From an optimization exercise on the open Yosys and OpenROAD flow, aimed at small area and a short achievable clock period; shortcuts taken in it are not production practice.
RTL that was checked went through simulation tests only; none was proved equivalent to the original.
The series may have gaps, and a smaller design here may also do less where the tests do not look.
No functional check of the RTL was part of run 9.
Power and IR drop assume default switching activity.

--- flow/config.mk ---
export PLATFORM = sky130hd
export DESIGN_NAME = mc_fifo_top
export DESIGN_NICKNAME = mc_fifo_top
export VERILOG_FILES = /design/flow/design.v
export SDC_FILE = /design/flow/constraint.sdc
export NUM_CORES = 4
export LEC_CHECK = 0
export CAP_MARGIN = 20
export CORE_MARGIN = 2
export CORE_UTILIZATION = 40
export PLACE_DENSITY = 0.6
export SLEW_MARGIN = 20
--- flow/constraint.sdc ---
create_clock -name core_clock -period 4.5 [get_ports {CLK}]
set_input_delay 0.9000 -clock core_clock [delete_from_list [all_inputs] [get_ports {CLK}]]
set_output_delay 0.9000 -clock core_clock [all_outputs]
set_load 0.01 [all_outputs]
--- flow/design.v ---
`default_nettype none
module mc_fifo_top (input  wire        CLK,
                    input  wire        RST,
                    input  wire        enq,
                    input  wire [2:0]  enq_idx,
                    input  wire        deq,
                    input  wire [2:0]  deq_idx,
                    input  wire [31:0] din,
                    output wire [31:0] dot,
                    output wire [7:0]  emp,
                    output wire [7:0]  full);
  MULTI_CHANNEL_FIFO #(.C_LOG(3), .FIFO_SIZE(3), .FIFO_WIDTH(32))
  u_fifo (.CLK(CLK), .RST(RST),
          .enq(enq), .enq_idx(enq_idx),
          .deq(deq), .deq_idx(deq_idx),
          .din(din), .dot(dot), .emp(emp), .full(full));
endmodule
`default_nettype wire

`default_nettype none
module BFIFO #(parameter                    FIFO_SIZE  =  4,   
               parameter                    FIFO_WIDTH = 32)   
              (input  wire                  CLK, 
               input  wire                  RST, 
               input  wire                  enq, 
               input  wire                  deq, 
               input  wire [FIFO_WIDTH-1:0] din, 
               output reg  [FIFO_WIDTH-1:0] dot, 
               output wire                  emp, 
               output wire                  full, 
               output reg  [FIFO_SIZE:0]    cnt);
  reg [FIFO_SIZE-1:0]  head, tail;
  reg [FIFO_WIDTH-1:0] mem [(1<<FIFO_SIZE)-1:0];
  assign emp  = (cnt==0);
  assign full = (cnt==(1<<FIFO_SIZE));
  always @(posedge CLK) dot <= mem[head];
  always @(posedge CLK) begin
    if (RST) {cnt, head, tail} <= 0;
    else begin
      case ({enq, deq})
        2'b01: begin                 head<=head+1;               cnt<=cnt-1; end
        2'b10: begin mem[tail]<=din;               tail<=tail+1; cnt<=cnt+1; end
        2'b11: begin mem[tail]<=din; head<=head+1; tail<=tail+1;             end
      endcase
    end
  end
endmodule
module MULTI_CHANNEL_FIFO #(parameter                    C_LOG      = 2,   
                            parameter                    FIFO_SIZE  = 2,   
                            parameter                    FIFO_WIDTH = 32)
                           (input  wire                  CLK,
                            input  wire                  RST,
                            input  wire                  enq,
                            input  wire [C_LOG-1:0]      enq_idx,
                            input  wire                  deq,
                            input  wire [C_LOG-1:0]      deq_idx,
                            input  wire [FIFO_WIDTH-1:0] din,
                            output reg  [FIFO_WIDTH-1:0] dot,
                            output wire [(1<<C_LOG)-1:0] emp,
                            output wire [(1<<C_LOG)-1:0] full);
  (* mem2reg *) reg [FIFO_SIZE:0] head_list [(1<<C_LOG)-1:0];
  (* mem2reg *) reg [FIFO_SIZE:0] tail_list [(1<<C_LOG)-1:0];
  reg [FIFO_WIDTH-1:0] mem [(1<<(C_LOG+FIFO_SIZE))-1:0];
  genvar i;
  generate
    for (i=0; i<(1<<C_LOG); i=i+1) begin: channels
      assign emp[i]  = (head_list[i] == tail_list[i]);
      assign full[i] = (head_list[i] == {~tail_list[i][FIFO_SIZE], tail_list[i][FIFO_SIZE-1:0]});
    end
  endgenerate
  wire [(C_LOG+FIFO_SIZE)-1:0] raddr = {deq_idx, head_list[deq_idx][FIFO_SIZE-1:0]};
  wire [(C_LOG+FIFO_SIZE)-1:0] waddr = {enq_idx, tail_list[enq_idx][FIFO_SIZE-1:0]};
  always @(posedge CLK) dot <= mem[raddr];
  integer p;
  always @(posedge CLK) begin
    if (RST) begin
      for (p=0; p<(1<<C_LOG); p=p+1) begin
        head_list[p] <= 0; 
        tail_list[p] <= 0;
      end
    end else begin
      case ({enq, deq})
        2'b01: begin 
          head_list[deq_idx] <= head_list[deq_idx] + 1;
        end
        2'b10: begin 
          mem[waddr]         <= din;
          tail_list[enq_idx] <= tail_list[enq_idx] + 1; 
        end
        2'b11: begin 
          mem[waddr]         <= din; 
          head_list[deq_idx] <= head_list[deq_idx] + 1; 
          tail_list[enq_idx] <= tail_list[enq_idx] + 1; 
        end
      endcase
    end
  end
endmodule
module DFIFO #(parameter                    FIFO_SIZE  =  4,   
               parameter                    FIFO_WIDTH = 32)   
              (input  wire                  CLK, 
               input  wire                  RST, 
               input  wire                  enq, 
               input  wire                  deq, 
               input  wire [FIFO_WIDTH-1:0] din, 
               output wire [FIFO_WIDTH-1:0] dot, 
               output wire                  emp, 
               output wire                  full, 
               output reg  [FIFO_SIZE:0]    cnt);
  reg [FIFO_SIZE-1:0]  head, tail;
  reg [FIFO_WIDTH-1:0] mem [(1<<FIFO_SIZE)-1:0];
  assign emp  = (cnt==0);
  assign full = (cnt==(1<<FIFO_SIZE));
  assign dot  = mem[head];
  always @(posedge CLK) begin
    if (RST) {cnt, head, tail} <= 0;
    else begin
      case ({enq, deq})
        2'b01: begin                 head<=head+1;               cnt<=cnt-1; end
        2'b10: begin mem[tail]<=din;               tail<=tail+1; cnt<=cnt+1; end
        2'b11: begin mem[tail]<=din; head<=head+1; tail<=tail+1;             end
      endcase
    end
  end
endmodule
module SRL_FIFO #(parameter                    FIFO_SIZE  = 4,    
                  parameter                    FIFO_WIDTH = 32)   
                 (input  wire                  CLK,
                  input  wire                  RST,
                  input  wire                  enq,
                  input  wire                  deq,
                  input  wire [FIFO_WIDTH-1:0] din,
                  output wire [FIFO_WIDTH-1:0] dot,
                  output wire                  emp,
                  output wire                  full,
                  output reg  [FIFO_SIZE:0]    cnt);
  reg  [FIFO_SIZE-1:0]  head;
  reg  [FIFO_WIDTH-1:0] mem [(1<<FIFO_SIZE)-1:0];
  assign emp  = (cnt==0);
  assign full = (cnt==(1<<FIFO_SIZE));
  assign dot  = mem[head];
  always @(posedge CLK) begin
    if (RST) begin
      cnt  <= 0;
      head <= {(FIFO_SIZE){1'b1}};
    end else begin
      case ({enq, deq})
        2'b01: begin cnt <= cnt - 1; head <= head - 1; end
        2'b10: begin cnt <= cnt + 1; head <= head + 1; end
      endcase
    end
  end
  integer i;
  always @(posedge CLK) begin
    if (enq) begin
      mem[0] <= din;
      for (i=1; i<(1<<FIFO_SIZE); i=i+1) mem[i] <= mem[i-1];
    end
  end
endmodule
`default_nettype wire
--- flow/run.sh ---
#!/bin/bash
# synth_recipe.tcl (not shown) runs the flow's synth.tcl, then flattens the netlist and writes it again
# the make line also repeats each setting of config.mk as NAME=value (left out here)
make -C /OpenROAD-flow-scripts/flow DESIGN_CONFIG=/design/flow/config.mk WORK_HOME=/design/flow/orfs CLKGATE_MAP_FILE= SYNTH_SCRIPT=/design/flow/synth_recipe.tcl finish
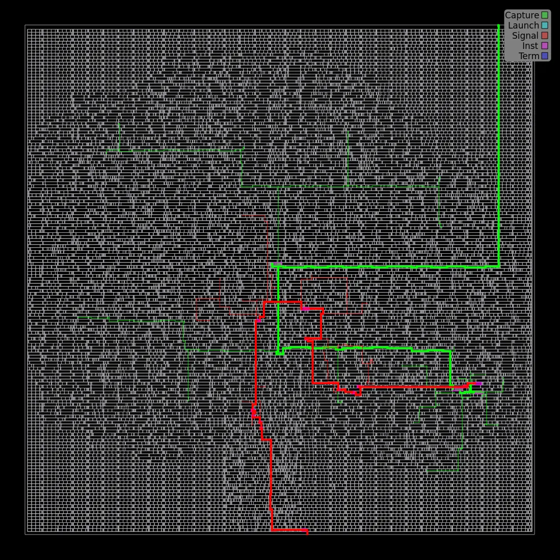
**Above:** run 1 (the worst timing path).
Final WS setup: 0.516 ns
Final Util: 47.6%

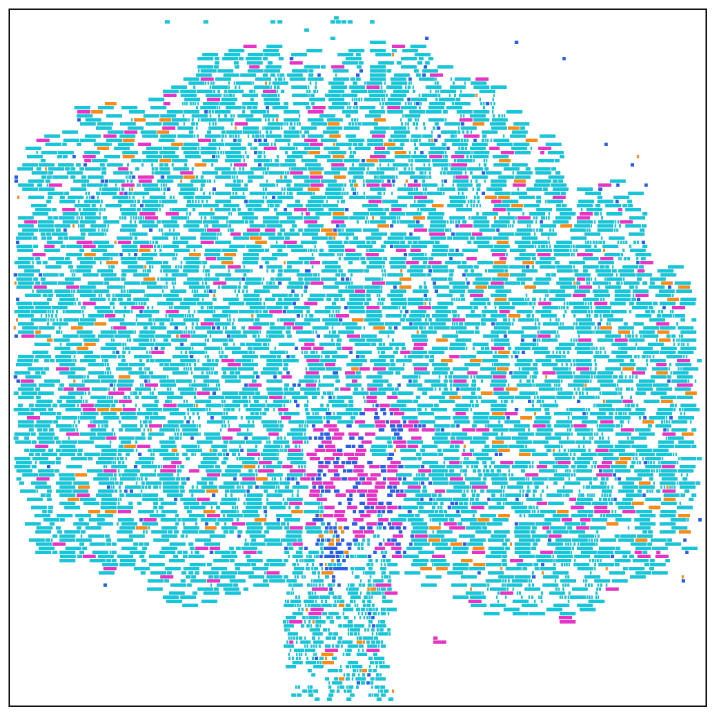
**Above:** run 1 (cell sizes after repair).
(1.5 px per µm)
legend:
  drive 3 to 4:
    color: blue
    cells: 381
    most_used: buf_4
  drive 1 or less:
    color: cyan
    cells: 4939
    most_used: edfxtp_1
  drive 6 and up:
    color: magenta
    cells: 408
    most_used: clkbuf_16
  drive 2:
    color: orange
    cells: 208
    most_used: mux4_2

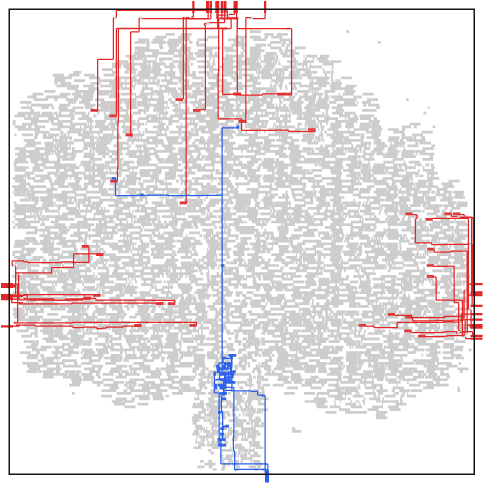
**Above:** run 1 (nets reached from selected ports).
(1 px per µm)
legend:
  deq_idx:
    color: blue
    bits: 3
    direction: input
    end_cells: 40
    buffers: 11
    wire: 1170 µm
  dot:
    color: red
    bits: 32
    direction: output
    end_cells: 32
    buffers: 32
    wire: 4560 µm
I/O pin count: 90
PortBufs: 89

==> results.txt, run 1 <==
vias in the first global route between 40000 and 50000; number of sequential cells ~2100; Crit path largest cell delay 0.62 ns; top-area cell type share of the netlist area between 70% and 80%; Max power group sequential cells; Clk. pwr 0.0174 W; First-pass DRT Iterations 8; element type at the critical path end flip-flop; status complete, no violations; area delta synth->final 18.1%; row count around 170; bufs w/o clock about 520; Post-Syn Instances about 5400; Crit path required time 5.30 ns; crit path max-delay cell type a221oi_1; clock latency on the worst-skew pair between 0.8 and 0.9 ns; total combinational power about 0.003 W; Yosys warning total 1; fmax around 0.25 GHz; CTS buffer count around 210; RSZ-0062 raised after global routing false; CTS Sinks 2144; Worst Skew roughly 0.073 ns; GR Overflow Total 0; Antenna Cells 2; Post-synth ARST share 0%; Synth Area in Simple Gates about 7.5%; clock network area share between 6 and 7%; crit-path max FO 21; register area 63400 µm²; Mean Syn Cell Area around 16 µm²; critical-path cell list clkdlybuf4s50_1 > or2_2 > buf_4 > o32ai_1 > o31a_2 > nor2_4 > buf_12 > a221oi_1 > nor3_1 > buf_4 > o2111ai_1 > o31a_1; Clock Power Share 41.0%; Multi-In Gates around 2800; Iter 0 DRT Violations around 6400; sequential share of cell area a little under two thirds; Post-layout nets about 5800; pre-CTS setup slack -0.276 ns; non-clk buf share around 5.9%; final setup violation count 0; post_cts resized 0; clock tree from TritonCTS done; placed instance count around 8300; FF+latch count, synth between 2000 and 2500; Synth Area in Adders less than 1%; DP Area approximately 93000 µm²; power density of the placed cells roughly 430 nW/µm²; Hold Path Class in2reg; startpoint types primary input; combinational family with the most area after synthesis multiplexers; Final Hold Viols 0; Antenna Violating Nets Remaining 0; Die Wd between 400 and 500 µm; fraction of layout cells with a size suffix above 1 16.8%; clkbuf count roughly 270; die height around 460 µm; Worst VDD drop between 0.4 and 0.5 mV; Hold Slack around 0.43 ns; largest net degree at the start of global routing between 60 and 70; gr usage total between 20% and 30%
==> run 1: routing by layer <==
metal | GRT usage (%) | vias up | share of wire, %
met3 | 4.20 | 438 | 8.2
met1 | 31.4 | 26285 | 40
met5 | 0 | - | 0.033
li1 | - | 21635 | -
met2 | 37.6 | 2326 | 48
met4 | 7.63 | 8 | 3.4
==> run 1: cell usage in the layout, fill, tap and decap left out, types with 26 or more instances in the layout <==
cell	count
nor2_4	69
o21ai_0	34
a21oi_1	166
clkinv_2	41
dfxtp_1	96
nor2_1	87
clkdlybuf4s50_1	55
o211a_1	26
o2111ai_1	48
clkbuf_1	44
a32oi_1	37
a31oi_1	57
nand3_1	369
a211oi_1	79
a221oi_1	27
buf_4	301
clkinv_1	55
mux4_2	130
edfxtp_1	2048
xnor2_1	27
clkbuf_16	215
buf_12	152
a2111oi_0	63
mux2i_1	453
nand2_1	884
==> run 1: worst paths after layout <==
kind / from / endpoint / cells after the start
setup / recovery: deq_idx[0] / u_fifo.dot[2] / 12
hold / removal: din[20] / u_fifo.mem[27][20] / 1
setup reg to reg: u_fifo.head_list[2][1] / u_fifo.dot[2] / 10
hold reg to reg: u_fifo.head_list[4][1] / u_fifo.head_list[4][1] / 2
==> run 1: worst max-delay path, delay by kind of cell <==
family	cells	cell delay (ns)
AOI/OAI and AO/OA	5	1.94
and+or+nand+nor	3	0.76
buffers and inverters	4	1.15
==> run 1: cell families after synthesis <==
family | after synthesis
adders and majority gates | 2
and+or+nand+nor | 1508
DFF | 2144
AOI/OAI and AO/OA | 701
xor gates and xnor gates | 37
muxes | 594
buffers and inverters | 375
==> run 1: sequential cells by signal (all words and copies together), names as in the netlist <==
signal and flops:
u_fifo.mem 2048, u_fifo.head_list 32, u_fifo.tail_list 32, u_fifo.dot 32
==> run 1: stage by stage <==
step                power (W)  utilization (%)  setup TNS (ns)
floorplan              0.0239                -           -1.21
global placement       0.0255             44.3           -3.30
detailed placement     0.0255             44.3           -3.91
CTS                    0.0428             47.5               0
global route           0.0438             47.6               0
finish                 0.0425             47.6               0
**Run 1: sequential cells grouped by signal name**

(1 px per µm) Other sequential cells in the stronger gray, the rest of the logic in the fainter gray.
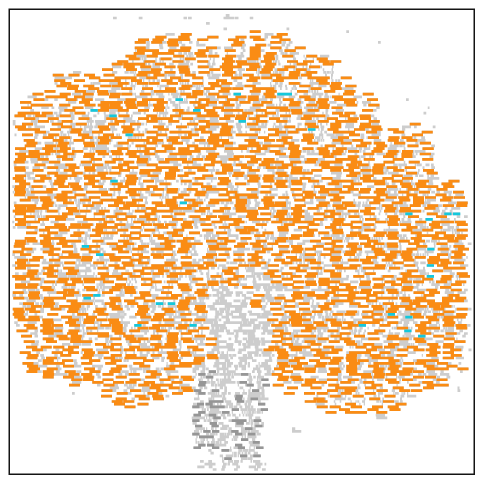

==> run 1 -> run 2 <==
==> flow/design.v (replaced) <==
`default_nettype none
module mc_fifo_top (input  wire        CLK,
                    input  wire        RST,
                    input  wire        enq,
                    input  wire [2:0]  enq_idx,
                    input  wire        deq,
                    input  wire [2:0]  deq_idx,
                    input  wire [31:0] din,
                    output wire [31:0] dot,
                    output wire [7:0]  emp,
                    output wire [7:0]  full);
  MULTI_CHANNEL_FIFO #(.C_LOG(3), .FIFO_SIZE(3), .FIFO_WIDTH(32))
  u_fifo (.CLK(CLK), .RST(RST),
          .enq(enq), .enq_idx(enq_idx),
          .deq(deq), .deq_idx(deq_idx),
          .din(din), .dot(dot), .emp(emp), .full(full));
endmodule
`default_nettype wire

`default_nettype none
module MULTI_CHANNEL_FIFO #(parameter                    C_LOG      = 2,   
                            parameter                    FIFO_SIZE  = 2,   
                            parameter                    FIFO_WIDTH = 32)
                           (input  wire                  CLK,
                            input  wire                  RST,
                            input  wire                  enq,
                            input  wire [C_LOG-1:0]      enq_idx,
                            input  wire                  deq,
                            input  wire [C_LOG-1:0]      deq_idx,
                            input  wire [FIFO_WIDTH-1:0] din,
                            output wire [FIFO_WIDTH-1:0] dot,
                            output wire [(1<<C_LOG)-1:0] emp,
                            output wire [(1<<C_LOG)-1:0] full);
  localparam NCH = 1 << C_LOG;
  localparam DEP = 1 << FIFO_SIZE;
  localparam W   = FIFO_WIDTH;
  reg ph;
  always @(posedge CLK) ph <= RST ? 1'b0 : ~ph;
  wire [W-1:0] dinx = din ^ {W{ph}};
  reg  [NCH*DEP*W-1:0] mem;    
  reg  [NCH*DEP-1:0]   occ;    
  reg  [W-1:0] rd;
  wire [W-1:0] head [0:NCH-1];
  genvar c, k;
  generate
    for (c = 0; c < NCH; c = c + 1) begin: ch
      wire pop  = deq & (deq_idx == c);
      wire push = enq & (enq_idx == c);
      assign emp[c]  = ~occ[c*DEP];
      assign full[c] = occ[c*DEP+DEP-1];
      assign head[c] = mem[(c*DEP)*W +: W] & {W{deq_idx == c}};
      for (k = 0; k < DEP; k = k + 1) begin: pos
        wire occ_k  = occ[c*DEP+k];
        wire occ_up = (k == DEP-1) ? 1'b0 : occ[c*DEP+k+1];
        wire occ_dn = (k == 0)     ? 1'b1 : occ[c*DEP+k-1];
        wire nx = pop & occ_up;
        wire hd = ~pop & occ_k;
        wire wr = ~(nx | hd);
        wire [W-1:0] q  = mem[(c*DEP+k)*W +: W];
        wire [W-1:0] qn = (k == DEP-1) ? {W{1'b0}} : mem[(c*DEP+k+1)*W +: W];
        wire [W-1:0] d;
        AOI222_BANK #(.W(W)) u_sel (.s0(nx), .a0(qn), .s1(wr), .a1(dinx), .s2(hd), .a2(q), .y(d));
        always @(posedge CLK) mem[(c*DEP+k)*W +: W] <= d;
        always @(posedge CLK) begin
          if (RST)               occ[c*DEP+k] <= 1'b0;
          else if (push & ~pop)  occ[c*DEP+k] <= occ_dn;
          else if (pop & ~push)  occ[c*DEP+k] <= occ_up;
        end
      end
    end
  endgenerate
  integer i;
  reg [W-1:0] sel;
  always @* begin
    sel = {W{1'b0}};
    for (i = 0; i < NCH; i = i + 1) sel = sel | head[i];
  end
  reg ph_d;
  always @(posedge CLK) begin
    rd   <= sel;
    ph_d <= ph;
  end
  assign dot = rd ^ {W{ph_d}};
endmodule
module AOI222_BANK #(parameter W = 32)
                    (input  wire         s0,
                     input  wire [W-1:0] a0,
                     input  wire         s1,
                     input  wire [W-1:0] a1,
                     input  wire         s2,
                     input  wire [W-1:0] a2,
                     output wire [W-1:0] y);
  assign y = ~(({W{s0}} & a0) | ({W{s1}} & a1) | ({W{s2}} & a2));
endmodule
`default_nettype wire
--- a/flow/config.mk
+++ b/flow/config.mk
@@ -11,2 +11,4 @@
 export PLACE_DENSITY = 0.6
 export SLEW_MARGIN = 20
+export SYNTH_HIERARCHICAL = 1
+export SYNTH_MINIMUM_KEEP_SIZE = 0
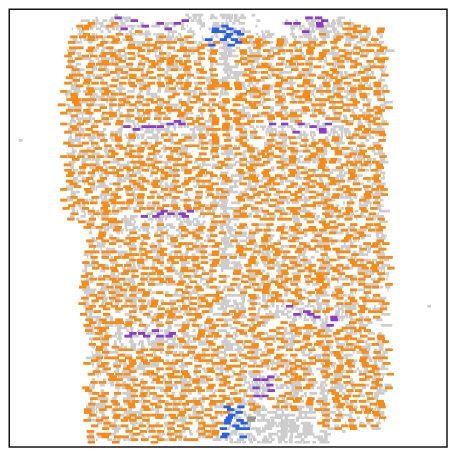
**Above:** run 2 (sequential cells grouped by signal name).
(1 px per µm) Other sequential cells in the stronger gray, the rest of the logic in the fainter gray.
legend:
  u_fifo.rd:
    color: blue
    flops: 32
    where: a vertical strip down the middle
  u_fifo.mem:
    color: orange
    flops: 2048
  u_fifo.occ:
    color: purple
    flops: 64
not colored: 2

==> results.txt, run 2 <==
status complete, no violations; Main synth FF type dfxtp_1; startpoint types flip-flop; register area 43000 µm² (-32%); Antenna Violating Nets Remaining 0 (unchanged); postcts setup bufs 0; Yosys cell types 29; Yosys warning total 7 (+6); met1 usage 37.2% (+5.8 points); Post-Syn Instances 5428 (+1.2%); DP Area 77400 µm² (-17%); Final Hold Viols 0 (unchanged); fraction of layout cells with a size suffix above 1 13.2% (-3.6 points); Synth Area in Compound Gates around 28%; RSZ-0062 raised after global routing false; Most Crowded Layer GR met1; post_cts resized 0 (unchanged); Worst VDD drop 0.321 mV (-21%); Synth Area in XOR/XNOR less than 1%; First-pass DRT Iterations 22 (+14); largest delay contributor family on the critical path flip-flops; top-area cell type share of the netlist area 57.5% (-15 points); Die Wd 436 µm (-5.9%); area of the multi-input gates ~28000 µm²; worst relative slew slack between 20% and 30%; Post-synth ARST share 0% (unchanged); setup tns final 0 ns (unchanged); Crit path required time 3.60 ns (-1.70 ns); Via density roughly 7; die height 436 µm (-5.9%); Power Total 0.0477 W (+12%); met3 usage in global routing 4.22% (+0.026 points); Post-synth EDFFs 0; CTS buffer count 198 (-7.0%); combinational family with the most area after synthesis compound AO/OA/AOI/OAI gates; Arr. time, crit path roughly 2.8 ns; commonest non-fill, non-tap cell in the layout dfxtp_1; FF+latch count, synth 2146 (+0.093%); clock tree from TritonCTS done; placed instance count 7901 (-5.2%); crit path max-delay cell type dfxtp_2; Hold Path Class reg2reg; Synth Area in Simple Gates 1.82% (-5.7 points); clock latency on the worst-skew pair 0.82 ns (-0.06 ns); critical setup path kind reg2out; CTS Sinks 2146 (+0.093%); Initial Utilization roughly two fifths; Mean Syn Cell Area 13.8 µm² (-13%); fmax 0.270 GHz (+7.6%); Post-layout nets 5672 (-2.1%); Crit path largest cell delay 1.09 ns (+0.47 ns); Reg clk slew, reported paths about 0.060 ns; vias in the first global route 50945 (+4.0%); element type at the critical path end output pin; Synth Area in Adders 0.134% (+0.10 points); critical-path cell list xor2_1 > clkdlybuf4s50_1; biggest regs u_fifo.mem: 2048 flops, u_fifo.occ: 64 flops, u_fifo.rd: 32 flops; Worst Skew 0.0244 ns (-0.0485 ns); gr usage total 23.7% (+0.60 points); grt met2 use 30.2% (-7.4 points); final setup violation count 0 (unchanged); post-route clock period utilization about 82%; most frequent cells in the layout dfxtp_1 (2144), a222oi_1 (2048), conb_1 (296); WP buf/inv 1 (-3); clk buf depth 3; GPL Wtd Cong 1.07; PortBufs 89 (unchanged); crit-path max FO 32 (+52%); area delta synth->final 12.7%; Top reg by flops u_fifo.mem; largest net degree at the start of global routing 66 (-2.9%); Iter 0 DRT Violations 18516 (+190%); GR Overflow Total 0 (unchanged); power density of the placed cells 566 nW/µm² (+33%); Detailed Route WL 241000 µm; number of flip-flops in the largest register 2048 (unchanged); I/O pin count 90 (unchanged); Static Leak ~30 nW; row count 158 (-6.0%)
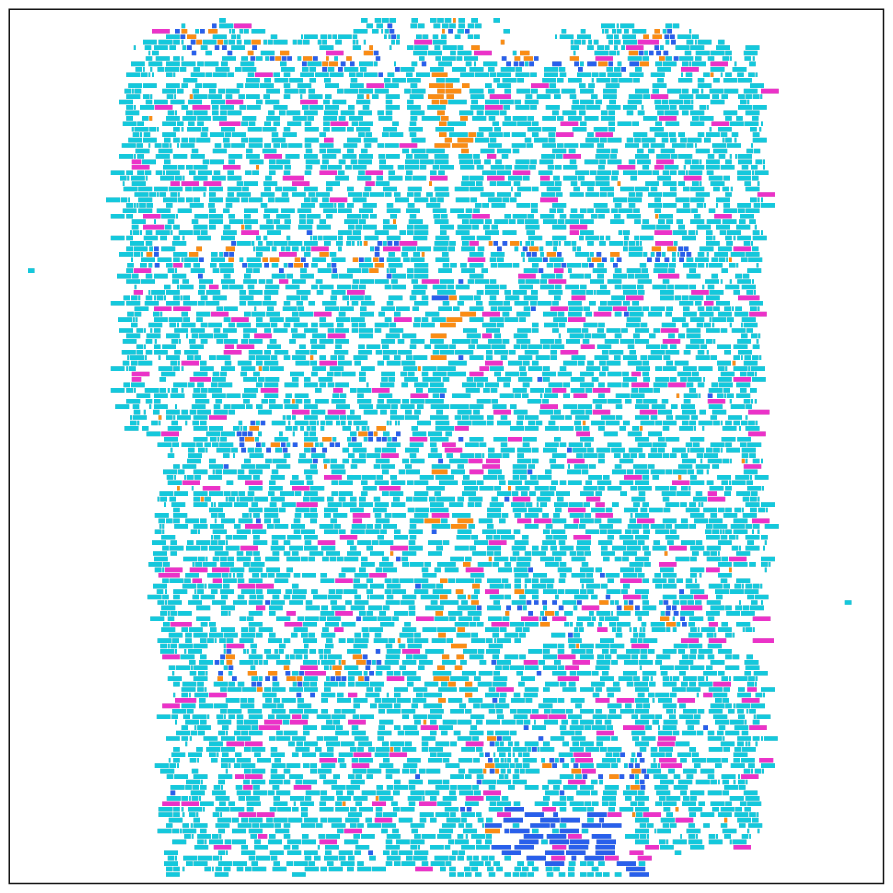
**Above:** run 2 (cell sizes after repair).
(2 px per µm)
legend:
  drive 3 to 4:
    color: blue
    cells: 273
    most_used: buf_4
  drive 1 or less:
    color: cyan
    cells: 5022
    most_used: dfxtp_1
  drive 2:
    color: orange
    cells: 186
    most_used: mux2i_2
  drive 6 and up:
    color: magenta
    cells: 303
    most_used: clkbuf_16

-- run 2: cell type report --
type	count	area share, %
sequential	2146	51.0
multi-input combinational	2902	33.3
clock buffer	287	6.94
timing repair buffer	350	3.89
tap	2480	3.68
clock inverter	75	1.13
inverter	24	0.107
antenna	3	0.00891
-- run 2: worst register-to-register path: stages, from the launching register on --
cell	delay (ns)
dfxtp_4	0.73
buf_12	0.43
xor2_4	0.79
buf_12	0.41
a222oi_1	0.25
-- run 2: final timing paths --
kind	startpoint	endpoint	slack, ns	depth (start not counted)
worst min-delay path	u_fifo.mem[19]	u_fifo.mem[19]	0.43	1
worst max-delay path	u_fifo.ph_d	dot[20]	0.80	2
worst min register to register	u_fifo.mem[19]	u_fifo.mem[19]	0.43	1
worst max register to register	u_fifo.ph	u_fifo.mem[1121]	1.74	4
-- run 2: kinds of logic after synthesis --
group / after synthesis
flip-flops: 2146
XOR/XNOR: 64
multiplexers: 200
AO/OA/AOI/OAI: 2112
AND/OR/NAND/NOR: 222
adder cells (fa/ha/maj): 8
buffers and inverters: 675
other: 1
-- run 2: per-layer routing --
metal	share of wire [%]	wire length, µm
met2	39	93000
met5	0	0
met4	5.2	12500
met3	12	29400
met1	44	106000
-- run 2: power breakdown --
part	switching, W	total (W)	internal (W)
clock network	0.00728	0.0175	0.0103
registers	0.00242	0.0245	0.0221
logic	0.00317	0.00565	0.00248
-- run 2: through the flow --
step           setup slack [ns]  hold WS, ns  utilization, %
4_1_cts                   0.725        0.435            45.4
6_report                  0.799        0.435            45.4
5_1_grt                   0.724        0.448            45.4
3_5_place_dp              0.892        0.425            41.7
2_1_floorplan             0.956        0.329               -
3_3_place_gp              0.979        0.420            41.7
**Run 2: the worst timing path**

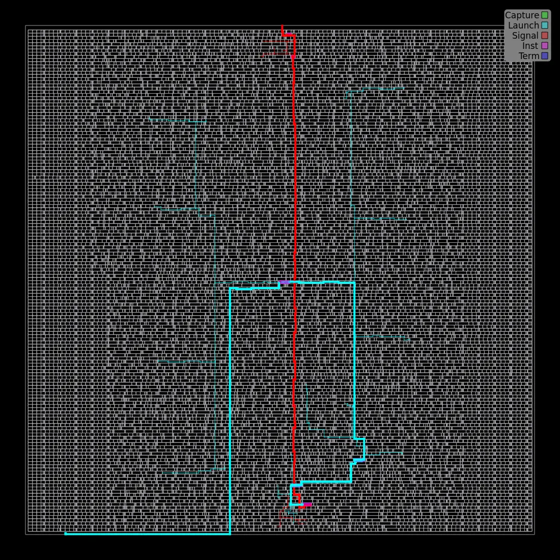

--- run 3 (changed files replaced; the others as in run 2) ---
==> flow/design.v <==
`default_nettype none
module mc_fifo_top (input  wire        CLK,
                    input  wire        RST,
                    input  wire        enq,
                    input  wire [2:0]  enq_idx,
                    input  wire        deq,
                    input  wire [2:0]  deq_idx,
                    input  wire [31:0] din,
                    output wire [31:0] dot,
                    output wire [7:0]  emp,
                    output wire [7:0]  full);
  MULTI_CHANNEL_FIFO #(.C_LOG(3), .FIFO_SIZE(3), .FIFO_WIDTH(32))
  u_fifo (.CLK(CLK), .RST(RST),
          .enq(enq), .enq_idx(enq_idx),
          .deq(deq), .deq_idx(deq_idx),
          .din(din), .dot(dot), .emp(emp), .full(full));
endmodule
`default_nettype wire

`default_nettype none
module MULTI_CHANNEL_FIFO #(parameter                    C_LOG      = 2,   
                            parameter                    FIFO_SIZE  = 2,   
                            parameter                    FIFO_WIDTH = 32)
                           (input  wire                  CLK,
                            input  wire                  RST,
                            input  wire                  enq,
                            input  wire [C_LOG-1:0]      enq_idx,
                            input  wire                  deq,
                            input  wire [C_LOG-1:0]      deq_idx,
                            input  wire [FIFO_WIDTH-1:0] din,
                            output reg  [FIFO_WIDTH-1:0] dot,
                            output wire [(1<<C_LOG)-1:0] emp,
                            output wire [(1<<C_LOG)-1:0] full);
  localparam NCH = 1 << C_LOG;
  localparam DEP = 1 << FIFO_SIZE;
  localparam W   = FIFO_WIDTH;
  reg ph;
  always @(posedge CLK) ph <= RST ? 1'b0 : ~ph;
  wire [W-1:0] dinx = din ^ {W{ph}};
  reg  [NCH*DEP*W-1:0] mem;    
  reg  [NCH*DEP-1:0]   occ;    
  wire [NCH-1:0]   rsel;       
  wire [NCH*W-1:0] heads;      
  genvar c, k;
  generate
    for (c = 0; c < NCH; c = c + 1) begin: ch
      wire pop  = deq & (deq_idx == c);
      wire push = enq & (enq_idx == c);
      assign emp[c]  = occ[c*DEP];
      assign full[c] = occ[c*DEP+DEP-1];
      assign rsel[c] = (deq_idx == c);
      assign heads[c*W +: W] = mem[(c*DEP)*W +: W];
      for (k = 0; k < DEP; k = k + 1) begin: pos
        wire occ_k  = (k == 0)     ? ~occ[c*DEP] : occ[c*DEP+k];
        wire occ_up = (k == DEP-1) ? 1'b0 : (k == DEP-2) ? occ[c*DEP+k+1] : occ[c*DEP+k+1];
        wire occ_dn = (k == 0)     ? 1'b1 : (k == 1) ? ~occ[c*DEP] : occ[c*DEP+k-1];
        wire nx = pop & occ_up;
        wire hd = ~pop & occ_k;
        wire wr = ~(nx | hd);
        wire [W-1:0] q = mem[(c*DEP+k)*W +: W];
        wire [W-1:0] d;
        if (k == DEP-1) begin: last
          AOI22_BANK #(.W(W)) u_sel (.s0(wr), .a0(dinx), .s1(hd), .a1(q), .y(d));
        end else begin: mid
          AOI222_BANK #(.W(W)) u_sel (.s0(nx), .a0(mem[(c*DEP+k+1)*W +: W]),
                                      .s1(wr), .a1(dinx), .s2(hd), .a2(q), .y(d));
        end
        always @(posedge CLK) mem[(c*DEP+k)*W +: W] <= d;
        wire occ_nx = RST                ? 1'b0   :
                      (push & ~pop)      ? occ_dn :
                      (pop & ~push)      ? occ_up : occ_k;
        always @(posedge CLK) occ[c*DEP+k] <= (k == 0) ? ~occ_nx : occ_nx;
      end
    end
  endgenerate
  wire [W-1:0] rdata;
  AO8_BANK #(.W(W)) u_rd (.s(rsel), .a(heads), .y(rdata));
  always @(posedge CLK) dot <= rdata ^ {W{ph}};
endmodule
module AOI222_BANK #(parameter W = 32)
                    (input  wire         s0,
                     input  wire [W-1:0] a0,
                     input  wire         s1,
                     input  wire [W-1:0] a1,
                     input  wire         s2,
                     input  wire [W-1:0] a2,
                     output wire [W-1:0] y);
  assign y = ~(({W{s0}} & a0) | ({W{s1}} & a1) | ({W{s2}} & a2));
endmodule
module AOI22_BANK #(parameter W = 32)
                   (input  wire         s0,
                    input  wire [W-1:0] a0,
                    input  wire         s1,
                    input  wire [W-1:0] a1,
                    output wire [W-1:0] y);
  assign y = ~(({W{s0}} & a0) | ({W{s1}} & a1));
endmodule
module AO8_BANK #(parameter W = 32)
                 (input  wire [7:0]     s,
                  input  wire [8*W-1:0] a,
                  output wire [W-1:0]   y);
  assign y = ({W{s[0]}} & a[0*W +: W]) | ({W{s[1]}} & a[1*W +: W]) |
             ({W{s[2]}} & a[2*W +: W]) | ({W{s[3]}} & a[3*W +: W]) |
             ({W{s[4]}} & a[4*W +: W]) | ({W{s[5]}} & a[5*W +: W]) |
             ({W{s[6]}} & a[6*W +: W]) | ({W{s[7]}} & a[7*W +: W]);
endmodule
`default_nettype wire
==> flow/config.mk <==
export PLATFORM = sky130hd
export DESIGN_NAME = mc_fifo_top
export DESIGN_NICKNAME = mc_fifo_top
export VERILOG_FILES = /design/flow/design.v
export SDC_FILE = /design/flow/constraint.sdc
export NUM_CORES = 4
export LEC_CHECK = 0
export CAP_MARGIN = 20
export CELL_PAD_IN_SITES_DETAIL_PLACEMENT = 1
export CELL_PAD_IN_SITES_GLOBAL_PLACEMENT = 2
export CORE_MARGIN = 2
export CORE_UTILIZATION = 40
export CTS_CLUSTER_DIAMETER = 80
export CTS_CLUSTER_SIZE = 30
export PLACE_DENSITY = 0.5
export SETUP_SLACK_MARGIN = 2.2
export SLEW_MARGIN = 20
export SYNTH_HIERARCHICAL = 1
export SYNTH_MINIMUM_KEEP_SIZE = 0
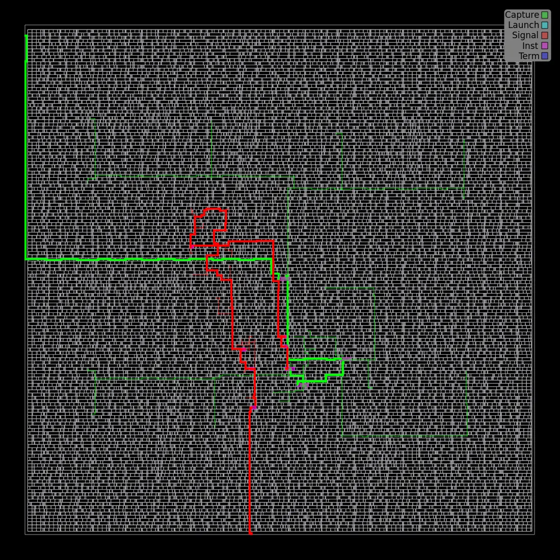
**Above:** run 3 (the worst timing path).
fin cells: 7879
post-layout min period: 2.30 ns

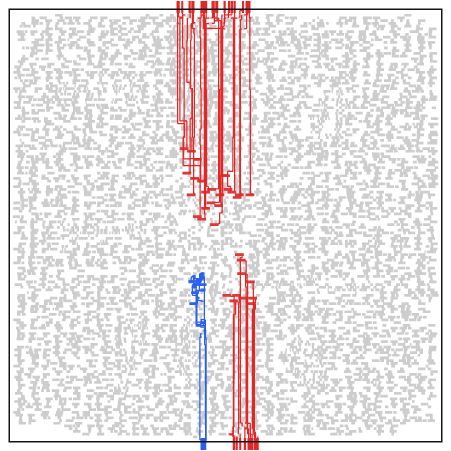
**Above:** run 3 (nets reached from selected ports).
(1 px per µm)

==> results.txt, run 3 <==
status complete, no violations; GPL Wtd Cong 0.861 (-19%); max cap viols 0; Reg clk slew, reported paths 0.09 ns (+0.03 ns); initial antenna violation count 9; element type at the critical path end flip-flop; DP Area 74500 µm² (-3.8%); Top reg by flops u_fifo.mem; area delta synth->final 10.2%; WL/cell between 30 and 40 µm; PortBufs 89 (unchanged); critical-path cell list clkdlybuf4s15_2 > buf_4 > and3b_2 > a22oi_1 > nand4_1 > xor2_1; Mean Syn Cell Area 13.2 µm² (-3.8%); hpwl dp 161000 µm; critical setup path kind in2reg; root buffer cell clkbuf_16; Worst Skew 0.0397 ns (+0.0152 ns); Post-layout nets 5459 (-3.8%); Post-route DRC 0; FF+latch count, synth 2145 (-0.047%); Hold Path Class reg2reg; htree depth 4; synthesized area 72900 µm²; met3 routed WL 20300 µm (-31%); pre-CTS setup slack 0.386 ns (-0.506 ns); post-route clock period utilization 51.2% (-31 points); Post-synth ARST share 0% (unchanged); Synth area leaders dfxtp_1 (59%), a222oi_1 (25%), buf_6 (5.7%); commonest non-fill, non-tap cell in the layout dfxtp_1; Arr. time, crit path 2.99 ns (+0.19 ns); Worst VDD drop 0.292 mV (-9.1%); final setup violation count 0 (unchanged); die height 431 µm (-1.2%); CTS Sinks 2145 (-0.047%); Post-synth EDFFs 0 (unchanged); I/O pin count 90 (unchanged); top-area cell type share of the netlist area 58.9% (+1.4 points); Iter 0 DRT Violations 14070 (-24%); largest net degree at the start of global routing 66 (unchanged); Initial Utilization 40.3% (about the same); Hold Slack 0.441 ns (+0.00646 ns); Top Metal Used met5; Yosys warning total 7 (unchanged); Main synth FF type dfxtp_1; crit path max-delay cell type a22oi_1; Antenna Violating Nets Remaining 0 (unchanged); Static Leak 29.2 nW (-4.6%); DR vias roughly 57000; Fill cells between 15000 and 20000; metal2 WL 128000 µm (+38%); number of flip-flops in the largest register 2048 (unchanged); fraction of layout cells with a size suffix above 1 15.3% (+2.1 points); Yosys cell types 40 (+38%); Slew Viols, Final 0; Final Cell Area roughly 80000 µm²; Crit path largest cell delay 0.69 ns (-0.40 ns); Synth top cells by count dfxtp_1 (2145), a222oi_1 (1792), a22oi_1 (383); sequential-to-total area share from yosys stat ~60%; register area 43100 µm² (+0.37%); Core ar. about 180000 µm²; largest area contributor in the netlist dfxtp_1; Final Hold Viols 0 (unchanged); hold_buf cts 0; clk buf depth 3 (unchanged); Crit path required time 5.19 ns (+1.59 ns); power density of the placed cells 522 nW/µm² (-7.8%); row count 156 (-1.3%); Via density 7.29 (+3.7%); crit-path max FO 32 (unchanged); startpoint types primary input; First-pass DRT Iterations 14 (-36%); most frequent cells in the layout dfxtp_1 (2096), a222oi_1 (1792), a22oi_1 (382); Worst-Margin Slew roughly 1 ns; setup tns final 0 ns (unchanged); biggest regs u_fifo.mem: 2048 flops, u_fifo.occ: 64 flops, u_fifo.dot: 32 flops; Die Wd 431 µm (-1.2%); first-pass GRT wire length a little under 400000 µm; fmax 0.434 GHz (+61%); Final Util 44.4% (-1.0 points); met1 WL 123000 µm (+16%); Detailed Route WL 281000 µm (+17%); CTS buffer count 132 (-33%); worst relative slew slack 31.3% (+10 points); placed instance count 7583 (-4.0%); vias in the first global route 54341 (+6.7%); Final WS setup 2.20 ns (+1.40 ns); Power Total 0.0419 W (-12%); Post-Syn Instances 5505 (+1.4%); RSZ-0062 raised after global routing true; gr usage total 28.5% (+4.8 points); most common cell in the netlist dfxtp_1; GR Overflow Total 0 (unchanged); Die ar. 186000 µm²; area of the multi-input gates 25500 µm² (-8.9%); clock tree from TritonCTS done; clock latency on the worst-skew pair 0.83 ns (about the same)
run 3: report_power, final:
part | total, W | internal, W | switching [W]
sequential | 0.0236 | 0.0215 | 0.00216
combinational | 0.00413 | 0.00184 | 0.00229
clock | 0.0141 | 0.00665 | 0.00746
total | 0.0419 | 0.0300 | 0.0119
run 3: final cells by class:
| type | instances | share of cell area (%) |
|---|---|---|
| inverter | 32 | 0.171 |
| clock inverter | 90 | 1.42 |
| timing repair buffer | 376 | 4.71 |
| antenna | 1 | 0.00312 |
| clock buffer | 151 | 4.53 |
| sequential | 2145 | 53.7 |
| multi-input combinational | 2714 | 31.8 |
| tap | 2370 | 3.69 |
run 3: worst paths after layout:
kind                                  startpoint          endpoint  slack [ns]  depth (start not counted)
worst max-delay path                  deq_idx[1]     u_fifo.dot[4]        2.20                          6
worst min-delay path            u_fifo.mem[1507]  u_fifo.mem[1507]        0.44                          1
worst max register to register         u_fifo.ph  u_fifo.mem[1281]        2.26                          5
worst min register to register  u_fifo.mem[1507]  u_fifo.mem[1507]        0.44                          1
run 3: what timing repair did:
| item | 4_1_cts | 5_1_grt |
|---|---|---|
| endpoints found under the setup margin | 2186 | 1156 |
| pin swaps | 8 | 14 |
| hold endpoints to repair | 0 | 0 |
| buffers inserted | 34 | 9 |
| resized for setup | 395 | 53 |
| gates cloned | 4 | 6 |
run 3: logic make-up (layout without fill, tap and decap cells):
family	after synthesis	count (layout)	share of synthesized area (%)
buffers and inverters	656	649	7.62
DFF	2145	2145	58.9
AOI/OAI and AO/OA	2224	2225	29.0
muxes	80	80	1.15
and+or+nand+nor	320	329	2.33
xor gates and xnor gates	64	64	0.769
adders and majority gates	16	16	0.275
other	0	1	0
run 3: worst max-delay path, delay by kind of cell:
kind	cells	cell delay, ns
XOR/XNOR	1	0.19
buffers and inverters	2	0.49
AND/OR/NAND/NOR	2	0.67
AO/OA/AOI/OAI	1	0.69
run 3: routing by layer:
metal	vias to the layer above	GRT usage, %
met5	-	0
met4	6	10.0
met3	374	3.66
met2	2500	44.3
met1	30205	40.6
li1	24334	-
**Run 3: sequential cells grouped by signal name**

(1.5 px per µm) Other sequential cells in the stronger gray, the rest of the logic in the fainter gray.
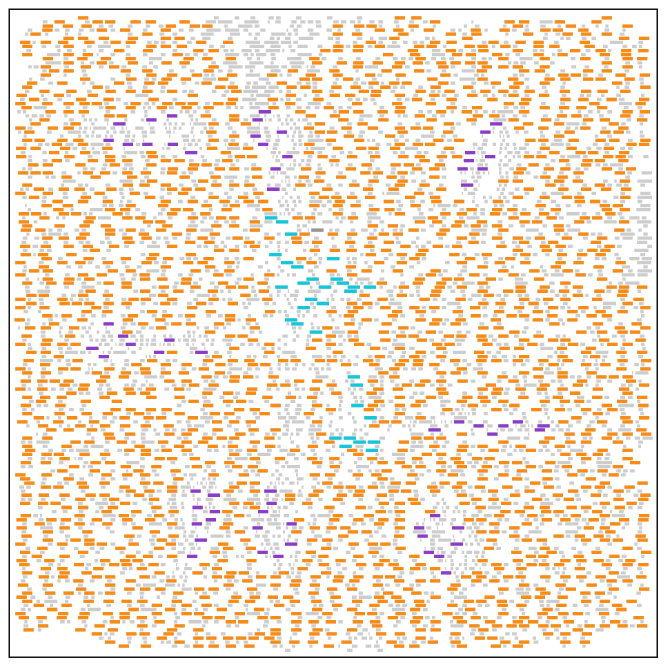

==> run 3 -> run 4 <==
--- a/flow/config.mk
+++ b/flow/config.mk
@@ -11,6 +11,4 @@
 export CORE_MARGIN = 2
 export CORE_UTILIZATION = 40
-export CTS_CLUSTER_DIAMETER = 80
-export CTS_CLUSTER_SIZE = 30
 export PLACE_DENSITY = 0.5
 export SETUP_SLACK_MARGIN = 2.2
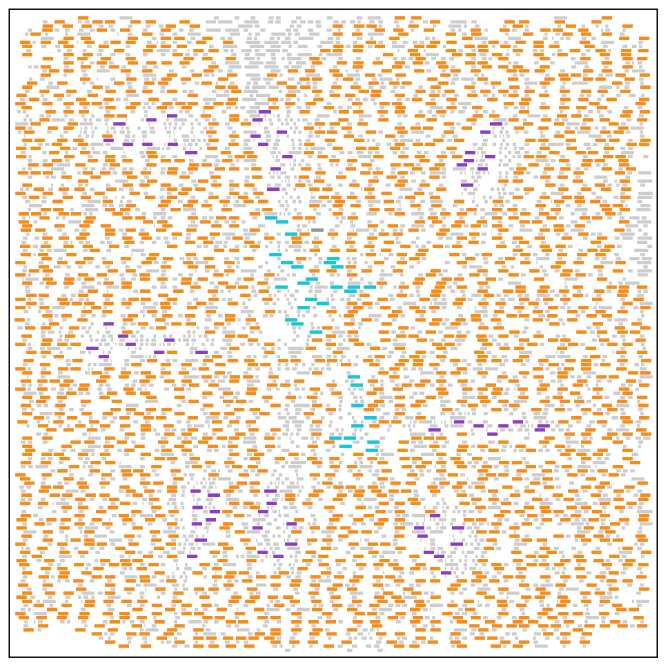
**Above:** run 4 (sequential cells grouped by signal name).
(1.5 px per µm) Other sequential cells in the stronger gray, the rest of the logic in the fainter gray.
legend:
  u_fifo.dot:
    color: cyan
    flops: 32
    where: middle
  u_fifo.occ:
    color: purple
    flops: 64
  u_fifo.mem:
    color: orange
    flops: 2048
    where: spread over the die
sequential power: 0.0237 W
Final Util: 45.9%
sequential share of cell area: 52.0%
register area: 43100 µm²

==> results.txt, run 4 <==
Post-route DRC 0 (unchanged); largest delay contributor family on the critical path flip-flops; Yosys warning total 7 (unchanged); die height 431 µm (unchanged); biggest regs u_fifo.mem: 2048 flops, u_fifo.occ: 64 flops, u_fifo.dot: 32 flops; Crit path required time 3.60 ns (-1.59 ns); Final Hold Viols 0 (unchanged); Post-synth ARST share 0% (unchanged); row count 156 (unchanged); CTS Sinks 2145 (unchanged); Post-Syn Instances 5505 (unchanged); I/O pin count 90 (unchanged); WL/cell 35.2 µm (-1.4%); element type at the critical path end output pin; Die ar. 186000 µm² (unchanged); logic gate share of total power 8.9% (-1.0 points); Hold Slack 0.437 ns (-0.00419 ns); Arr. time, crit path 1.40 ns (-1.59 ns); largest area contributor in the netlist dfxtp_1; GR Overflow Total 0 (unchanged); crit-path max FO 1 (-97%); CP Launch Point u_fifo.dot[30]; gr usage total 28.8% (+0.32 points); Worst-Margin Slew 1.04 ns (+0.00972 ns); Synth top cells by count dfxtp_1 (2145), a222oi_1 (1792), a22oi_1 (383); HP Start u_fifo.mem[503]; Worst R2R Setup Slack 2.26 ns (about the same); PortBufs 89 (unchanged); vias in the first global route 55427 (+2.0%); sequential-to-total area share from yosys stat 58.9% (unchanged); Crit path largest cell delay 0.41 ns (-0.28 ns); Mean Syn Cell Area 13.2 µm² (unchanged); Critical R2R Launch u_fifo.ph; Synth area leaders dfxtp_1 (59%), a222oi_1 (25%), buf_6 (5.7%); Slew Viols, Final 0 (unchanged); final setup violation count 0 (unchanged); initial antenna violation count 5 (-4); Initial Utilization 40.3% (unchanged); htree depth 4 (unchanged); most common cell in the netlist dfxtp_1; critical setup path kind reg2out; Iter 0 DRT Violations 13660 (-2.9%); P_sw 0.0123 W (+3.2%); largest net degree at the start of global routing 66 (unchanged); setup tns final 0 ns (unchanged); FF+latch count, synth 2145 (unchanged); register share of total power 50.6% (-5.8 points); status complete, no violations; Detailed Route WL 283000 µm (+0.60%); first-pass GRT wire length 403000 µm (+1.2%); worst hold path depth 1 (unchanged); Main synth FF type dfxtp_1; startpoint types flip-flop; Core ar. 181000 µm² (unchanged); crit path max-delay cell type dfxtp_4; GPL Wtd Cong 0.861 (unchanged); power density of the placed cells 564 nW/µm² (+8.2%); Post-layout nets 5542 (+1.5%); fraction of layout cells with a size suffix above 1 16.5% (+1.2 points); Post-synth EDFFs 0 (unchanged); hpwl dp 161000 µm (unchanged); Antenna Violating Nets Remaining 0 (unchanged); Pint 0.0345 W (+15%); Worst Skew 0.0228 ns (-0.0168 ns); worst relative slew slack 30.7% (-0.65 points); post-layout min period 2.30 ns (-0.00826 ns); max cap viols 0 (unchanged); Static Leak 30.6 nW (+4.6%); synthesized area 72900 µm² (unchanged); Hold Path Class reg2reg; top-area cell type share of the netlist area 58.9% (unchanged); WP buf/inv 1 (-1); clk buf depth 3 (unchanged); First-pass DRT Iterations 13 (-1); Via density 7.21 (-1.1%); Die Wd 431 µm (unchanged); Top reg by flops u_fifo.mem; root buffer cell clkbuf_16; clock latency on the worst-skew pair 0.87 ns (+0.04 ns); commonest non-fill, non-tap cell in the layout dfxtp_1; post-route clock period utilization 51.0% (-0.18 points); Clock Power Share 40.6% (+6.9 points); RSZ-0062 raised after global routing true; Stages on worst setup path 1 (-5); CTS buffer count 225 (+70%); DR vias 57940 (+0.91%); area delta synth->final 13.8%; Power Total 0.0468 W (+12%); Sw Share 26.3% (-2.2 points); clock tree from TritonCTS done; Worst R2R Path Depth 5 (unchanged); Reg clk slew, reported paths 0.06 ns (-0.03 ns); Worst VDD drop 0.354 mV (+21%); Yosys cell types 40 (unchanged); fmax 0.436 GHz (+0.36%); most frequent cells in the layout dfxtp_1 (2096), a222oi_1 (1792), a22oi_1 (383); number of flip-flops in the largest register 2048 (unchanged); critical-path cell list buf_6
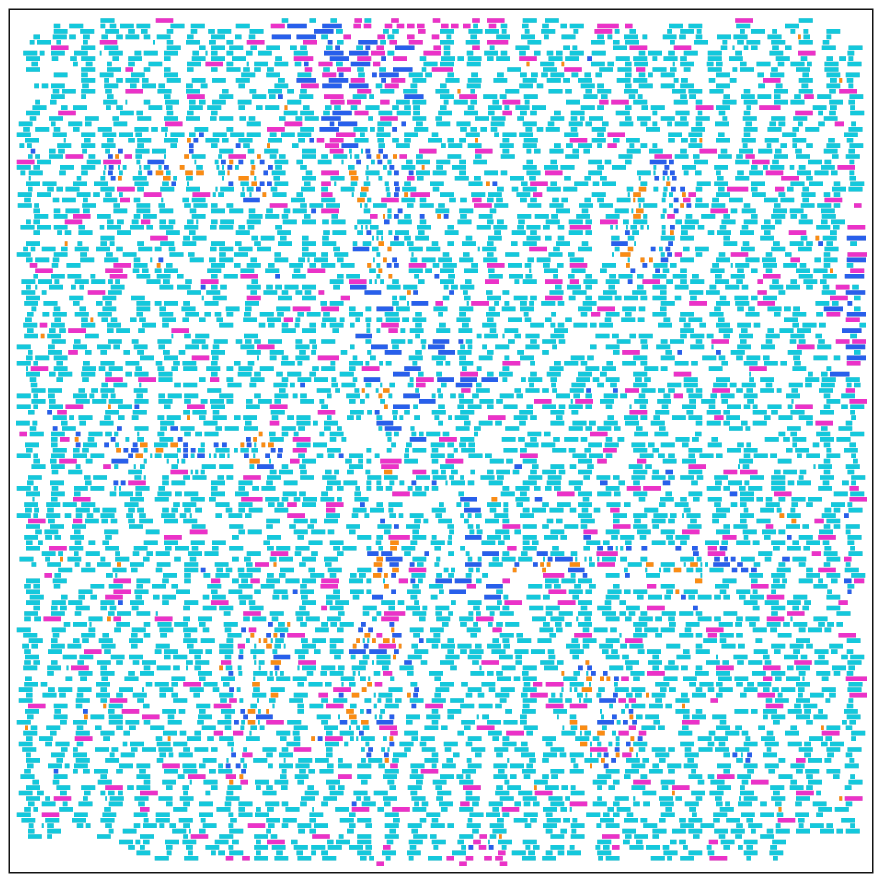
**Above:** run 4 (cell sizes after repair).
(2 px per µm)
legend:
  drive 6 and up:
    color: magenta
    cells: 437
    most_used: clkbuf_16
  drive 2:
    color: orange
    cells: 170
    most_used: nor2_2
  drive 1 or less:
    color: cyan
    cells: 4731
    most_used: dfxtp_1
  drive 3 to 4:
    color: blue
    cells: 328
    most_used: buf_4

## run 4: cell counts after synthesis
Identical to the previous run, type by type.
## run 4: area by class of cell
class	instances	area, µm²
antenna	3	7.51
clock buffer	354	6850
clock inverter	55	666
fill	18042	97900
inverter	32	134
multi-input combinational	2711	25500
sequential	2145	43100
tap	2370	2970
timing repair buffer	369	3780
## run 4: timing repair
action                                 4_1_cts  5_1_grt
hold buffers                                 0        0
cloned                                       5        2
pin swaps                                   11        3
setup buffers                               30        6
endpoints found under the hold margin        0        0
gates resized for setup                    402       38
setup endpoints to repair                 2181     1263
## run 4: worst paths after layout
| kind | end |
|---|---|
| setup / recovery | dot[30] |
| hold / removal | u_fifo.mem[503] |
| setup reg to reg | u_fifo.mem[108] |
| hold reg to reg | u_fifo.mem[503] |
## run 4: per-layer routing
layer  track usage, %  routed length [µm]
met1             40.8              124000
met2             44.0              127000
met3             4.05               20600
met4             12.0               10800
met5                0                   0
## run 4: cells by family (layout without fill, tap and decap cells)
family	after synthesis	after routing	share of synthesized area [%]
other	0	3	0
adder cells (fa/ha/maj)	16	16	0.275
buffers and inverters	656	810	7.62
AND/OR/NAND/NOR	320	326	2.33
multiplexers	80	80	1.15
XOR/XNOR	64	64	0.769
flip-flops	2145	2145	58.9
AO/OA/AOI/OAI	2224	2225	29.0
## run 4: per-stage QoR
| stage | cell area [µm²] | worst slack, ns | std cells |
|---|---|---|---|
| final | 83000 | 2.20 | 8039 |
| after global routing | 83000 | 2.17 | 8037 |
| after detailed placement | 74500 | 0.386 | 7583 |
| after floorplan | 73500 | 1.74 | 5505 |
| after CTS | 82800 | 2.15 | 8027 |
| after global placement | 74400 | 0.350 | 7580 |
## run 4: power by group through the flow
| stage | clock network (W) | logic [W] | registers (W) |
|---|---|---|---|
| 2_1_floorplan | 0 | 0.00242 | 0.0228 |
| 4_1_cts | 0.0193 | 0.00409 | 0.0236 |
| 3_5_place_dp | 0 | 0.00404 | 0.0239 |
| 3_3_place_gp | 0 | 0.00390 | 0.0239 |
| 5_1_grt | 0.0201 | 0.00440 | 0.0238 |
| 6_report | 0.0190 | 0.00415 | 0.0237 |
**Run 4: nets reached from selected ports**

(1 px per µm)
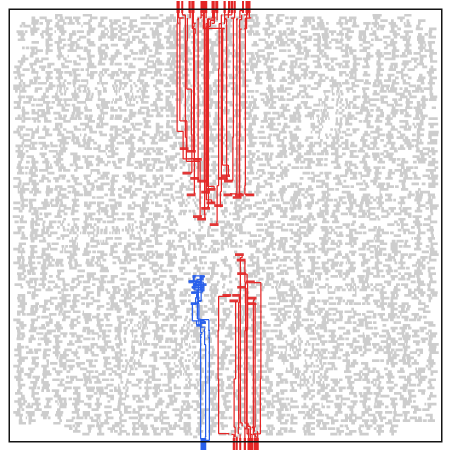

==> run 4 -> run 5 <==
--- a/flow/config.mk
+++ b/flow/config.mk
@@ -8,9 +8,11 @@
 export CAP_MARGIN = 20
 export CELL_PAD_IN_SITES_DETAIL_PLACEMENT = 1
-export CELL_PAD_IN_SITES_GLOBAL_PLACEMENT = 2
+export CELL_PAD_IN_SITES_GLOBAL_PLACEMENT = 1
 export CORE_MARGIN = 2
-export CORE_UTILIZATION = 40
-export PLACE_DENSITY = 0.5
-export SETUP_SLACK_MARGIN = 2.2
+export CORE_UTILIZATION = 52
+export CTS_CLUSTER_DIAMETER = 80
+export CTS_CLUSTER_SIZE = 30
+export PLACE_DENSITY = 0.62
+export SETUP_SLACK_MARGIN = 2.3
 export SLEW_MARGIN = 20
 export SYNTH_HIERARCHICAL = 1
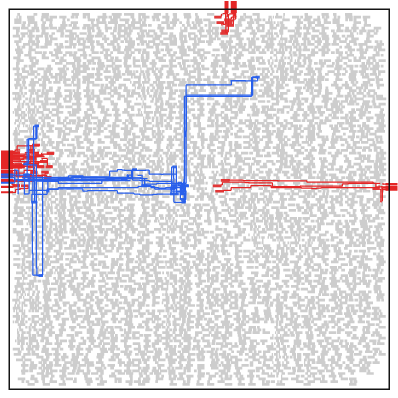
**Above:** run 5 (nets reached from selected ports).
(1 px per µm)
legend:
  dot:
    color: red
    bits: 32
    direction: output
    end_cells: 32
    buffers: 32
    wire: 1360 µm
  deq_idx:
    color: blue
    bits: 3
    direction: input
    end_cells: 21
    buffers: 12
    wire: 2840 µm

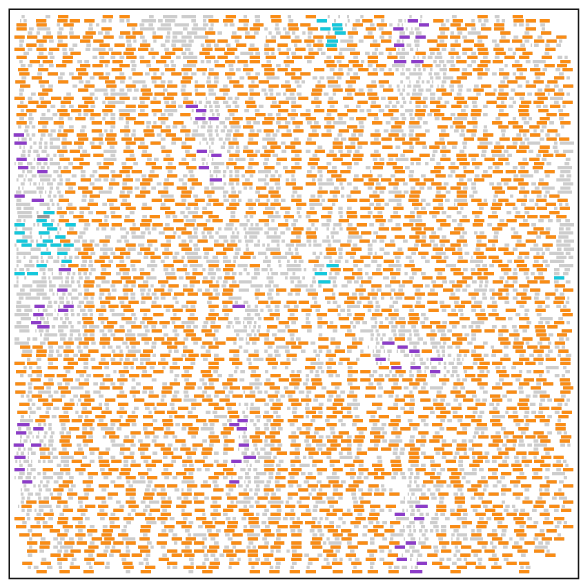
**Above:** run 5 (sequential cells grouped by signal name).
(1.5 px per µm) Other sequential cells in the stronger gray, the rest of the logic in the fainter gray.
sequential share of cell area: 53.7%
register area: 43000 µm²
sequential power: 0.0233 W
Final Util: 57.5%

==> results.txt, run 5 <==
status complete, no violations; vias in the first global route 55734 (+0.55%); root buffer cell clkbuf_16; Post-Syn Instances 5505 (unchanged); synthesized area 72900 µm² (unchanged); clock tree from TritonCTS done; crit path max-delay cell type xor2_2; Mean Syn Cell Area 13.2 µm² (unchanged); largest area contributor in the netlist dfxtp_1; Antenna Violating Nets Remaining 0 (unchanged); Worst Skew 0.0282 ns (+0.00532 ns); Final Hold Viols 0 (unchanged); WL/cell 36.4 µm (+3.4%); final setup violation count 0 (unchanged); Post-synth ARST share 0% (unchanged); most common cell in the netlist dfxtp_1; pre-CTS setup slack 0.471 ns (+0.0851 ns); top-area cell type share of the netlist area 58.9% (unchanged); Slew Viols, Final 0 (unchanged); Die Wd 378 µm (-12%); WP buf/inv 3 (+2); Main synth FF type dfxtp_1; Crit path required time 5.11 ns (+1.51 ns); largest delay contributor family on the critical path buffers and inverters; Reg clk slew, reported paths 0.11 ns (+0.05 ns); post-route clock period utilization 50.5% (-0.54 points); htree depth 3 (-1); crit-path max FO 13 (+12); gr usage total 35.3% (+6.5 points); Post-synth EDFFs 0 (unchanged); sequential-to-total area share from yosys stat 58.9% (unchanged); Top reg by flops u_fifo.mem; biggest regs u_fifo.mem: 2048 flops, u_fifo.occ: 64 flops, u_fifo.dot: 32 flops; Worst R2R Setup Slack 2.33 ns (+0.07 ns); Post-route DRC 0 (unchanged); Post-layout nets 5522 (-0.36%); Synth area leaders dfxtp_1 (59%), a222oi_1 (25%), buf_6 (5.7%); Worst R2R Path Depth 4 (-1); post-layout min period 2.27 ns (-0.0245 ns); Worst-Margin Slew 1.10 ns (+0.0599 ns); WHS Endpoint u_fifo.mem[1006]; First-pass DRT Iterations 14 (+1); Final WS setup 2.23 ns (+0.0245 ns); Static Leak 29.3 nW (-4.2%); Iter 0 DRT Violations 14941 (+9.4%); Core ar. 139000 µm² (-23%); PortBufs 89 (unchanged); Critical R2R Launch u_fifo.ph; Die ar. 143000 µm² (-23%); I/O pin count 90 (unchanged); element type at the critical path end flip-flop; CTS Sinks 2145 (unchanged); initial antenna violation count 11 (+6); Detailed Route WL 269000 µm (-4.8%); Yosys cell types 40 (unchanged); die height 378 µm (-12%); RSZ-0062 raised after global routing true; DP Area 73900 µm² (-0.85%); DR vias 58926 (+1.7%); Arr. time, crit path 2.88 ns (+1.48 ns); most frequent cells in the layout dfxtp_1 (2116), a222oi_1 (1792), a22oi_1 (354); max cap viols 0 (unchanged); row count 137 (-12%); fraction of layout cells with a size suffix above 1 17.0% (+0.46 points); GPL Wtd Cong 0.908 (+5.5%); hpwl dp 147000 µm (-8.4%); hold_buf cts 0 (unchanged); Final Cell Area 80100 µm² (-3.5%); first-pass GRT wire length 385000 µm (-4.3%); power density of the placed cells 481 nW/µm² (-15%); area delta synth->final 9.90%; critical-path cell list clkbuf_2 > clkbuf_16 > and3_4 > buf_4 > a22oi_1 > nand4_1 > xor2_2; Via density 7.96 (+10%); commonest non-fill, non-tap cell in the layout dfxtp_1; FF+latch count, synth 2145 (unchanged); fmax 0.440 GHz (+1.1%); largest net degree at the start of global routing 66 (unchanged); number of flip-flops in the largest register 2048 (unchanged)
[run 5: cell counts after synthesis]
No cell type changed its count.
[run 5: power by group]
group / internal (W) / switching (W) / leakage, nW
clock: 0.00443 / 0.00653 / 1.52
combinational: 0.00185 / 0.00245 / 9.70
sequential: 0.0214 / 0.00187 / 18.1
[run 5: logic make-up after synthesis]
kind of cell / synth area share, %
fa+ha+maj: 0.275
buf+inv: 7.62
compound gates: 29.0
simple gates: 2.33
xor+xnor: 0.769
mux: 1.15
flops: 58.9
[run 5: cell type report]
cell class                      instances  area [µm²]
Clock buffer                          107        2510
Multi-Input combinational cell       2742       26600
Inverter                               32         163
Sequential cell                      2145       43000
Tap cell                             1876        2350
Clock inverter                         45         588
Antenna cell                            4        10.0
Timing Repair Buffer                  448        4840
Fill cell                           13368       59200
[run 5: per-layer routing]
layer / share of wire [%] / GRT usage (%) / up-vias
li1: - / - / 24320
met1: 40 / 47.9 / 30802
met2: 45 / 55.2 / 3336
met3: 11 / 7.82 / 454
met4: 3.7 / 13.1 / 14
met5: 0.035 / 0 / -
[run 5: worst register-to-register path: stages, from the launching register on]
cell	delay, ns
dfxtp_4	0.46
buf_12	0.27
xor2_4	0.72
buf_12	0.40
a22oi_1	0.19
[run 5: worst max path at each step]
stage	startpoint	to	slack [ns]	depth (start not counted)
floorplan	deq_idx[0]	u_fifo.occ[6]	2.03	8
global placement	deq	u_fifo.mem[1320]	0.60	7
detailed placement	deq	u_fifo.mem[1335]	0.47	7
CTS	u_fifo.occ[39]	full[4]	2.16	1
global route	u_fifo.occ[0]	emp[0]	2.23	1
finish	deq_idx[1]	u_fifo.dot[30]	2.23	7
[run 5: timing repair]
| item | in CTS | in global routing |
|---|---|---|
| gates resized for setup | 490 | 70 |
| endpoints found under the hold margin | 0 | 0 |
| cloned | 38 | 6 |
| pin swaps | 55 | 20 |
| endpoints found under the setup margin | 2186 | 1054 |
| buffers inserted | 111 | 24 |
[run 5: through the flow]
stage	hold slack (ns)	std cells	total power (W)
floorplan	0.414	5505	0.0252
global placement	0.423	7063	0.0274
detailed placement	0.429	7064	0.0275
CTS	0.447	7365	0.0384
global route	0.455	7395	0.0397
finish	0.443	7399	0.0386
**Run 5: cell sizes after repair**

(2 px per µm)
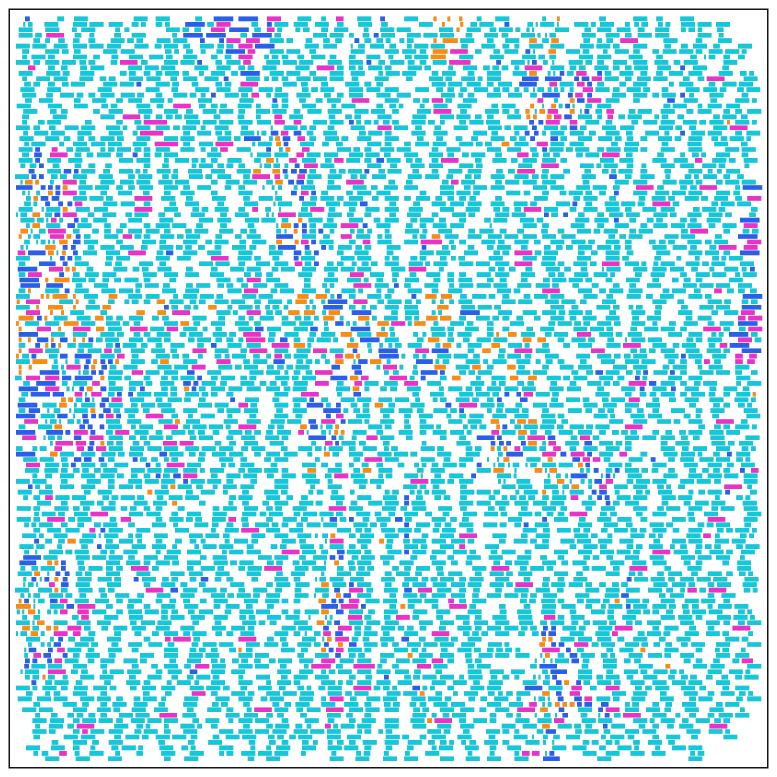

==> run 5 -> run 6 <==
==> flow/flow/run.sh (new file) <==
#!/bin/bash
# The standard layout (standard.sh) with two changes: clock tree synthesis adds
# no dummy loads to balance the tree, and the port buffers are plain buf_4
# cells rather than the resizer's default pick.
set -euo pipefail
export CTS_ARGS="-sink_clustering_enable -repair_clock_nets -dont_use_dummy_load -sink_clustering_size 30 -sink_clustering_max_diameter 80"
export BUFFER_PORTS_ARGS="-buffer_cell sky130_fd_sc_hd__buf_4"
bash standard.sh > standard.log 2>&1
==> flow/standard.sh (new file) <==
#!/bin/bash
# synth_recipe.tcl (not shown) runs the flow's synth.tcl, then flattens the netlist and writes it again
# the make line also repeats each setting of config.mk as NAME=value (left out here)
make -C /OpenROAD-flow-scripts/flow DESIGN_CONFIG=/design/flow/config.mk WORK_HOME=/design/flow/orfs CLKGATE_MAP_FILE= SYNTH_SCRIPT=/design/flow/synth_recipe.tcl "${@:-finish}"
removed: flow/run.sh
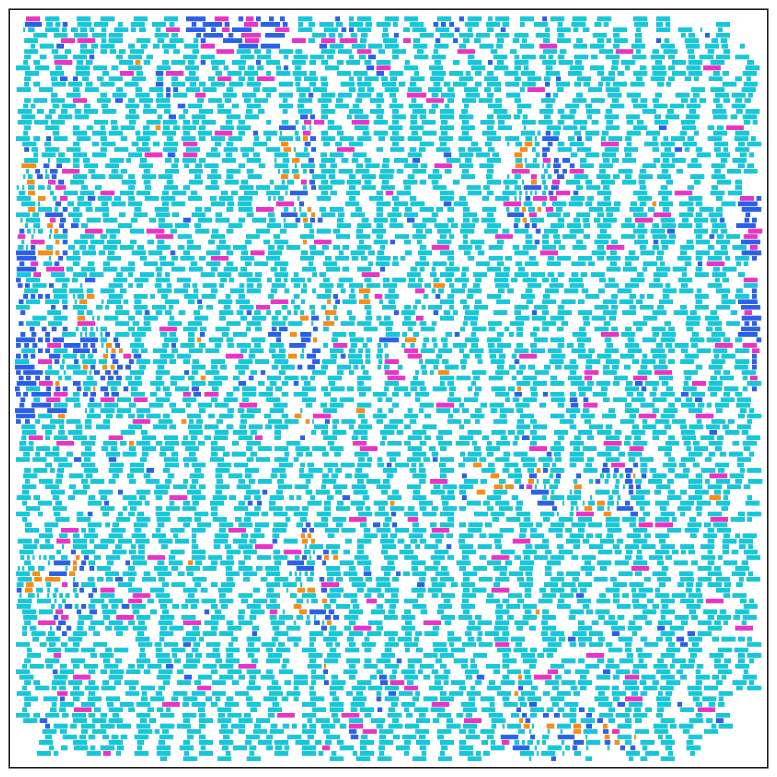
**Above:** run 6 (cell sizes after repair).
(2 px per µm)
legend:
  drive 2:
    color: orange
    cells: 113
    most_used: nor2_2
  drive 3 to 4:
    color: blue
    cells: 449
    most_used: buf_4
  drive 6 and up:
    color: magenta
    cells: 207
    most_used: clkbuf_16
  drive 1 or less:
    color: cyan
    cells: 4621
    most_used: dfxtp_1

==> results.txt, run 6 <==
Mean Syn Cell Area 13.2 µm² (unchanged); Post-route DRC 0 (unchanged); CP Launch Point deq_idx[1]; largest delay contributor family on the critical path XOR/XNOR gates; Via density 8.01 (+0.63%); pre-CTS setup slack 1.06 ns (+0.593 ns); Stages on worst setup path 5 (-2); Post-synth ARST share 0% (unchanged); Yosys cell types 40 (unchanged); Worst-Margin Slew 1.17 ns (+0.0744 ns); top-area cell type share of the netlist area 58.9% (unchanged); CTS Sinks 2145 (unchanged); post-route clock period utilization 55.3% (+4.8 points); Post-Syn Instances 5505 (unchanged); critical path endpoint u_fifo.dot[11]; Initial Utilization a little over half; Post-synth EDFFs 0 (unchanged); sequential-to-total area share from yosys stat 58.9% (unchanged); WL/cell 36.6 µm (+0.53%); gr usage total 34.7% (-0.61 points); Iter 0 DRT Violations 14762 (-1.2%); power density of the placed cells 478 nW/µm² (-0.74%); most frequent cells in the layout dfxtp_1 (2128), a222oi_1 (1792), a22oi_1 (378); largest net degree at the start of global routing 66 (unchanged); crit path max-delay cell type xor2_1; Hold Slack 0.439 ns (-0.00328 ns); die height 378 µm (unchanged); max cap viols 0 (unchanged); critical setup path kind in2reg; number of flip-flops in the largest register 2048 (unchanged); startpoint types primary input; crit-path max FO 32 (+19); Detailed Route WL 266000 µm (-1.2%); final setup violation count 0 (unchanged); row count 137 (unchanged); htree depth 3 (unchanged); Crit path largest cell delay a little under 0.7 ns; Synth top cells by count dfxtp_1 (2145), a222oi_1 (1792), a22oi_1 (383); Worst Skew 0.0643 ns (+0.0361 ns); First-pass DRT Iterations 13 (-1); Static Leak 28.4 nW (-3.1%); area delta synth->final 6.93%; Core ar. 139000 µm² (unchanged); Antenna Violating Nets Remaining 0 (unchanged); commonest non-fill, non-tap cell in the layout dfxtp_1; Final Hold Viols 0 (unchanged); Worst R2R Path Depth 4 (unchanged); Critical R2R Launch u_fifo.ph; GPL Wtd Cong 0.893 (-1.7%); RSZ-0062 raised after global routing true; Main synth FF type dfxtp_1; clock latency on the worst-skew pair between 0.7 and 0.8 ns; Yosys warning total 7; largest area contributor in the netlist dfxtp_1; initial antenna violation count 13 (+2); GR Overflow Total 0; Die ar. 143000 µm² (unchanged); fmax 0.402 GHz (-8.7%); PortBufs 89 (unchanged); worst relative slew slack 21.7%; Reg clk slew, reported paths 0.10 ns (about the same); Fill cells 13493 (+0.94%); first-pass GRT wire length 379000 µm (-1.8%); Crit path required time 5.05 ns (-0.06 ns); critical-path cell list buf_4 > and3b_4 > a22oi_1 > nand4_1 > xor2_1; clk buf depth 3; fraction of layout cells with a size suffix above 1 14.3% (-2.7 points); most common cell in the netlist dfxtp_1; clock tree from TritonCTS done; biggest regs u_fifo.mem: 2048 flops, u_fifo.occ: 64 flops, u_fifo.dot: 32 flops; synthesized area 72900 µm² (unchanged); hpwl dp 150000 µm (+1.7%); Slew Viols, Final 0 (unchanged); DR vias 58269 (-1.1%); Hold Path Class reg2reg; WP buf/inv 1 (-2); element type at the critical path end flip-flop; Synth area leaders dfxtp_1 (59%), a222oi_1 (25%), buf_6 (5.7%); I/O pin count 90 (unchanged); CTS buffer count between 90 and 100; status complete, no violations; FF+latch count, synth 2145 (unchanged); Top reg by flops u_fifo.mem; vias in the first global route 54526 (-2.2%); r2r endpoint u_fifo.mem[1067]; Worst VDD drop approximately 0.37 mV; Worst R2R Setup Slack 2.30 ns (-0.03 ns); root buffer cell clkbuf_16; Arr. time, crit path 3.03 ns (+0.15 ns); Post-layout nets 5450 (-1.3%); Die Wd 378 µm (unchanged)
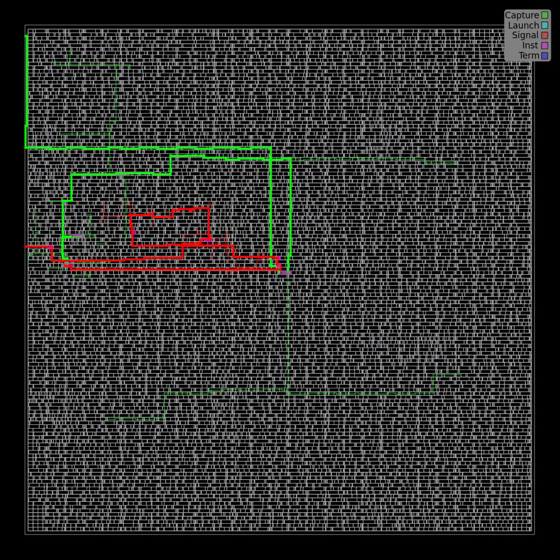
**Above:** run 6 (the worst timing path).
setup tns final: 0 ns
Final WS setup: 2.01 ns
post-layout min period: 2.49 ns

==> run 6: cell counts after synthesis <==
No cell type changed its count.
==> run 6: power breakdown <==
part,switching [W],internal [W],leakage [nW]
sequential,0.00187,0.0214,18.1
clock,0.00589,0.00379,1.17
combinational,0.00243,0.00184,9.15
total,0.0102,0.0271,28.4
==> run 6: per-layer routing <==
| layer | global-route usage, % | share of wire (%) |
|---|---|---|
| met1 | 48.3 | 41 |
| met2 | 53.2 | 44 |
| met3 | 6.76 | 11 |
| met4 | 13.4 | 4.2 |
| met5 | 0 | 0.029 |
==> run 6: cell type report <==
type	count	area, µm²	area share, %
antenna	5	12.5	0.0160
clock buffer	95	2380	3.05
inverter	32	159	0.204
multi-input combinational	2750	26300	33.7
sequential	2145	43000	55.1
tap	1876	2350	3.01
timing repair buffer	368	3780	4.85
==> run 6: cell families (layout without fill, tap and decap cells) <==
kind of cell,after synthesis,in the layout,synth area share (%)
adders and majority gates,16,16,0.275
DFF,2145,2145,58.9
muxes,80,80,1.15
xor gates and xnor gates,64,66,0.769
and+or+nand+nor,320,364,2.33
other,0,5,0
buffers and inverters,656,495,7.62
AOI/OAI and AO/OA,2224,2224,29.0
==> run 6: stage by stage <==
step	instances	area, µm²	power [W]	util, %
after floorplan	5505	74200	0.0252	-
after global placement	7030	73400	0.0274	52.6
after detailed placement	7032	73400	0.0275	52.7
after CTS	7213	77000	0.0371	55.3
after global routing	7269	78000	0.0384	55.9
final	7271	78000	0.0373	55.9
==> run 6: timing repair <==
| item | CTS | global route |
|---|---|---|
| gates resized for setup | 118 | 55 |
| hold buffers | 0 | 0 |
| gates cloned | 36 | 11 |
| setup endpoints to repair | 2023 | 1022 |
| pin swaps | 51 | 40 |
| buffers inserted | 50 | 42 |
==> run 6: worst min path at each step <==
stage	depth (start not counted)	startpoint	to	slack (ns)
2_1_floorplan	1	u_fifo.mem[1000]	u_fifo.mem[1000]	0.41
3_3_place_gp	1	u_fifo.mem[245]	u_fifo.mem[245]	0.42
3_5_place_dp	1	u_fifo.mem[2020]	u_fifo.mem[2020]	0.43
4_1_cts	1	u_fifo.mem[493]	u_fifo.mem[493]	0.44
5_1_grt	1	u_fifo.mem[186]	u_fifo.mem[154]	0.45
6_report	1	u_fifo.mem[743]	u_fifo.mem[743]	0.44
**Run 6: gate families picked out**

(1.5 px per µm)
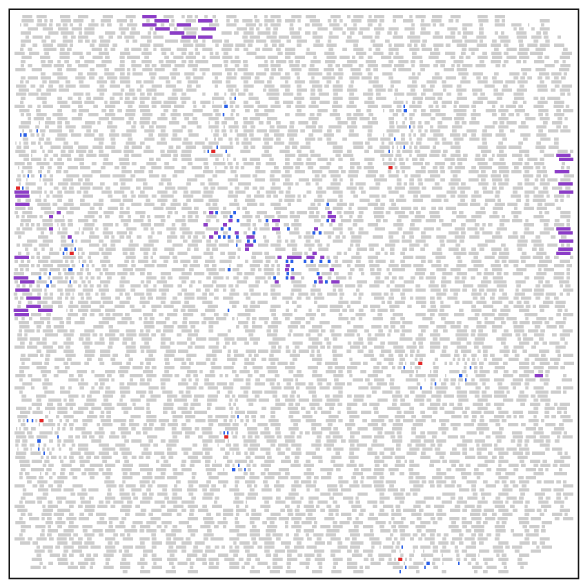

==> run 6 -> run 7 <==
==> flow/flow/run.sh (replaced) <==
#!/bin/bash
# The standard layout (standard.sh), with clock tree synthesis told not to add
# dummy loads to balance the tree. Everything else is the standard flow's own flow.
set -euo pipefail
export CTS_ARGS="-sink_clustering_enable -repair_clock_nets -dont_use_dummy_load -sink_clustering_size 30 -sink_clustering_max_diameter 80"
bash standard.sh > standard.log 2>&1
--- a/flow/config.mk
+++ b/flow/config.mk
@@ -8,11 +8,11 @@
 export CAP_MARGIN = 20
 export CELL_PAD_IN_SITES_DETAIL_PLACEMENT = 1
-export CELL_PAD_IN_SITES_GLOBAL_PLACEMENT = 1
+export CELL_PAD_IN_SITES_GLOBAL_PLACEMENT = 2
 export CORE_MARGIN = 2
-export CORE_UTILIZATION = 52
+export CORE_UTILIZATION = 40
 export CTS_CLUSTER_DIAMETER = 80
 export CTS_CLUSTER_SIZE = 30
-export PLACE_DENSITY = 0.62
-export SETUP_SLACK_MARGIN = 2.3
+export PLACE_DENSITY = 0.5
+export SETUP_SLACK_MARGIN = 2.2
 export SLEW_MARGIN = 20
 export SYNTH_HIERARCHICAL = 1
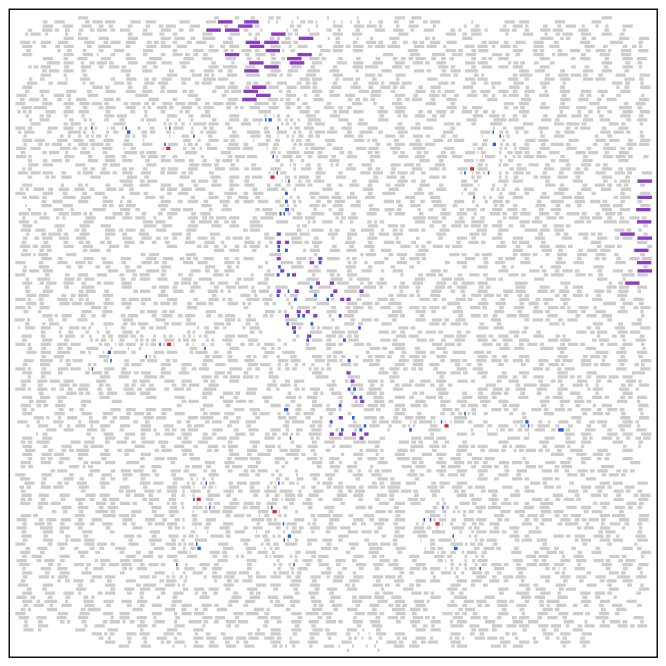
**Above:** run 7 (gate families picked out).
(1.5 px per µm)
legend:
  XOR/XNOR gates:
    color: purple
    cells: 64
  NAND gates:
    color: blue
    cells: 88
    most_used: nand2_1
  AND-OR and OR-AND gates:
    color: red
    cells: 8
    most_used: a211o_1
multi-input gate share of the layout cell area: 32.4%
commonest non-fill, non-tap cell in the layout: dfxtp_1

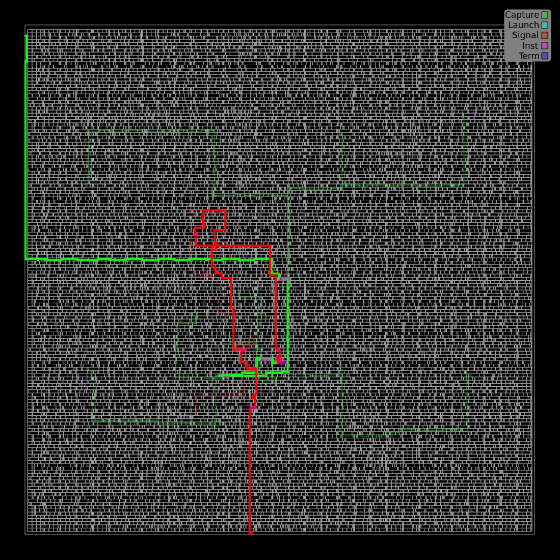
**Above:** run 7 (the worst timing path).
fin cells: 7766
Final WS setup: 2.18 ns
Final Util: 43.5%

==> results.txt, run 7 <==
status complete, no violations; CP Launch Point deq_idx[1]; max cap viols 0 (unchanged); final setup violation count 0 (unchanged); Core ar. 181000 µm² (+30%); GPL Wtd Cong 0.861 (-3.6%); DR vias 57064 (-2.1%); vias in the first global route 54169 (-0.65%); row count 156 (+14%); htree depth 4 (+1); Die Wd 431 µm (+14%); largest area contributor in the netlist dfxtp_1; Reg clk slew, reported paths 0.11 ns (about the same); GR Overflow Total 0 (unchanged); Slew Viols, Final 0 (unchanged); Post-synth ARST share 0% (unchanged); Crit path required time 5.16 ns (+0.11 ns); Final Hold Viols 0 (unchanged); element type at the critical path end flip-flop; Worst Skew 0.0528 ns (-0.0115 ns); I/O pin count 90 (unchanged); number of flip-flops in the largest register 2048 (unchanged); Synth Area in Compound Gates 29.0% (unchanged); clock latency on the worst-skew pair 0.82 ns (+0.07 ns); Hold Slack 0.425 ns (-0.0145 ns); die height 431 µm (+14%); Top reg by flops u_fifo.mem; pre-CTS setup slack 0.386 ns (-0.678 ns); Main synth FF type dfxtp_1; Synth area leaders dfxtp_1 (59%), a222oi_1 (25%), buf_6 (5.7%); Critical R2R Launch u_fifo.ph; Yosys warning total 7 (unchanged); Worst-Margin Slew 1.07 ns (-0.104 ns); RSZ-0062 raised after global routing true; Static Leak 28.4 nW (+0.13%); hpwl dp 161000 µm (+7.4%); Synth Area in XOR/XNOR 0.769% (unchanged); PortBufs 89 (unchanged); post-route clock period utilization 51.6% (-3.7 points); gr usage total 28.4% (-6.3 points); Detailed Route WL 280000 µm (+5.4%); Worst R2R Setup Slack 2.23 ns (-0.07 ns); FF+latch count, synth 2145 (unchanged); top-area cell type share of the netlist area 58.9% (unchanged); Synth Area in Simple Gates 2.33% (unchanged); Post-layout nets 5453 (+0.055%); clock tree from TritonCTS done; Crit path largest cell delay 0.70 ns (about the same); CTS buffer count 132 (+39%); Mean Syn Cell Area 13.2 µm² (unchanged); Antenna Violating Nets Remaining 0 (unchanged); critical path endpoint u_fifo.dot[9]; clk buf depth 3 (unchanged); root buffer cell clkbuf_16; Die ar. 186000 µm² (+30%); post-layout min period 2.32 ns (-0.167 ns); r2r endpoint u_fifo.mem[1745]; Synth Area in Adders 0.275% (unchanged); first-pass GRT wire length 397000 µm (+4.8%); CTS Sinks 2145 (unchanged); biggest regs u_fifo.mem: 2048 flops, u_fifo.occ: 64 flops, u_fifo.dot: 32 flops; combinational family with the most area after synthesis compound AO/OA/AOI/OAI gates; Iter 0 DRT Violations 13911 (-5.8%); Final Cell Area 78700 µm² (+0.92%); critical-path cell list clkdlybuf4s15_2 > buf_6 > and3b_2 > a22oi_1 > nand4_1 > xor2_1; hold_buf cts 0 (unchanged); startpoint types primary input; crit-path max FO 32 (unchanged); Arr. time, crit path 2.98 ns (-0.05 ns); largest net degree at the start of global routing 66 (unchanged); WL/cell 36.1 µm (-1.3%); fraction of layout cells with a size suffix above 1 13.5% (-0.77 points); WP buf/inv 2 (+1); DP Area 74500 µm² (+1.5%); most common cell in the netlist dfxtp_1; Synth top cells by count dfxtp_1 (2145), a222oi_1 (1792), a22oi_1 (383); synthesized area 72900 µm² (unchanged); Worst R2R Path Depth 5 (+1); Via density 7.35 (-8.3%); largest delay contributor family on the critical path compound AO/OA/AOI/OAI gates; First-pass DRT Iterations 14 (+1); setup tns final 0 ns (unchanged); Post-route DRC 0 (unchanged); most frequent cells in the layout dfxtp_1 (2096), a222oi_1 (1792), a22oi_1 (383); crit path max-delay cell type a22oi_1; initial antenna violation count 7 (-6); power density of the placed cells 499 nW/µm² (+4.4%); Hold Path Class reg2reg; critical setup path kind in2reg; Yosys cell types 40 (unchanged); Stages on worst setup path 6 (+1); Worst VDD drop 0.273 mV (-27%); sequential-to-total area share from yosys stat 58.9% (unchanged); worst relative slew slack 28.6% (+6.9 points); fraction of synthesized area in multiplexers 1.15% (unchanged); Post-Syn Instances 5505 (unchanged); Initial Utilization 40.3% (-12 points); Post-synth EDFFs 0 (unchanged); area delta synth->final 7.92%; fmax 0.431 GHz (+7.2%)
## run 7: cell count changes in the layout (fill, tap and decap cells not counted), sizes merged
cell / before / now
and4bb: 3 / 4
clkinvlp: 1 / 3
inv: 31 / 30
o21ai: 16 / 17
clkbuf: 97 / 135
nor2: 157 / 124
buf: 366 / 330
clkdlybuf4s50: 0 / 34
clkdlybuf4s15: 0 / 2
and2: 94 / 90
xor2: 66 / 64
dlygate4sd2: 0 / 1
diode: 5 / 3
## run 7: worst register-to-register path: stages (launching register included)
cell	delay (ns)
dfxtp_4	0.36
buf_12	0.14
buf_4	0.34
xor2_4	0.19
buf_4	0.74
a222oi_1	0.31
## run 7: per-layer routing
metal  wire length [µm]  track usage (%)  vias up
li1                   -                -    24185
met1             123000             40.5    30051
met2             127000             44.1     2454
met3              19900             3.46      372
met4               9950             10.3        2
met5                 13                0        -
## run 7: worst min path at each step
stage	startpoint	endpoint	slack, ns	cells past startpoint
detailed placement	u_fifo.mem[737]	u_fifo.mem[737]	0.43	1
CTS	u_fifo.mem[1713]	u_fifo.mem[1681]	0.43	1
global route	u_fifo.mem[502]	u_fifo.mem[502]	0.45	1
finish	u_fifo.mem[1713]	u_fifo.mem[1681]	0.42	1
floorplan	u_fifo.mem[224]	u_fifo.mem[224]	0.41	1
global placement	u_fifo.mem[1267]	u_fifo.mem[1267]	0.42	1
## run 7: layout make-up
cell class              instances  area, µm²
diodes                          3       7.51
repair buffers                370       3620
fillers                     18207     102000
multi-input cells            2713      25500
well taps                    2370       2970
flip-flops and latches       2145      43100
clock buffers                 132       3300
repair inverters                1       5.00
inverters                      32        138
## run 7: per-stage QoR
stage          total power [W]  util, %  cells
4_1_cts                 0.0394     43.3   7743
2_1_floorplan           0.0252        -   5505
6_report                0.0393     43.5   7766
5_1_grt                 0.0406     43.5   7764
3_5_place_dp            0.0279     41.2   7583
3_3_place_gp            0.0278     41.1   7580
## run 7: what timing repair did
item,4_1_cts,5_1_grt
pin swaps,11,9
setup endpoints to repair,2187,1100
gates resized for setup,371,56
setup buffers,24,13
cloned,4,6
## run 7: report_power, final
| part | switching [W] | total (W) | internal [W] |
|---|---|---|---|
| combinational | 0.00229 | 0.00406 | 0.00177 |
| sequential | 0.00214 | 0.0236 | 0.0215 |
| clock | 0.00635 | 0.0116 | 0.00522 |
**Run 7: cell sizes after repair**

(2 px per µm)
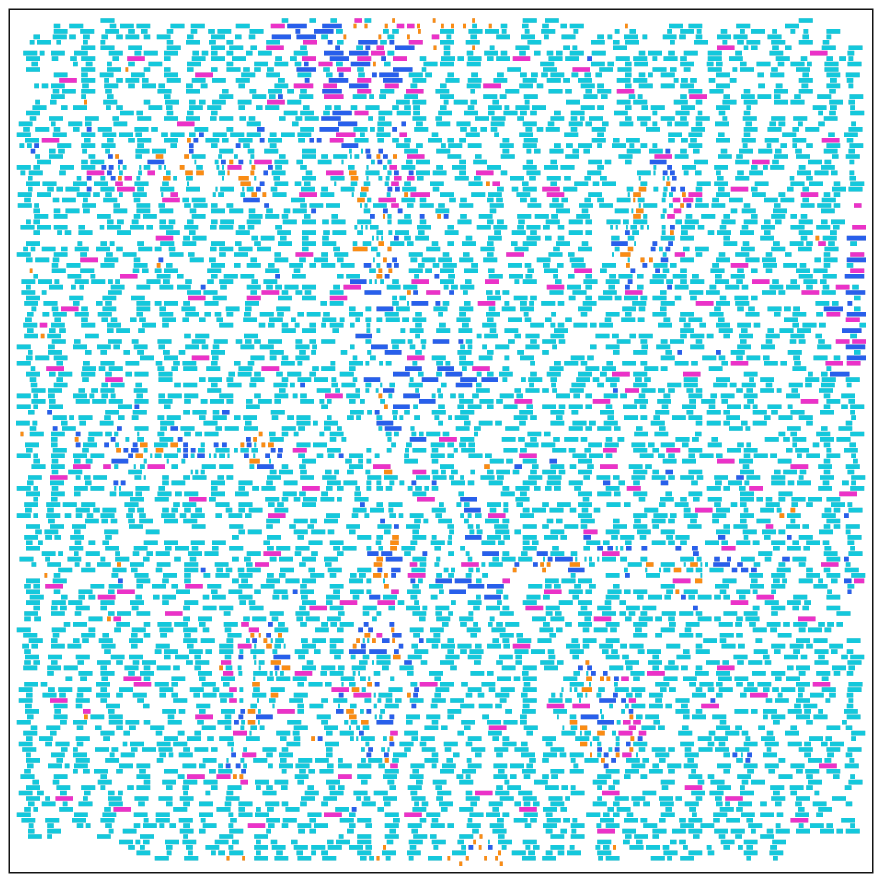

==> run 7 -> run 8 <==
--- a/flow/design.v
+++ b/flow/design.v
@@ -47,8 +47,8 @@
       wire pop  = deq & (deq_idx == c);
       wire push = enq & (enq_idx == c);
-      assign emp[c]  = occ[c*DEP];
-      assign full[c] = occ[c*DEP+DEP-1];
       assign rsel[c] = (deq_idx == c);
       assign heads[c*W +: W] = mem[(c*DEP)*W +: W];
+      wire [DEP-1:0] occ_nx;    
+      OUTREG #(.W(2)) u_flags (.CLK(CLK), .d({occ_nx[DEP-1], ~occ_nx[0]}), .q({full[c], emp[c]}));
       for (k = 0; k < DEP; k = k + 1) begin: pos
         wire occ_k  = (k == 0)     ? ~occ[c*DEP] : occ[c*DEP+k];
@@ -67,8 +67,8 @@
         end
         always @(posedge CLK) mem[(c*DEP+k)*W +: W] <= d;
-        wire occ_nx = RST                ? 1'b0   :
-                      (push & ~pop)      ? occ_dn :
-                      (pop & ~push)      ? occ_up : occ_k;
-        always @(posedge CLK) occ[c*DEP+k] <= (k == 0) ? ~occ_nx : occ_nx;
+        assign occ_nx[k] = RST                ? 1'b0   :
+                           (push & ~pop)      ? occ_dn :
+                           (pop & ~push)      ? occ_up : occ_k;
+        always @(posedge CLK) occ[c*DEP+k] <= (k == 0) ? ~occ_nx[k] : occ_nx[k];
       end
     end
@@ -77,4 +77,10 @@
   AO8_BANK #(.W(W)) u_rd (.s(rsel), .a(heads), .y(rdata));
   always @(posedge CLK) dot <= rdata ^ {W{ph}};
+endmodule
+module OUTREG #(parameter W = 1)
+               (input  wire         CLK,
+                input  wire [W-1:0] d,
+                output reg  [W-1:0] q);
+  always @(posedge CLK) q <= d;
 endmodule
 module AOI222_BANK #(parameter W = 32)
--- a/flow/config.mk
+++ b/flow/config.mk
@@ -8,11 +8,11 @@
 export CAP_MARGIN = 20
 export CELL_PAD_IN_SITES_DETAIL_PLACEMENT = 1
-export CELL_PAD_IN_SITES_GLOBAL_PLACEMENT = 2
+export CELL_PAD_IN_SITES_GLOBAL_PLACEMENT = 1
 export CORE_MARGIN = 2
-export CORE_UTILIZATION = 40
+export CORE_UTILIZATION = 52
 export CTS_CLUSTER_DIAMETER = 80
 export CTS_CLUSTER_SIZE = 30
-export PLACE_DENSITY = 0.5
-export SETUP_SLACK_MARGIN = 2.2
+export PLACE_DENSITY = 0.62
+export SETUP_SLACK_MARGIN = 2.5
 export SLEW_MARGIN = 20
 export SYNTH_HIERARCHICAL = 1
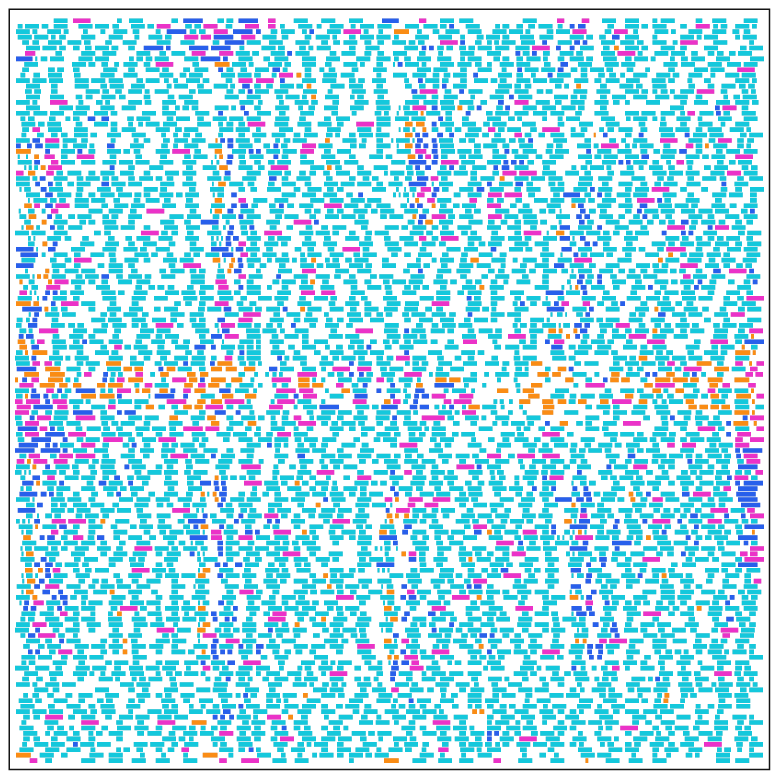
**Above:** run 8 (cell sizes after repair).
(2 px per µm)
legend:
  drive 6 and up:
    color: magenta
    cells: 339
    most_used: clkbuf_16
  drive 3 to 4:
    color: blue
    cells: 534
    most_used: buf_4
  drive 2:
    color: orange
    cells: 253
    most_used: and2_2
  drive 1 or less:
    color: cyan
    cells: 4528
    most_used: dfxtp_1
Final Cell Area: 82300 µm²
bufs w/o clock: 577

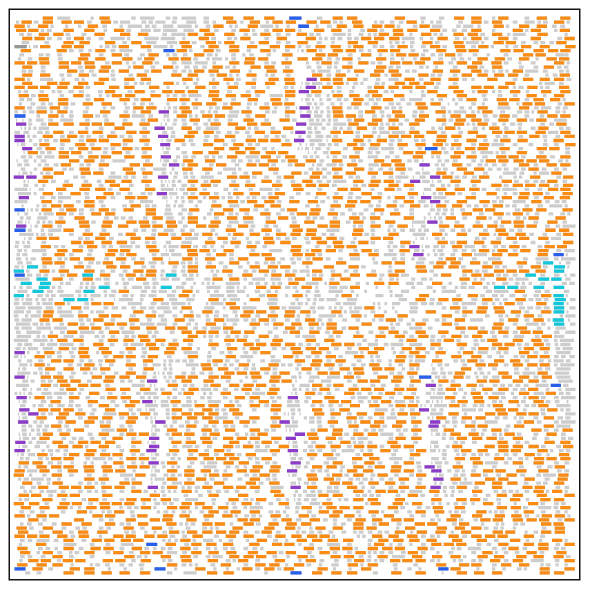
**Above:** run 8 (sequential cells grouped by signal name).
(1.5 px per µm) Other sequential cells in the stronger gray, the rest of the logic in the fainter gray.
legend:
  u_fifo.occ:
    color: purple
    flops: 64
  u_fifo.ch.u_flags.q:
    color: blue
    flops: 16
    where: spread over the die
  u_fifo.dot:
    color: cyan
    flops: 32
    where: a horizontal strip, middle
  u_fifo.mem:
    color: orange
    flops: 2048
    where: spread over the die
not colored: 1

==> results.txt, run 8 <==
vias in the first global route 57252 (+5.7%); Arr. time, crit path 2.89 ns (-0.09 ns); Crit path top cell by count buf_12; RSZ-0062 raised after global routing true; hpwl dp 154000 µm (-4.1%); Crit path required time 5.14 ns (-0.02 ns); Final Hold Viols 0 (unchanged); Most Crowded Layer GR met2; synthesized area 73300 µm² (+0.50%); Iter 0 DRT Violations 14981 (+7.7%); startpoint types primary input; CTS Sinks 2161 (+0.75%); met3 usage in global routing 8.52% (+5.1 points); Static Leak 30.2 nW (+6.2%); PortBufs 89 (unchanged); crit path max-delay cell type a22oi_2; critical setup path kind in2reg; Hold Path Class reg2reg; Critical R2R Launch u_fifo.ph; final setup violation count 0 (unchanged); GPL Wtd Cong 0.978 (+14%); Worst Skew 0.0478 ns (-0.00501 ns); I/O pin count 90 (unchanged); setup tns final 0 ns (unchanged); CP Launch Point deq_idx[2]; CTS buffer count 97 (-27%); clock latency on the worst-skew pair 0.75 ns (-0.07 ns); Die ar. 144000 µm² (-22%); biggest regs u_fifo.mem: 2048 flops, u_fifo.occ: 64 flops, u_fifo.dot: 32 flops; fmax 0.443 GHz (+2.9%); Mean Syn Cell Area 13.3 µm² (+0.21%); critical path endpoint u_fifo.dot[27]; largest delay contributor family on the critical path simple AND/OR/NAND/NOR gates; Final Util 58.9% (+15 points); row count 137 (-12%); WP buf/inv 4 (+2); power density of the placed cells 465 nW/µm² (-6.8%); Post-layout nets 5722 (+4.9%); Worst R2R Path Depth 7 (+2); area delta synth->final 12.3%; Core ar. 140000 µm² (-23%); Via density 8.03 (+9.3%); Post-route DRC 0 (unchanged); clock tree from TritonCTS done; Crit path largest cell delay 0.49 ns (-0.21 ns); number of flip-flops in the largest register 2048 (unchanged); Detailed Route WL 285000 µm (+1.5%); Worst VDD drop 0.338 mV (+24%); Synth area leaders dfxtp_1 (59%), a222oi_1 (24%), buf_6 (5.7%); post-route clock period utilization 50.1% (-1.5 points); critical-path cell list buf_12 > buf_16 > and3b_2 > buf_6 > buf_12 > a22oi_2 > nand4_1 > xor2_4; hold_buf cts 0 (unchanged); Stages on worst setup path 8 (+2); Slew Viols, Final 0 (unchanged); Yosys cell types 41 (+2.5%); fraction of layout cells with a size suffix above 1 19.9% (+6.4 points); Post-synth ARST share 0% (unchanged); Antenna Violating Nets Remaining 0 (unchanged); Post-Syn Instances 5521 (+0.29%); gr usage total 36.3% (+7.8 points); htree depth 3 (-1); Worst-Margin Slew 0.904 ns (-0.165 ns); most common cell in the netlist dfxtp_1; met1 usage 44.4% (+3.9 points); worst relative slew slack 39.7% (+11 points); Top reg by flops u_fifo.mem; Synth top cells by count dfxtp_1 (2161), a222oi_1 (1792), a22oi_1 (383); initial antenna violation count 23 (+16); root buffer cell clkbuf_16; crit-path max FO 8 (-75%); FF+latch count, synth 2161 (+0.75%); status complete, no violations; Reg clk slew, reported paths 0.12 ns (about the same); top-area cell type share of the netlist area 59.0% (+0.14 points); die height 379 µm (-12%); r2r endpoint u_fifo.mem[1131]; first-pass GRT wire length 391000 µm (-1.6%); DR vias 60473 (+6.0%); max cap viols 0 (unchanged); largest area contributor in the netlist dfxtp_1; First-pass DRT Iterations 22 (+8); most frequent cells in the layout dfxtp_1 (2126), a222oi_1 (1792), a22oi_1 (338); element type at the critical path end flip-flop; commonest non-fill, non-tap cell in the layout dfxtp_1; clk buf depth 3 (unchanged); Yosys warning total 8 (+1); Worst R2R Setup Slack 2.44 ns (+0.21 ns); GR Overflow Total 0 (unchanged); Initial Utilization 52.5% (+12 points); grt met2 use 60.8% (+17 points); Post-synth EDFFs 0 (unchanged); post-layout min period 2.26 ns (-0.0653 ns); sequential-to-total area share from yosys stat 59.0% (+0.14 points); Die Wd 379 µm (-12%); WL/cell 37.8 µm (+4.7%); largest net degree at the start of global routing 65 (-1.5%); Main synth FF type dfxtp_1
[run 8: worst min-delay path by stage]
stage	start	end	slack [ns]	depth (start not counted)
3_5_place_dp	u_fifo.mem[2037]	u_fifo.mem[2037]	0.43	1
5_1_grt	u_fifo.mem[545]	u_fifo.mem[513]	0.45	1
4_1_cts	u_fifo.mem[575]	u_fifo.mem[543]	0.43	1
6_report	u_fifo.mem[648]	u_fifo.mem[616]	0.44	1
2_1_floorplan	u_fifo.mem[1760]	u_fifo.mem[1760]	0.41	1
3_3_place_gp	u_fifo.mem[1517]	u_fifo.mem[1517]	0.42	1
[run 8: logic make-up after synthesis]
family	count (synthesis)	share of synthesized area [%]
AOI/OAI and AO/OA	2224	28.8
muxes	80	1.15
xor gates and xnor gates	64	0.765
adders and majority gates	24	0.410
DFF	2161	59.0
and+or+nand+nor	321	2.32
buffers and inverters	647	7.50
[run 8: worst register-to-register path, stage by stage, from the launching register on]
cell and delay [ns]:
dfxtp_4 0.48, buf_16 0.23, buf_6 0.14, buf_4 0.19
xor2_4 0.10, buf_12 0.16, buf_12 0.17, a222oi_1 0.46
[run 8: final cells by class]
| class | instances | area, µm² |
|---|---|---|
| fill | 13295 | 57400 |
| timing repair inverter | 4 | 31.3 |
| antenna | 2 | 5.00 |
| timing repair buffer | 577 | 6660 |
| sequential | 2161 | 43300 |
| clock buffer | 97 | 2430 |
| multi-input combinational | 2783 | 27300 |
| inverter | 32 | 204 |
| tap | 1876 | 2350 |
[run 8: report_power, final]
group | switching, W | internal [W]
combinational | 0.00271 | 0.00221
clock | 0.00597 | 0.00386
sequential | 0.00191 | 0.0216
total | 0.0106 | 0.0277
[run 8: routing by layer]
layer  up-vias  routed length (µm)
met5         -                 145
met4        12               11800
met3       577               28900
met2      3569              138000
met1     31547              106000
li1      24768                   -
[run 8: what timing repair did]
item                       in CTS  in global routing
pin swaps                      76                 73
gates cloned                   72                 27
gates resized for setup       478                144
buffers inserted              165                 81
setup endpoints to repair    2208                807
[run 8: stage by stage]
step	total power [W]	area (µm²)	instances	hold slack, ns	setup WS [ns]
after CTS	0.0378	80600	7422	0.435	2.32
after global routing	0.0393	82300	7530	0.453	2.31
after global placement	0.0278	75000	7084	0.423	0.774
final	0.0383	82300	7532	0.436	2.24
after floorplan	0.0255	75100	5521	0.413	2.05
after detailed placement	0.0280	75100	7088	0.429	0.693
**Run 8: nets reached from selected ports**

(1 px per µm)
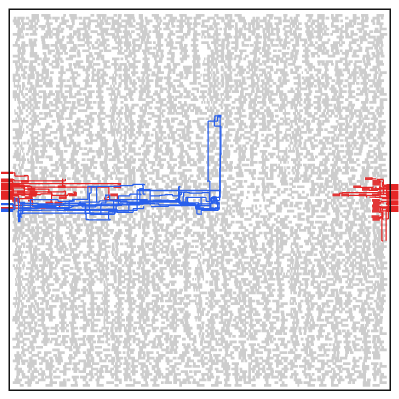

==> run 8 -> run 9 <==
--- a/flow/design.v
+++ b/flow/design.v
@@ -29,5 +29,5 @@
                             input  wire [C_LOG-1:0]      deq_idx,
                             input  wire [FIFO_WIDTH-1:0] din,
-                            output reg  [FIFO_WIDTH-1:0] dot,
+                            output wire [FIFO_WIDTH-1:0] dot,
                             output wire [(1<<C_LOG)-1:0] emp,
                             output wire [(1<<C_LOG)-1:0] full);
@@ -76,5 +76,9 @@
   wire [W-1:0] rdata;
   AO8_BANK #(.W(W)) u_rd (.s(rsel), .a(heads), .y(rdata));
-  always @(posedge CLK) dot <= rdata ^ {W{ph}};
+  reg  [W-1:0] rd;
+  wire [W-1:0] rph;
+  always @(posedge CLK) rd <= rdata;
+  OUTREG #(.W(W)) u_rph (.CLK(CLK), .d({W{ph}}), .q(rph));
+  assign dot = rd ^ rph;
 endmodule
 module OUTREG #(parameter W = 1)
--- a/flow/config.mk
+++ b/flow/config.mk
@@ -14,5 +14,5 @@
 export CTS_CLUSTER_SIZE = 30
 export PLACE_DENSITY = 0.62
-export SETUP_SLACK_MARGIN = 2.5
+export SETUP_SLACK_MARGIN = 2.3
 export SLEW_MARGIN = 20
 export SYNTH_HIERARCHICAL = 1
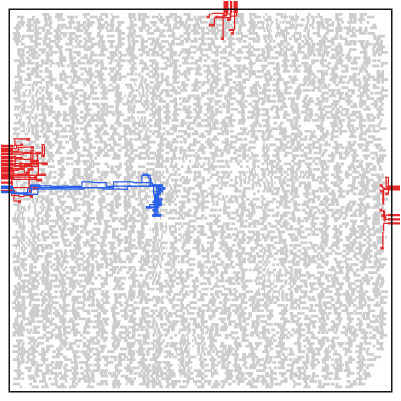
**Above:** run 9 (nets reached from selected ports).
(1 px per µm)
legend:
  deq_idx:
    color: blue
    bits: 3
    direction: input
    end_cells: 17
    buffers: 6
    wire: 791 µm
  dot:
    color: red
    bits: 32
    direction: output
    end_cells: 32
    buffers: 32
    wire: 978 µm

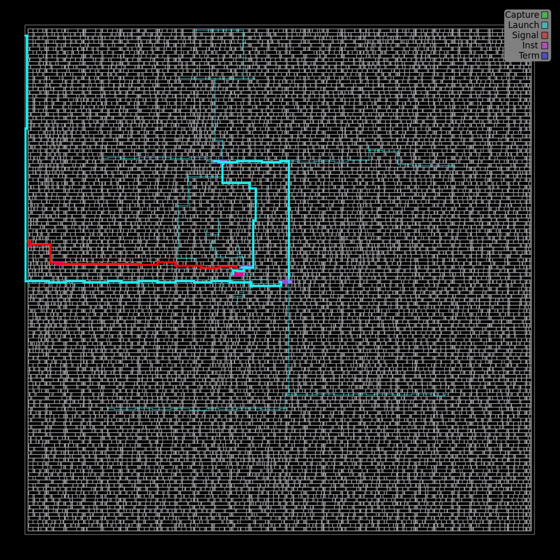
**Above:** run 9 (the worst timing path).
Final Util: 55.7%
post-layout min period: 2.40 ns
Final WS setup: 2.10 ns

==> results.txt, run 9 <==
synthesized area 73900 µm² (+0.86%); initial antenna violation count 9 (-61%); Post-synth EDFFs 0 (unchanged); biggest regs u_fifo.mem: 2048 flops, u_fifo.occ: 64 flops; PortBufs 89 (unchanged); Worst R2R Setup Slack 2.33 ns (-0.11 ns); number of flip-flops in the largest register 2048 (unchanged); First-pass DRT Iterations 17 (-23%); Final Hold Viols 0 (unchanged); first-pass GRT wire length 384000 µm (-1.8%); status complete, no violations; power density of the placed cells 482 nW/µm² (+3.8%); htree depth 3 (unchanged); Worst Skew 0.0688 ns (+0.0210 ns); top-area cell type share of the netlist area 59.4% (+0.37 points); die height 381 µm (+0.42%); Yosys warning total 9 (+1); Main synth FF type dfxtp_1; Yosys cell types 40 (-2.4%); vias in the first global route 55638 (-2.8%); worst relative slew slack 39.6% (-0.083 points); Die ar. 145000 µm² (+0.84%); CTS Sinks 2193 (+1.5%); Hold Path Class reg2reg; sequential-to-total area share from yosys stat 59.4% (+0.37 points); Post-synth ARST share 0% (unchanged); post-route clock period utilization 53.4% (+3.3 points); Final Cell Area 78600 µm² (-4.5%); fmax 0.416 GHz (-6.2%); critical setup path kind reg2out; Arr. time, crit path 1.50 ns (-1.39 ns); Via density 7.95 (-0.97%); DR vias 58250 (-3.7%); Worst R2R Path Depth 4 (-3); Crit path required time 3.60 ns (-1.54 ns); Critical R2R Launch u_fifo.ph; Iter 0 DRT Violations 14992 (+0.073%); I/O pin count 90 (unchanged); worst hold path depth 1 (unchanged); most common cell in the netlist dfxtp_1; Top reg by flops u_fifo.mem; most frequent cells in the layout dfxtp_1 (2146), a222oi_1 (1792), a22oi_1 (376); clock tree from TritonCTS done; Core ar. 141000 µm² (+1.1%); WL/cell 36.2 µm (-4.2%); fraction of layout cells with a size suffix above 1 14.0% (-5.9 points); max cap viols 0 (unchanged); Worst VDD drop 0.374 mV (+11%); crit-path max FO 1 (-7); largest net degree at the start of global routing 65 (unchanged); Fill cells 13729 (+3.3%); Synth top cells by count dfxtp_1 (2193), a222oi_1 (1792), a22oi_1 (383); Synth area leaders dfxtp_1 (59%), a222oi_1 (24%), buf_6 (5.6%); Die Wd 381 µm (+0.42%); Post-route DRC 0 (unchanged); DP Area 75100 µm² (about the same); largest area contributor in the netlist dfxtp_1; Reg clk slew, reported paths 0.11 ns (about the same); Worst-Margin Slew 0.904 ns (-0.000186 ns); element type at the critical path end output pin; Hold Slack 0.438 ns (+0.00208 ns); final setup violation count 0 (unchanged); GR Overflow Total 0 (unchanged); RSZ-0062 raised after global routing true; r2r endpoint u_fifo.mem[524]; commonest non-fill, non-tap cell in the layout dfxtp_1; clk buf depth 3 (unchanged); Slew Viols, Final 0 (unchanged); Static Leak 28.6 nW (-5.4%); pre-CTS setup slack 0.579 ns (-0.114 ns); Initial Utilization 52.3% (-0.13 points); clock latency on the worst-skew pair 0.77 ns (+0.02 ns); root buffer cell clkbuf_16; hpwl dp 153000 µm (-0.52%); CTS buffer count 100 (+3.1%); CP Launch Point u_fifo.rd[19]; Detailed Route WL 265000 µm (-6.8%); row count 138 (+0.73%); Mean Syn Cell Area 13.3 µm² (+0.33%); GPL Wtd Cong 0.917 (-6.2%); area delta synth->final 6.37%; startpoint types flip-flop; FF+latch count, synth 2193 (+1.5%); critical path endpoint dot[19]; Post-layout nets 5499 (-3.9%); Antenna Violating Nets Remaining 0 (unchanged); setup tns final 0 ns (unchanged); Post-Syn Instances 5550 (+0.53%); gr usage total 34.5% (-1.8 points)
run 9: cell types whose count changed after synthesis:
cell      delta
and3b_2      +1
and4_1       -1
dfxtp_1     +32
and3b_1      -1
clkbuf_1     +1
buf_2        -4
and4_2       +1
run 9: cell type report:
| class | count | area [µm²] | area share (%) |
|---|---|---|---|
| diodes | 5 | 12.5 | 0.0159 |
| clock buffers | 100 | 2500 | 3.18 |
| inverters | 32 | 184 | 0.234 |
| multi-input cells | 2737 | 26200 | 33.3 |
| flip-flops and latches | 2193 | 44000 | 56.0 |
| well taps | 1890 | 2360 | 3.01 |
| repair buffers | 368 | 3310 | 4.21 |
| repair inverters | 1 | 7.51 | 0.00955 |
run 9: how the worst min path moves through the flow:
stage                      from          endpoint
6_report        u_fifo.mem[447]   u_fifo.mem[415]
5_1_grt        u_fifo.mem[1992]  u_fifo.mem[1992]
4_1_cts        u_fifo.mem[2046]  u_fifo.mem[2014]
3_5_place_dp    u_fifo.mem[993]   u_fifo.mem[993]
3_3_place_gp    u_fifo.mem[484]   u_fifo.mem[484]
2_1_floorplan  u_fifo.mem[1000]  u_fifo.mem[1000]
run 9: critical path: stages, from the launching register on:
cell and delay, ns:
dfxtp_4 0.43, xor2_2 0.17, buf_2 0.15
run 9: metal layers:
metal	track usage, %	wire, µm	vias to the layer above
met5	0	58	-
met4	11.9	9510	8
met3	6.79	28200	440
met2	53.0	119000	3251
met1	48.4	108000	30323
li1	-	-	24228
run 9: what timing repair did:
action,CTS,global route
setup endpoints to repair,2208,949
buffers inserted,48,7
hold buffers,0,0
resized for setup,339,46
pin swaps,68,16
cloned,24,1
run 9: power breakdown:
part	internal, W	switching, W
sequential	0.0219	0.00196
clock	0.00398	0.00602
combinational	0.00178	0.00229
run 9: cells by family after synthesis:
family	after synthesis	synth area share [%]
adders and majority gates	24	0.406
muxes	80	1.14
DFF	2193	59.4
AOI/OAI and AO/OA	2224	28.6
and+or+nand+nor	321	2.31
xor gates and xnor gates	64	0.758
buffers and inverters	644	7.42
run 9: stage by stage:
stage	cells	power, W
2_1_floorplan	5550	0.0256
3_3_place_gp	7140	0.0279
3_5_place_dp	7141	0.0280
4_1_cts	7313	0.0378
5_1_grt	7323	0.0391
6_report	7326	0.0379
**Run 9: gate families picked out**

(1.5 px per µm)
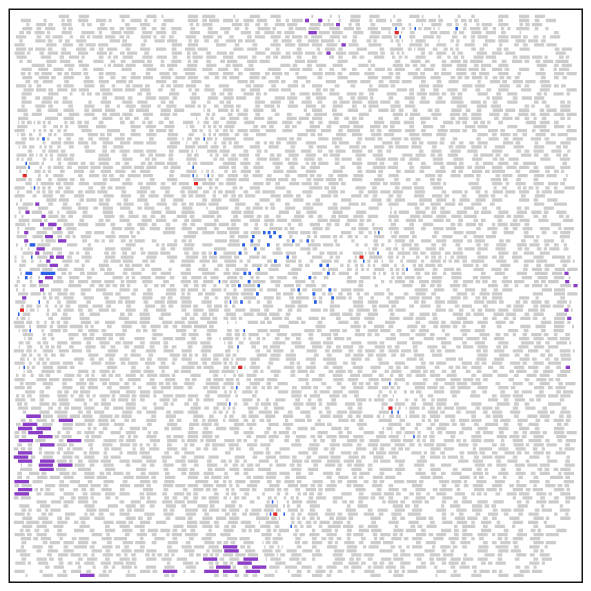

==> run 9 -> run 10 <==
--- a/flow/design.v
+++ b/flow/design.v
@@ -29,5 +29,5 @@
                             input  wire [C_LOG-1:0]      deq_idx,
                             input  wire [FIFO_WIDTH-1:0] din,
-                            output wire [FIFO_WIDTH-1:0] dot,
+                            output reg  [FIFO_WIDTH-1:0] dot,
                             output wire [(1<<C_LOG)-1:0] emp,
                             output wire [(1<<C_LOG)-1:0] full);
@@ -76,9 +76,5 @@
   wire [W-1:0] rdata;
   AO8_BANK #(.W(W)) u_rd (.s(rsel), .a(heads), .y(rdata));
-  reg  [W-1:0] rd;
-  wire [W-1:0] rph;
-  always @(posedge CLK) rd <= rdata;
-  OUTREG #(.W(W)) u_rph (.CLK(CLK), .d({W{ph}}), .q(rph));
-  assign dot = rd ^ rph;
+  always @(posedge CLK) dot <= rdata ^ {W{ph}};
 endmodule
 module OUTREG #(parameter W = 1)
==> flow/run.sh (new file) <==
#!/bin/bash
# synth_recipe.tcl (not shown) runs the flow's synth.tcl, then flattens the netlist and writes it again
# the make line also repeats each setting of config.mk as NAME=value (left out here)
make -C /OpenROAD-flow-scripts/flow DESIGN_CONFIG=/design/flow/config.mk WORK_HOME=/design/flow/orfs CLKGATE_MAP_FILE= SYNTH_SCRIPT=/design/flow/synth_recipe.tcl finish
removed: flow/flow/run.sh
removed: flow/standard.sh
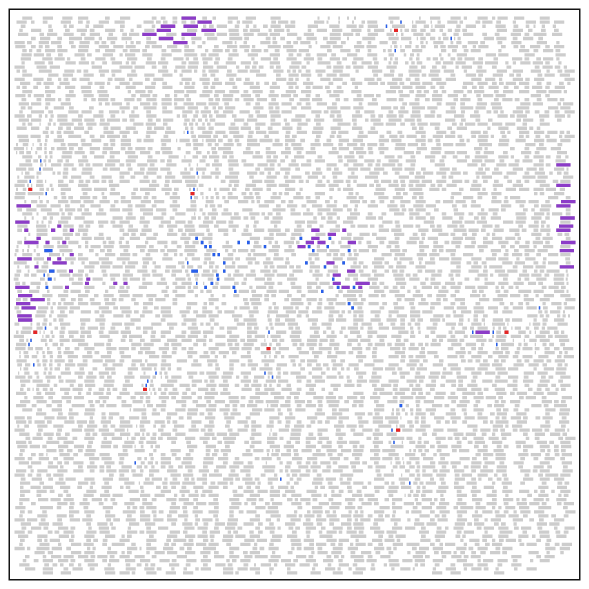
**Above:** run 10 (gate families picked out).
(1.5 px per µm)
legend:
  AND-OR and OR-AND gates:
    color: red
    cells: 8
    most_used: a211o_1
  NAND gates:
    color: blue
    cells: 72
    most_used: nand2_1
  XOR/XNOR gates:
    color: purple
    cells: 65
    most_used: xor2_4

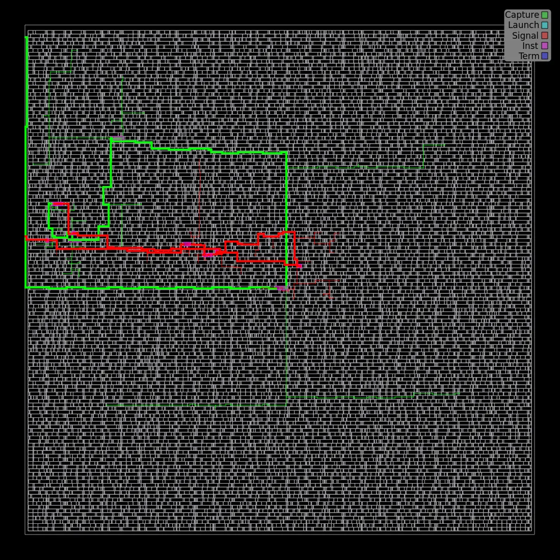
**Above:** run 10 (the worst timing path).
Final Util: 56.7%
post-layout min period: 2.25 ns
Final WS setup: 2.25 ns
fin cells: 7352

==> results.txt, run 10 <==
status complete, no violations; P_sw 0.0111 W (+8.0%); htree depth 3 (unchanged); Slew Viols, Final 0 (unchanged); power density of the placed cells 495 nW/µm² (+2.5%); CTS buffer count 100 (unchanged); largest net degree at the start of global routing 65 (unchanged); hpwl dp 149000 µm (-2.6%); Hold Path Class reg2reg; Post-Syn Instances 5521 (-0.52%); CTS Sinks 2161 (-1.5%); Pint 0.0281 W (+1.6%); Mean Syn Cell Area 13.3 µm² (-0.33%); FF+latch count, synth 2161 (-1.5%); Main synth FF type dfxtp_1; Synth Area in Simple Gates 2.32% (+0.016 points); number of flip-flops in the largest register 2048 (unchanged); Antenna Violating Nets Remaining 0 (unchanged); Final Cell Area 79200 µm² (+0.80%); hold_buf cts 0 (unchanged); Detailed Route WL 265000 µm (about the same); most common cell in the netlist dfxtp_1; Top reg by flops u_fifo.mem; postcts setup bufs 58 (+21%); WL/cell 36.1 µm (-0.29%); die height 379 µm (-0.42%); worst relative slew slack 30.6% (-9.0 points); final setup violation count 0 (unchanged); DR vias 58500 (+0.43%); DP Area 74500 µm² (-0.69%); startpoint types primary input; element type at the critical path end flip-flop; PortBufs 89 (unchanged); Synth Area in XOR/XNOR 0.765% (+0.0065 points); register share of total power 60.0% (-2.9 points); clock latency on the worst-skew pair 0.77 ns (about the same); clk buf depth 3 (unchanged); Arr. time, crit path 2.87 ns (+1.37 ns); Post-synth ARST share 0% (unchanged); Crit path required time 5.12 ns (+1.52 ns); Worst Skew 0.0286 ns (-0.0402 ns); Synth Area in Compound Gates 28.8% (+0.24 points); Post-route DRC 0 (unchanged); GR Overflow Total 0 (unchanged); Die Wd 379 µm (-0.42%); Clock Power Share 29.3% (+2.9 points); biggest regs u_fifo.mem: 2048 flops, u_fifo.occ: 64 flops, u_fifo.dot: 32 flops; combinational family with the most area after synthesis compound AO/OA/AOI/OAI gates; Post-layout nets 5472 (-0.49%); post-route clock period utilization 50.0% (-3.4 points); max cap viols 0 (unchanged); vias in the first global route 55831 (+0.35%); Worst VDD drop 0.392 mV (+4.7%); root buffer cell clkbuf_16; clock tree from TritonCTS done; Reg clk slew, reported paths 0.11 ns (about the same); Initial Utilization 52.5% (+0.13 points); critical setup path kind in2reg; Iter 0 DRT Violations 14415 (-3.8%); Post-synth EDFFs 0 (unchanged); Synth Area in Adders 0.410% (+0.0035 points); Die ar. 144000 µm² (-0.84%); Yosys cell types 41 (+2.5%); fraction of layout cells with a size suffix above 1 15.0% (+0.92 points); largest area contributor in the netlist dfxtp_1; GPL Wtd Cong 0.910 (-0.77%); I/O pin count 90 (unchanged); most frequent cells in the layout dfxtp_1 (2146), a222oi_1 (1792), a22oi_1 (373); first-pass GRT wire length 381000 µm (-0.57%); Synth top cells by count dfxtp_1 (2161), a222oi_1 (1792), a22oi_1 (383); setup tns final 0 ns (unchanged); fraction of synthesized area in multiplexers 1.15% (+0.0097 points); sequential-to-total area share from yosys stat 59.0% (-0.37 points); post_cts resized 315 (-7.1%); area delta synth->final 8.14%; logic gate share of total power 10.6% (about the same); row count 137 (-0.72%); First-pass DRT Iterations 13 (-4); synthesized area 73300 µm² (-0.85%); Worst-Margin Slew 1.04 ns (+0.135 ns); fmax 0.445 GHz (+6.8%); Sw Share 28.3% (+1.2 points); top-area cell type share of the netlist area 59.0% (-0.37 points); Synth area leaders dfxtp_1 (59%), a222oi_1 (24%), buf_6 (5.7%); commonest non-fill, non-tap cell in the layout dfxtp_1; crit-path max FO 32 (+31); gr usage total 34.9% (+0.48 points); Yosys warning total 8 (-1); Core ar. 140000 µm² (-1.1%); Via density 7.96 (about the same); RSZ-0062 raised after global routing true; initial antenna violation count 4 (-5); Final Hold Viols 0 (unchanged); Static Leak 28.9 nW (+1.0%)
-- run 10: final timing paths --
kind / from / to / slack [ns] / depth (start not counted)
setup / recovery: deq_idx[0] / u_fifo.dot[28] / 2.25 / 7
hold / removal: u_fifo.mem[1532] / u_fifo.mem[1532] / 0.44 / 1
setup reg to reg: u_fifo.ph / u_fifo.mem[822] / 2.37 / 5
hold reg to reg: u_fifo.mem[1532] / u_fifo.mem[1532] / 0.44 / 1
-- run 10: worst max-delay path, cell delays in order --
cell and delay (ns):
buf_2 0.21, buf_8 0.19, and3b_1 0.18, buf_4 0.25, a22oi_1 0.43, nand4_1 0.41, xor2_1 0.28
-- run 10: cells by family (layout without fill, tap and decap cells) --
logic type                 count (synthesis)  count (layout)
xor gates and xnor gates                  64              65
muxes                                     80              80
other                                      0               4
DFF                                     2161            2161
and+or+nand+nor                          321             359
buffers and inverters                    647             559
AOI/OAI and AO/OA                       2224            2224
adders and majority gates                 24              24
-- run 10: layer usage --
layer / share of wire (%) / track usage, %
met5: 0.047 / 0
met1: 40 / 46.0
met3: 9.5 / 6.78
met2: 47 / 56.4
met4: 4.0 / 14.2
-- run 10: power by group through the flow --
| stage | registers, W | logic (W) | clock network (W) |
|---|---|---|---|
| global route | 0.0236 | 0.00437 | 0.0123 |
| CTS | 0.0234 | 0.00403 | 0.0117 |
| finish | 0.0235 | 0.00417 | 0.0115 |
| global placement | 0.0238 | 0.00389 | 0 |
| detailed placement | 0.0238 | 0.00404 | 0 |
| floorplan | 0.0229 | 0.00243 | 0 |
-- run 10: per-stage QoR --
step | utilization [%] | setup slack [ns] | power (W) | hold slack (ns) | cells
2_1_floorplan | - | 1.91 | 0.0254 | 0.414 | 5521
3_3_place_gp | 53.3 | 0.506 | 0.0277 | 0.423 | 7071
3_5_place_dp | 53.4 | 0.363 | 0.0278 | 0.429 | 7072
4_1_cts | 56.5 | 2.29 | 0.0391 | 0.447 | 7336
5_1_grt | 56.7 | 2.20 | 0.0403 | 0.458 | 7348
6_report | 56.7 | 2.25 | 0.0392 | 0.442 | 7352
-- run 10: cell type report --
class / instances / area (µm²)
repair inverters: 1 / 7.51
multi-input cells: 2752 / 26500
clock buffers: 107 / 2590
clock inverters: 61 / 817
flip-flops and latches: 2161 / 43300
well taps: 1876 / 2350
repair buffers: 358 / 3520
diodes: 4 / 10.0
fillers: 13464 / 60500
inverters: 32 / 184

==> notes/layouts.md <==
Pictures saved along the way, in no particular order.

Cell sizes after repair.
(2 px per µm)
Plate I
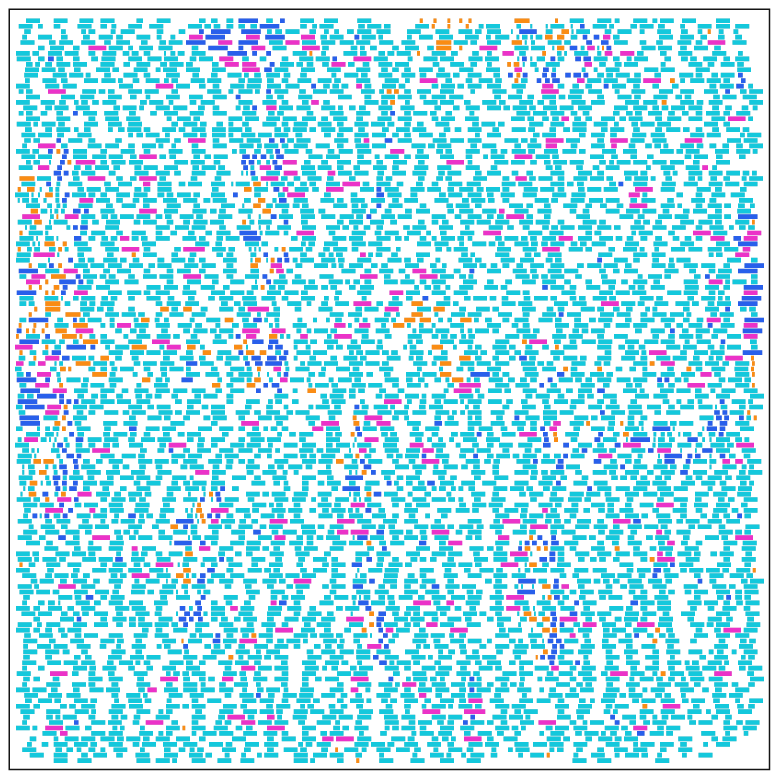
Plate II
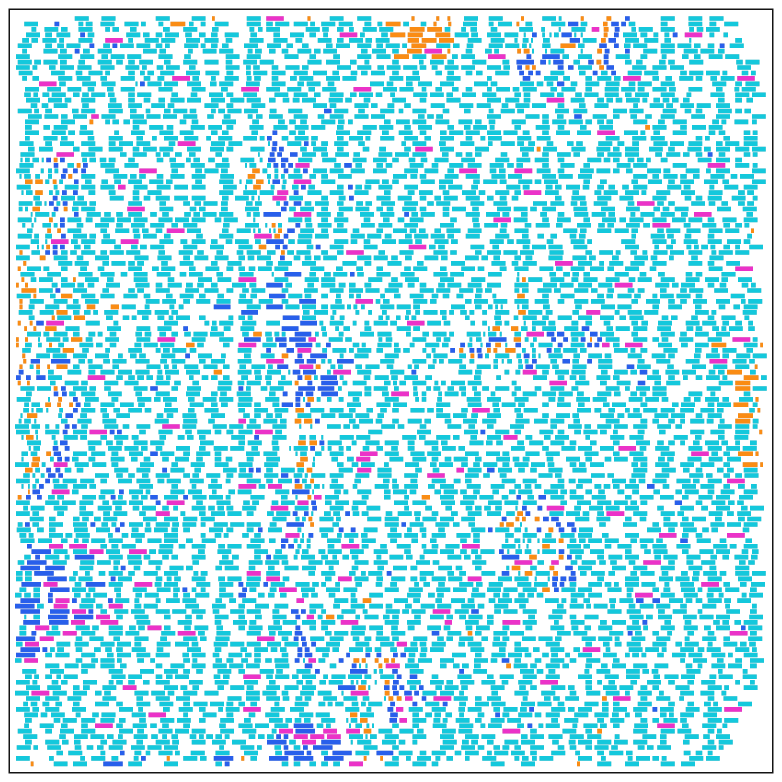
Plate III
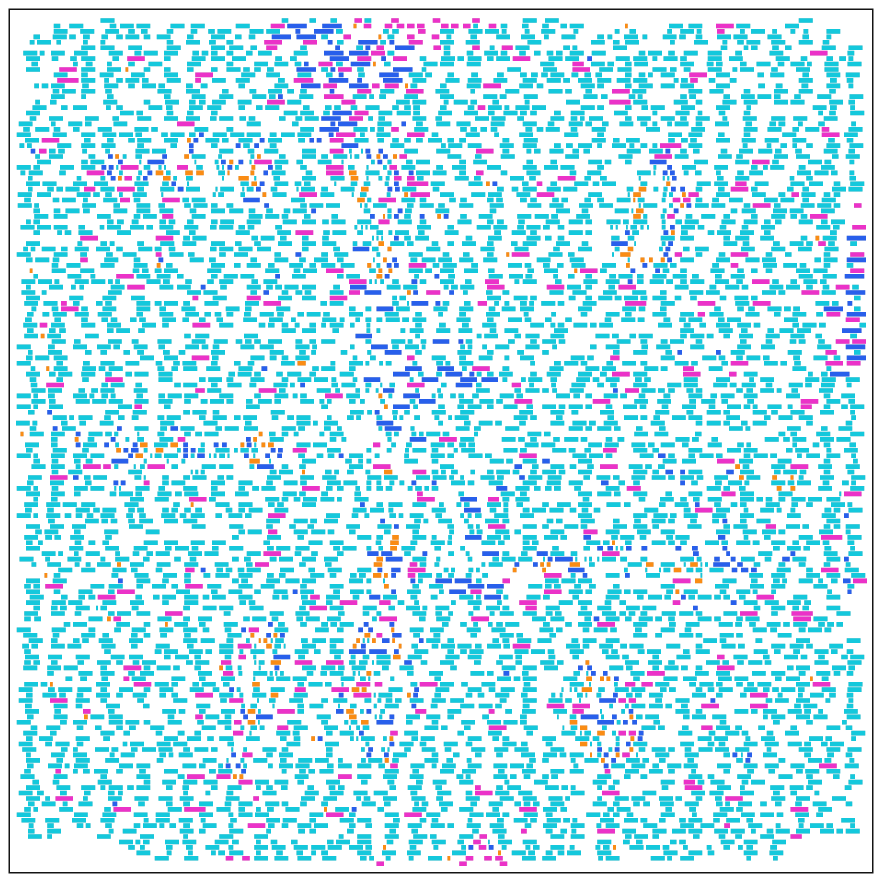
| picture | from |
|---|---|
| Plate I | run 10 |
| Plate III | run 3 |
| Plate II | run 9 |

Key to Plate III:
legend:
  drive 6 and up:
    color: magenta
    cells: 331
    most_used: clkbuf_16
  drive 3 to 4:
    color: blue
    cells: 346
    most_used: buf_4
  drive 1 or less:
    color: cyan
    cells: 4667
    most_used: dfxtp_1
  drive 2:
    color: orange
    cells: 164
    most_used: nor2_2


==> layout pictures side by side <==
Sequential cells grouped by signal name.
(1.5 px per µm) Other sequential cells in the stronger gray, the rest of the logic in the fainter gray.
picture 1
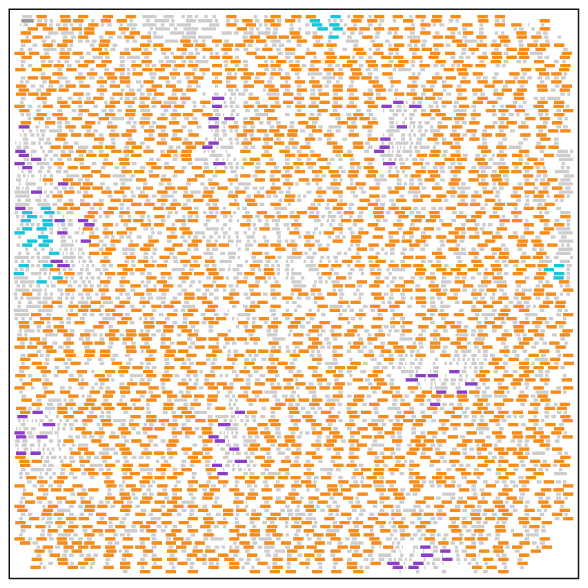
picture 2
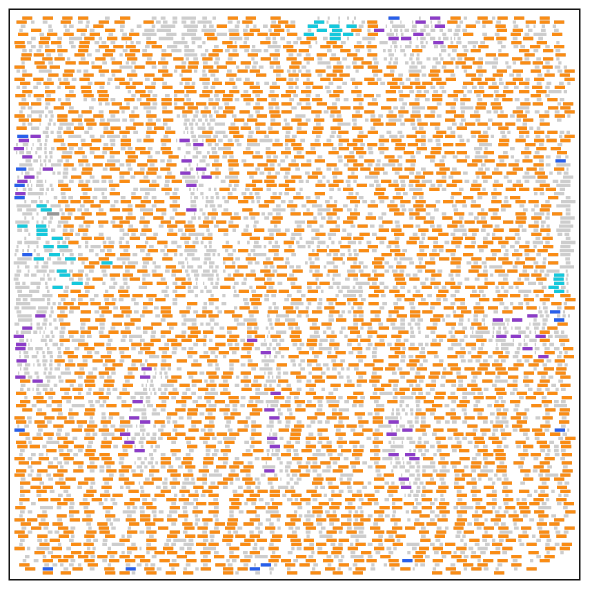
picture 3
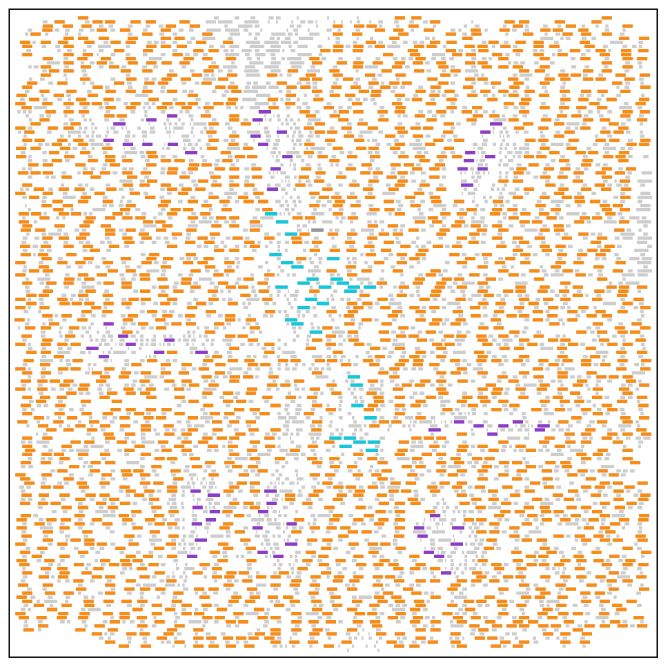
picture 4
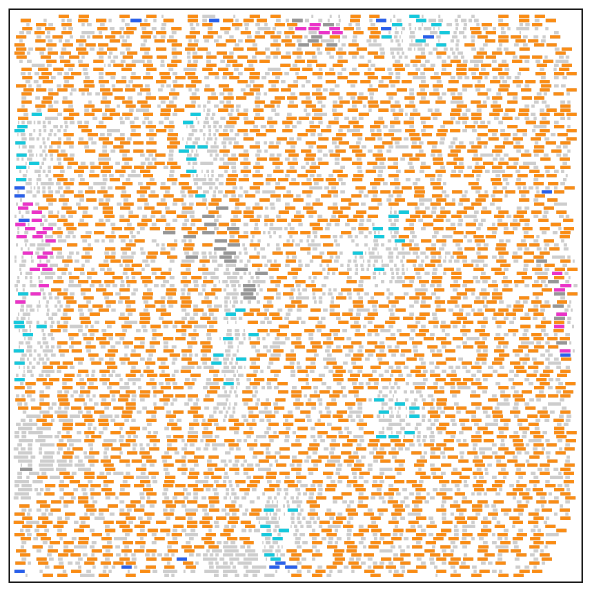
| picture | from |
|---|---|
| picture 2 | run 10 |
| picture 4 | run 9 |
| picture 3 | run 7 |
| picture 1 | run 6 |
The one with the largest die is picture 3.

Key to picture 2:
legend:
  u_fifo.mem:
    color: orange
    flops: 2048
    where: spread over the die
  u_fifo.dot:
    color: cyan
    flops: 32
  u_fifo.ch.u_flags.q:
    color: blue
    flops: 16
    where: spread over the die
  u_fifo.occ:
    color: purple
    flops: 64
    where: spread over the die

==> separate check: timing with driven ports <==
Ports are ideal in the flow. The routed layouts listed here were re-timed in OpenROAD. Step 1, drivers: a clkbuf_16 drives CLK and a buf_2 each remaining input, both assumed. Step 2 times the ports against the registers' clock, not the clock port: input delays grow and output delays shrink by t, the midpoint of the rising clock arrivals with the driver on. a / b / c = ideal / step 1 / step 2; a / b = the first two.
run | shift t [ns] | slack for setup (ns) | slew at the worst register clock pin (ns)
run 1 | 0.933 | 0.516 / 0.578 / -0.355 | 0.07 / 0.07
run 2 | 0.886 | 0.799 / 0.718 / 0.852 | 0.07 / 0.07
run 3 | 0.899 | 2.197 / 2.137 / 1.261 | 0.11 / 0.11
run 4 | 0.956 | 2.205 / 2.108 / 1.264 | 0.07 / 0.07
run 5 | 0.824 | 2.229 / 2.191 / 1.459 | 0.12 / 0.12
run 6 | 0.809 | 2.012 / 2.062 / 1.253 | 0.12 / 0.12
run 7 | 0.875 | 2.179 / 2.140 / 1.265 | 0.11 / 0.11
run 8 | 0.813 | 2.244 / 2.258 / 1.445 | 0.12 / 0.12
run 9 | 0.813 | 2.097 / 2.015 / 1.380 | 0.12 / 0.12
run 10 | 0.837 | 2.251 / 2.250 / 1.452 | 0.12 / 0.12
Met with ideal ports but missed after step 2: setup timing in run 1. The setup slack of run 4, which loses most, moves by -0.097 ns with the drivers and by -0.941 ns with both steps.
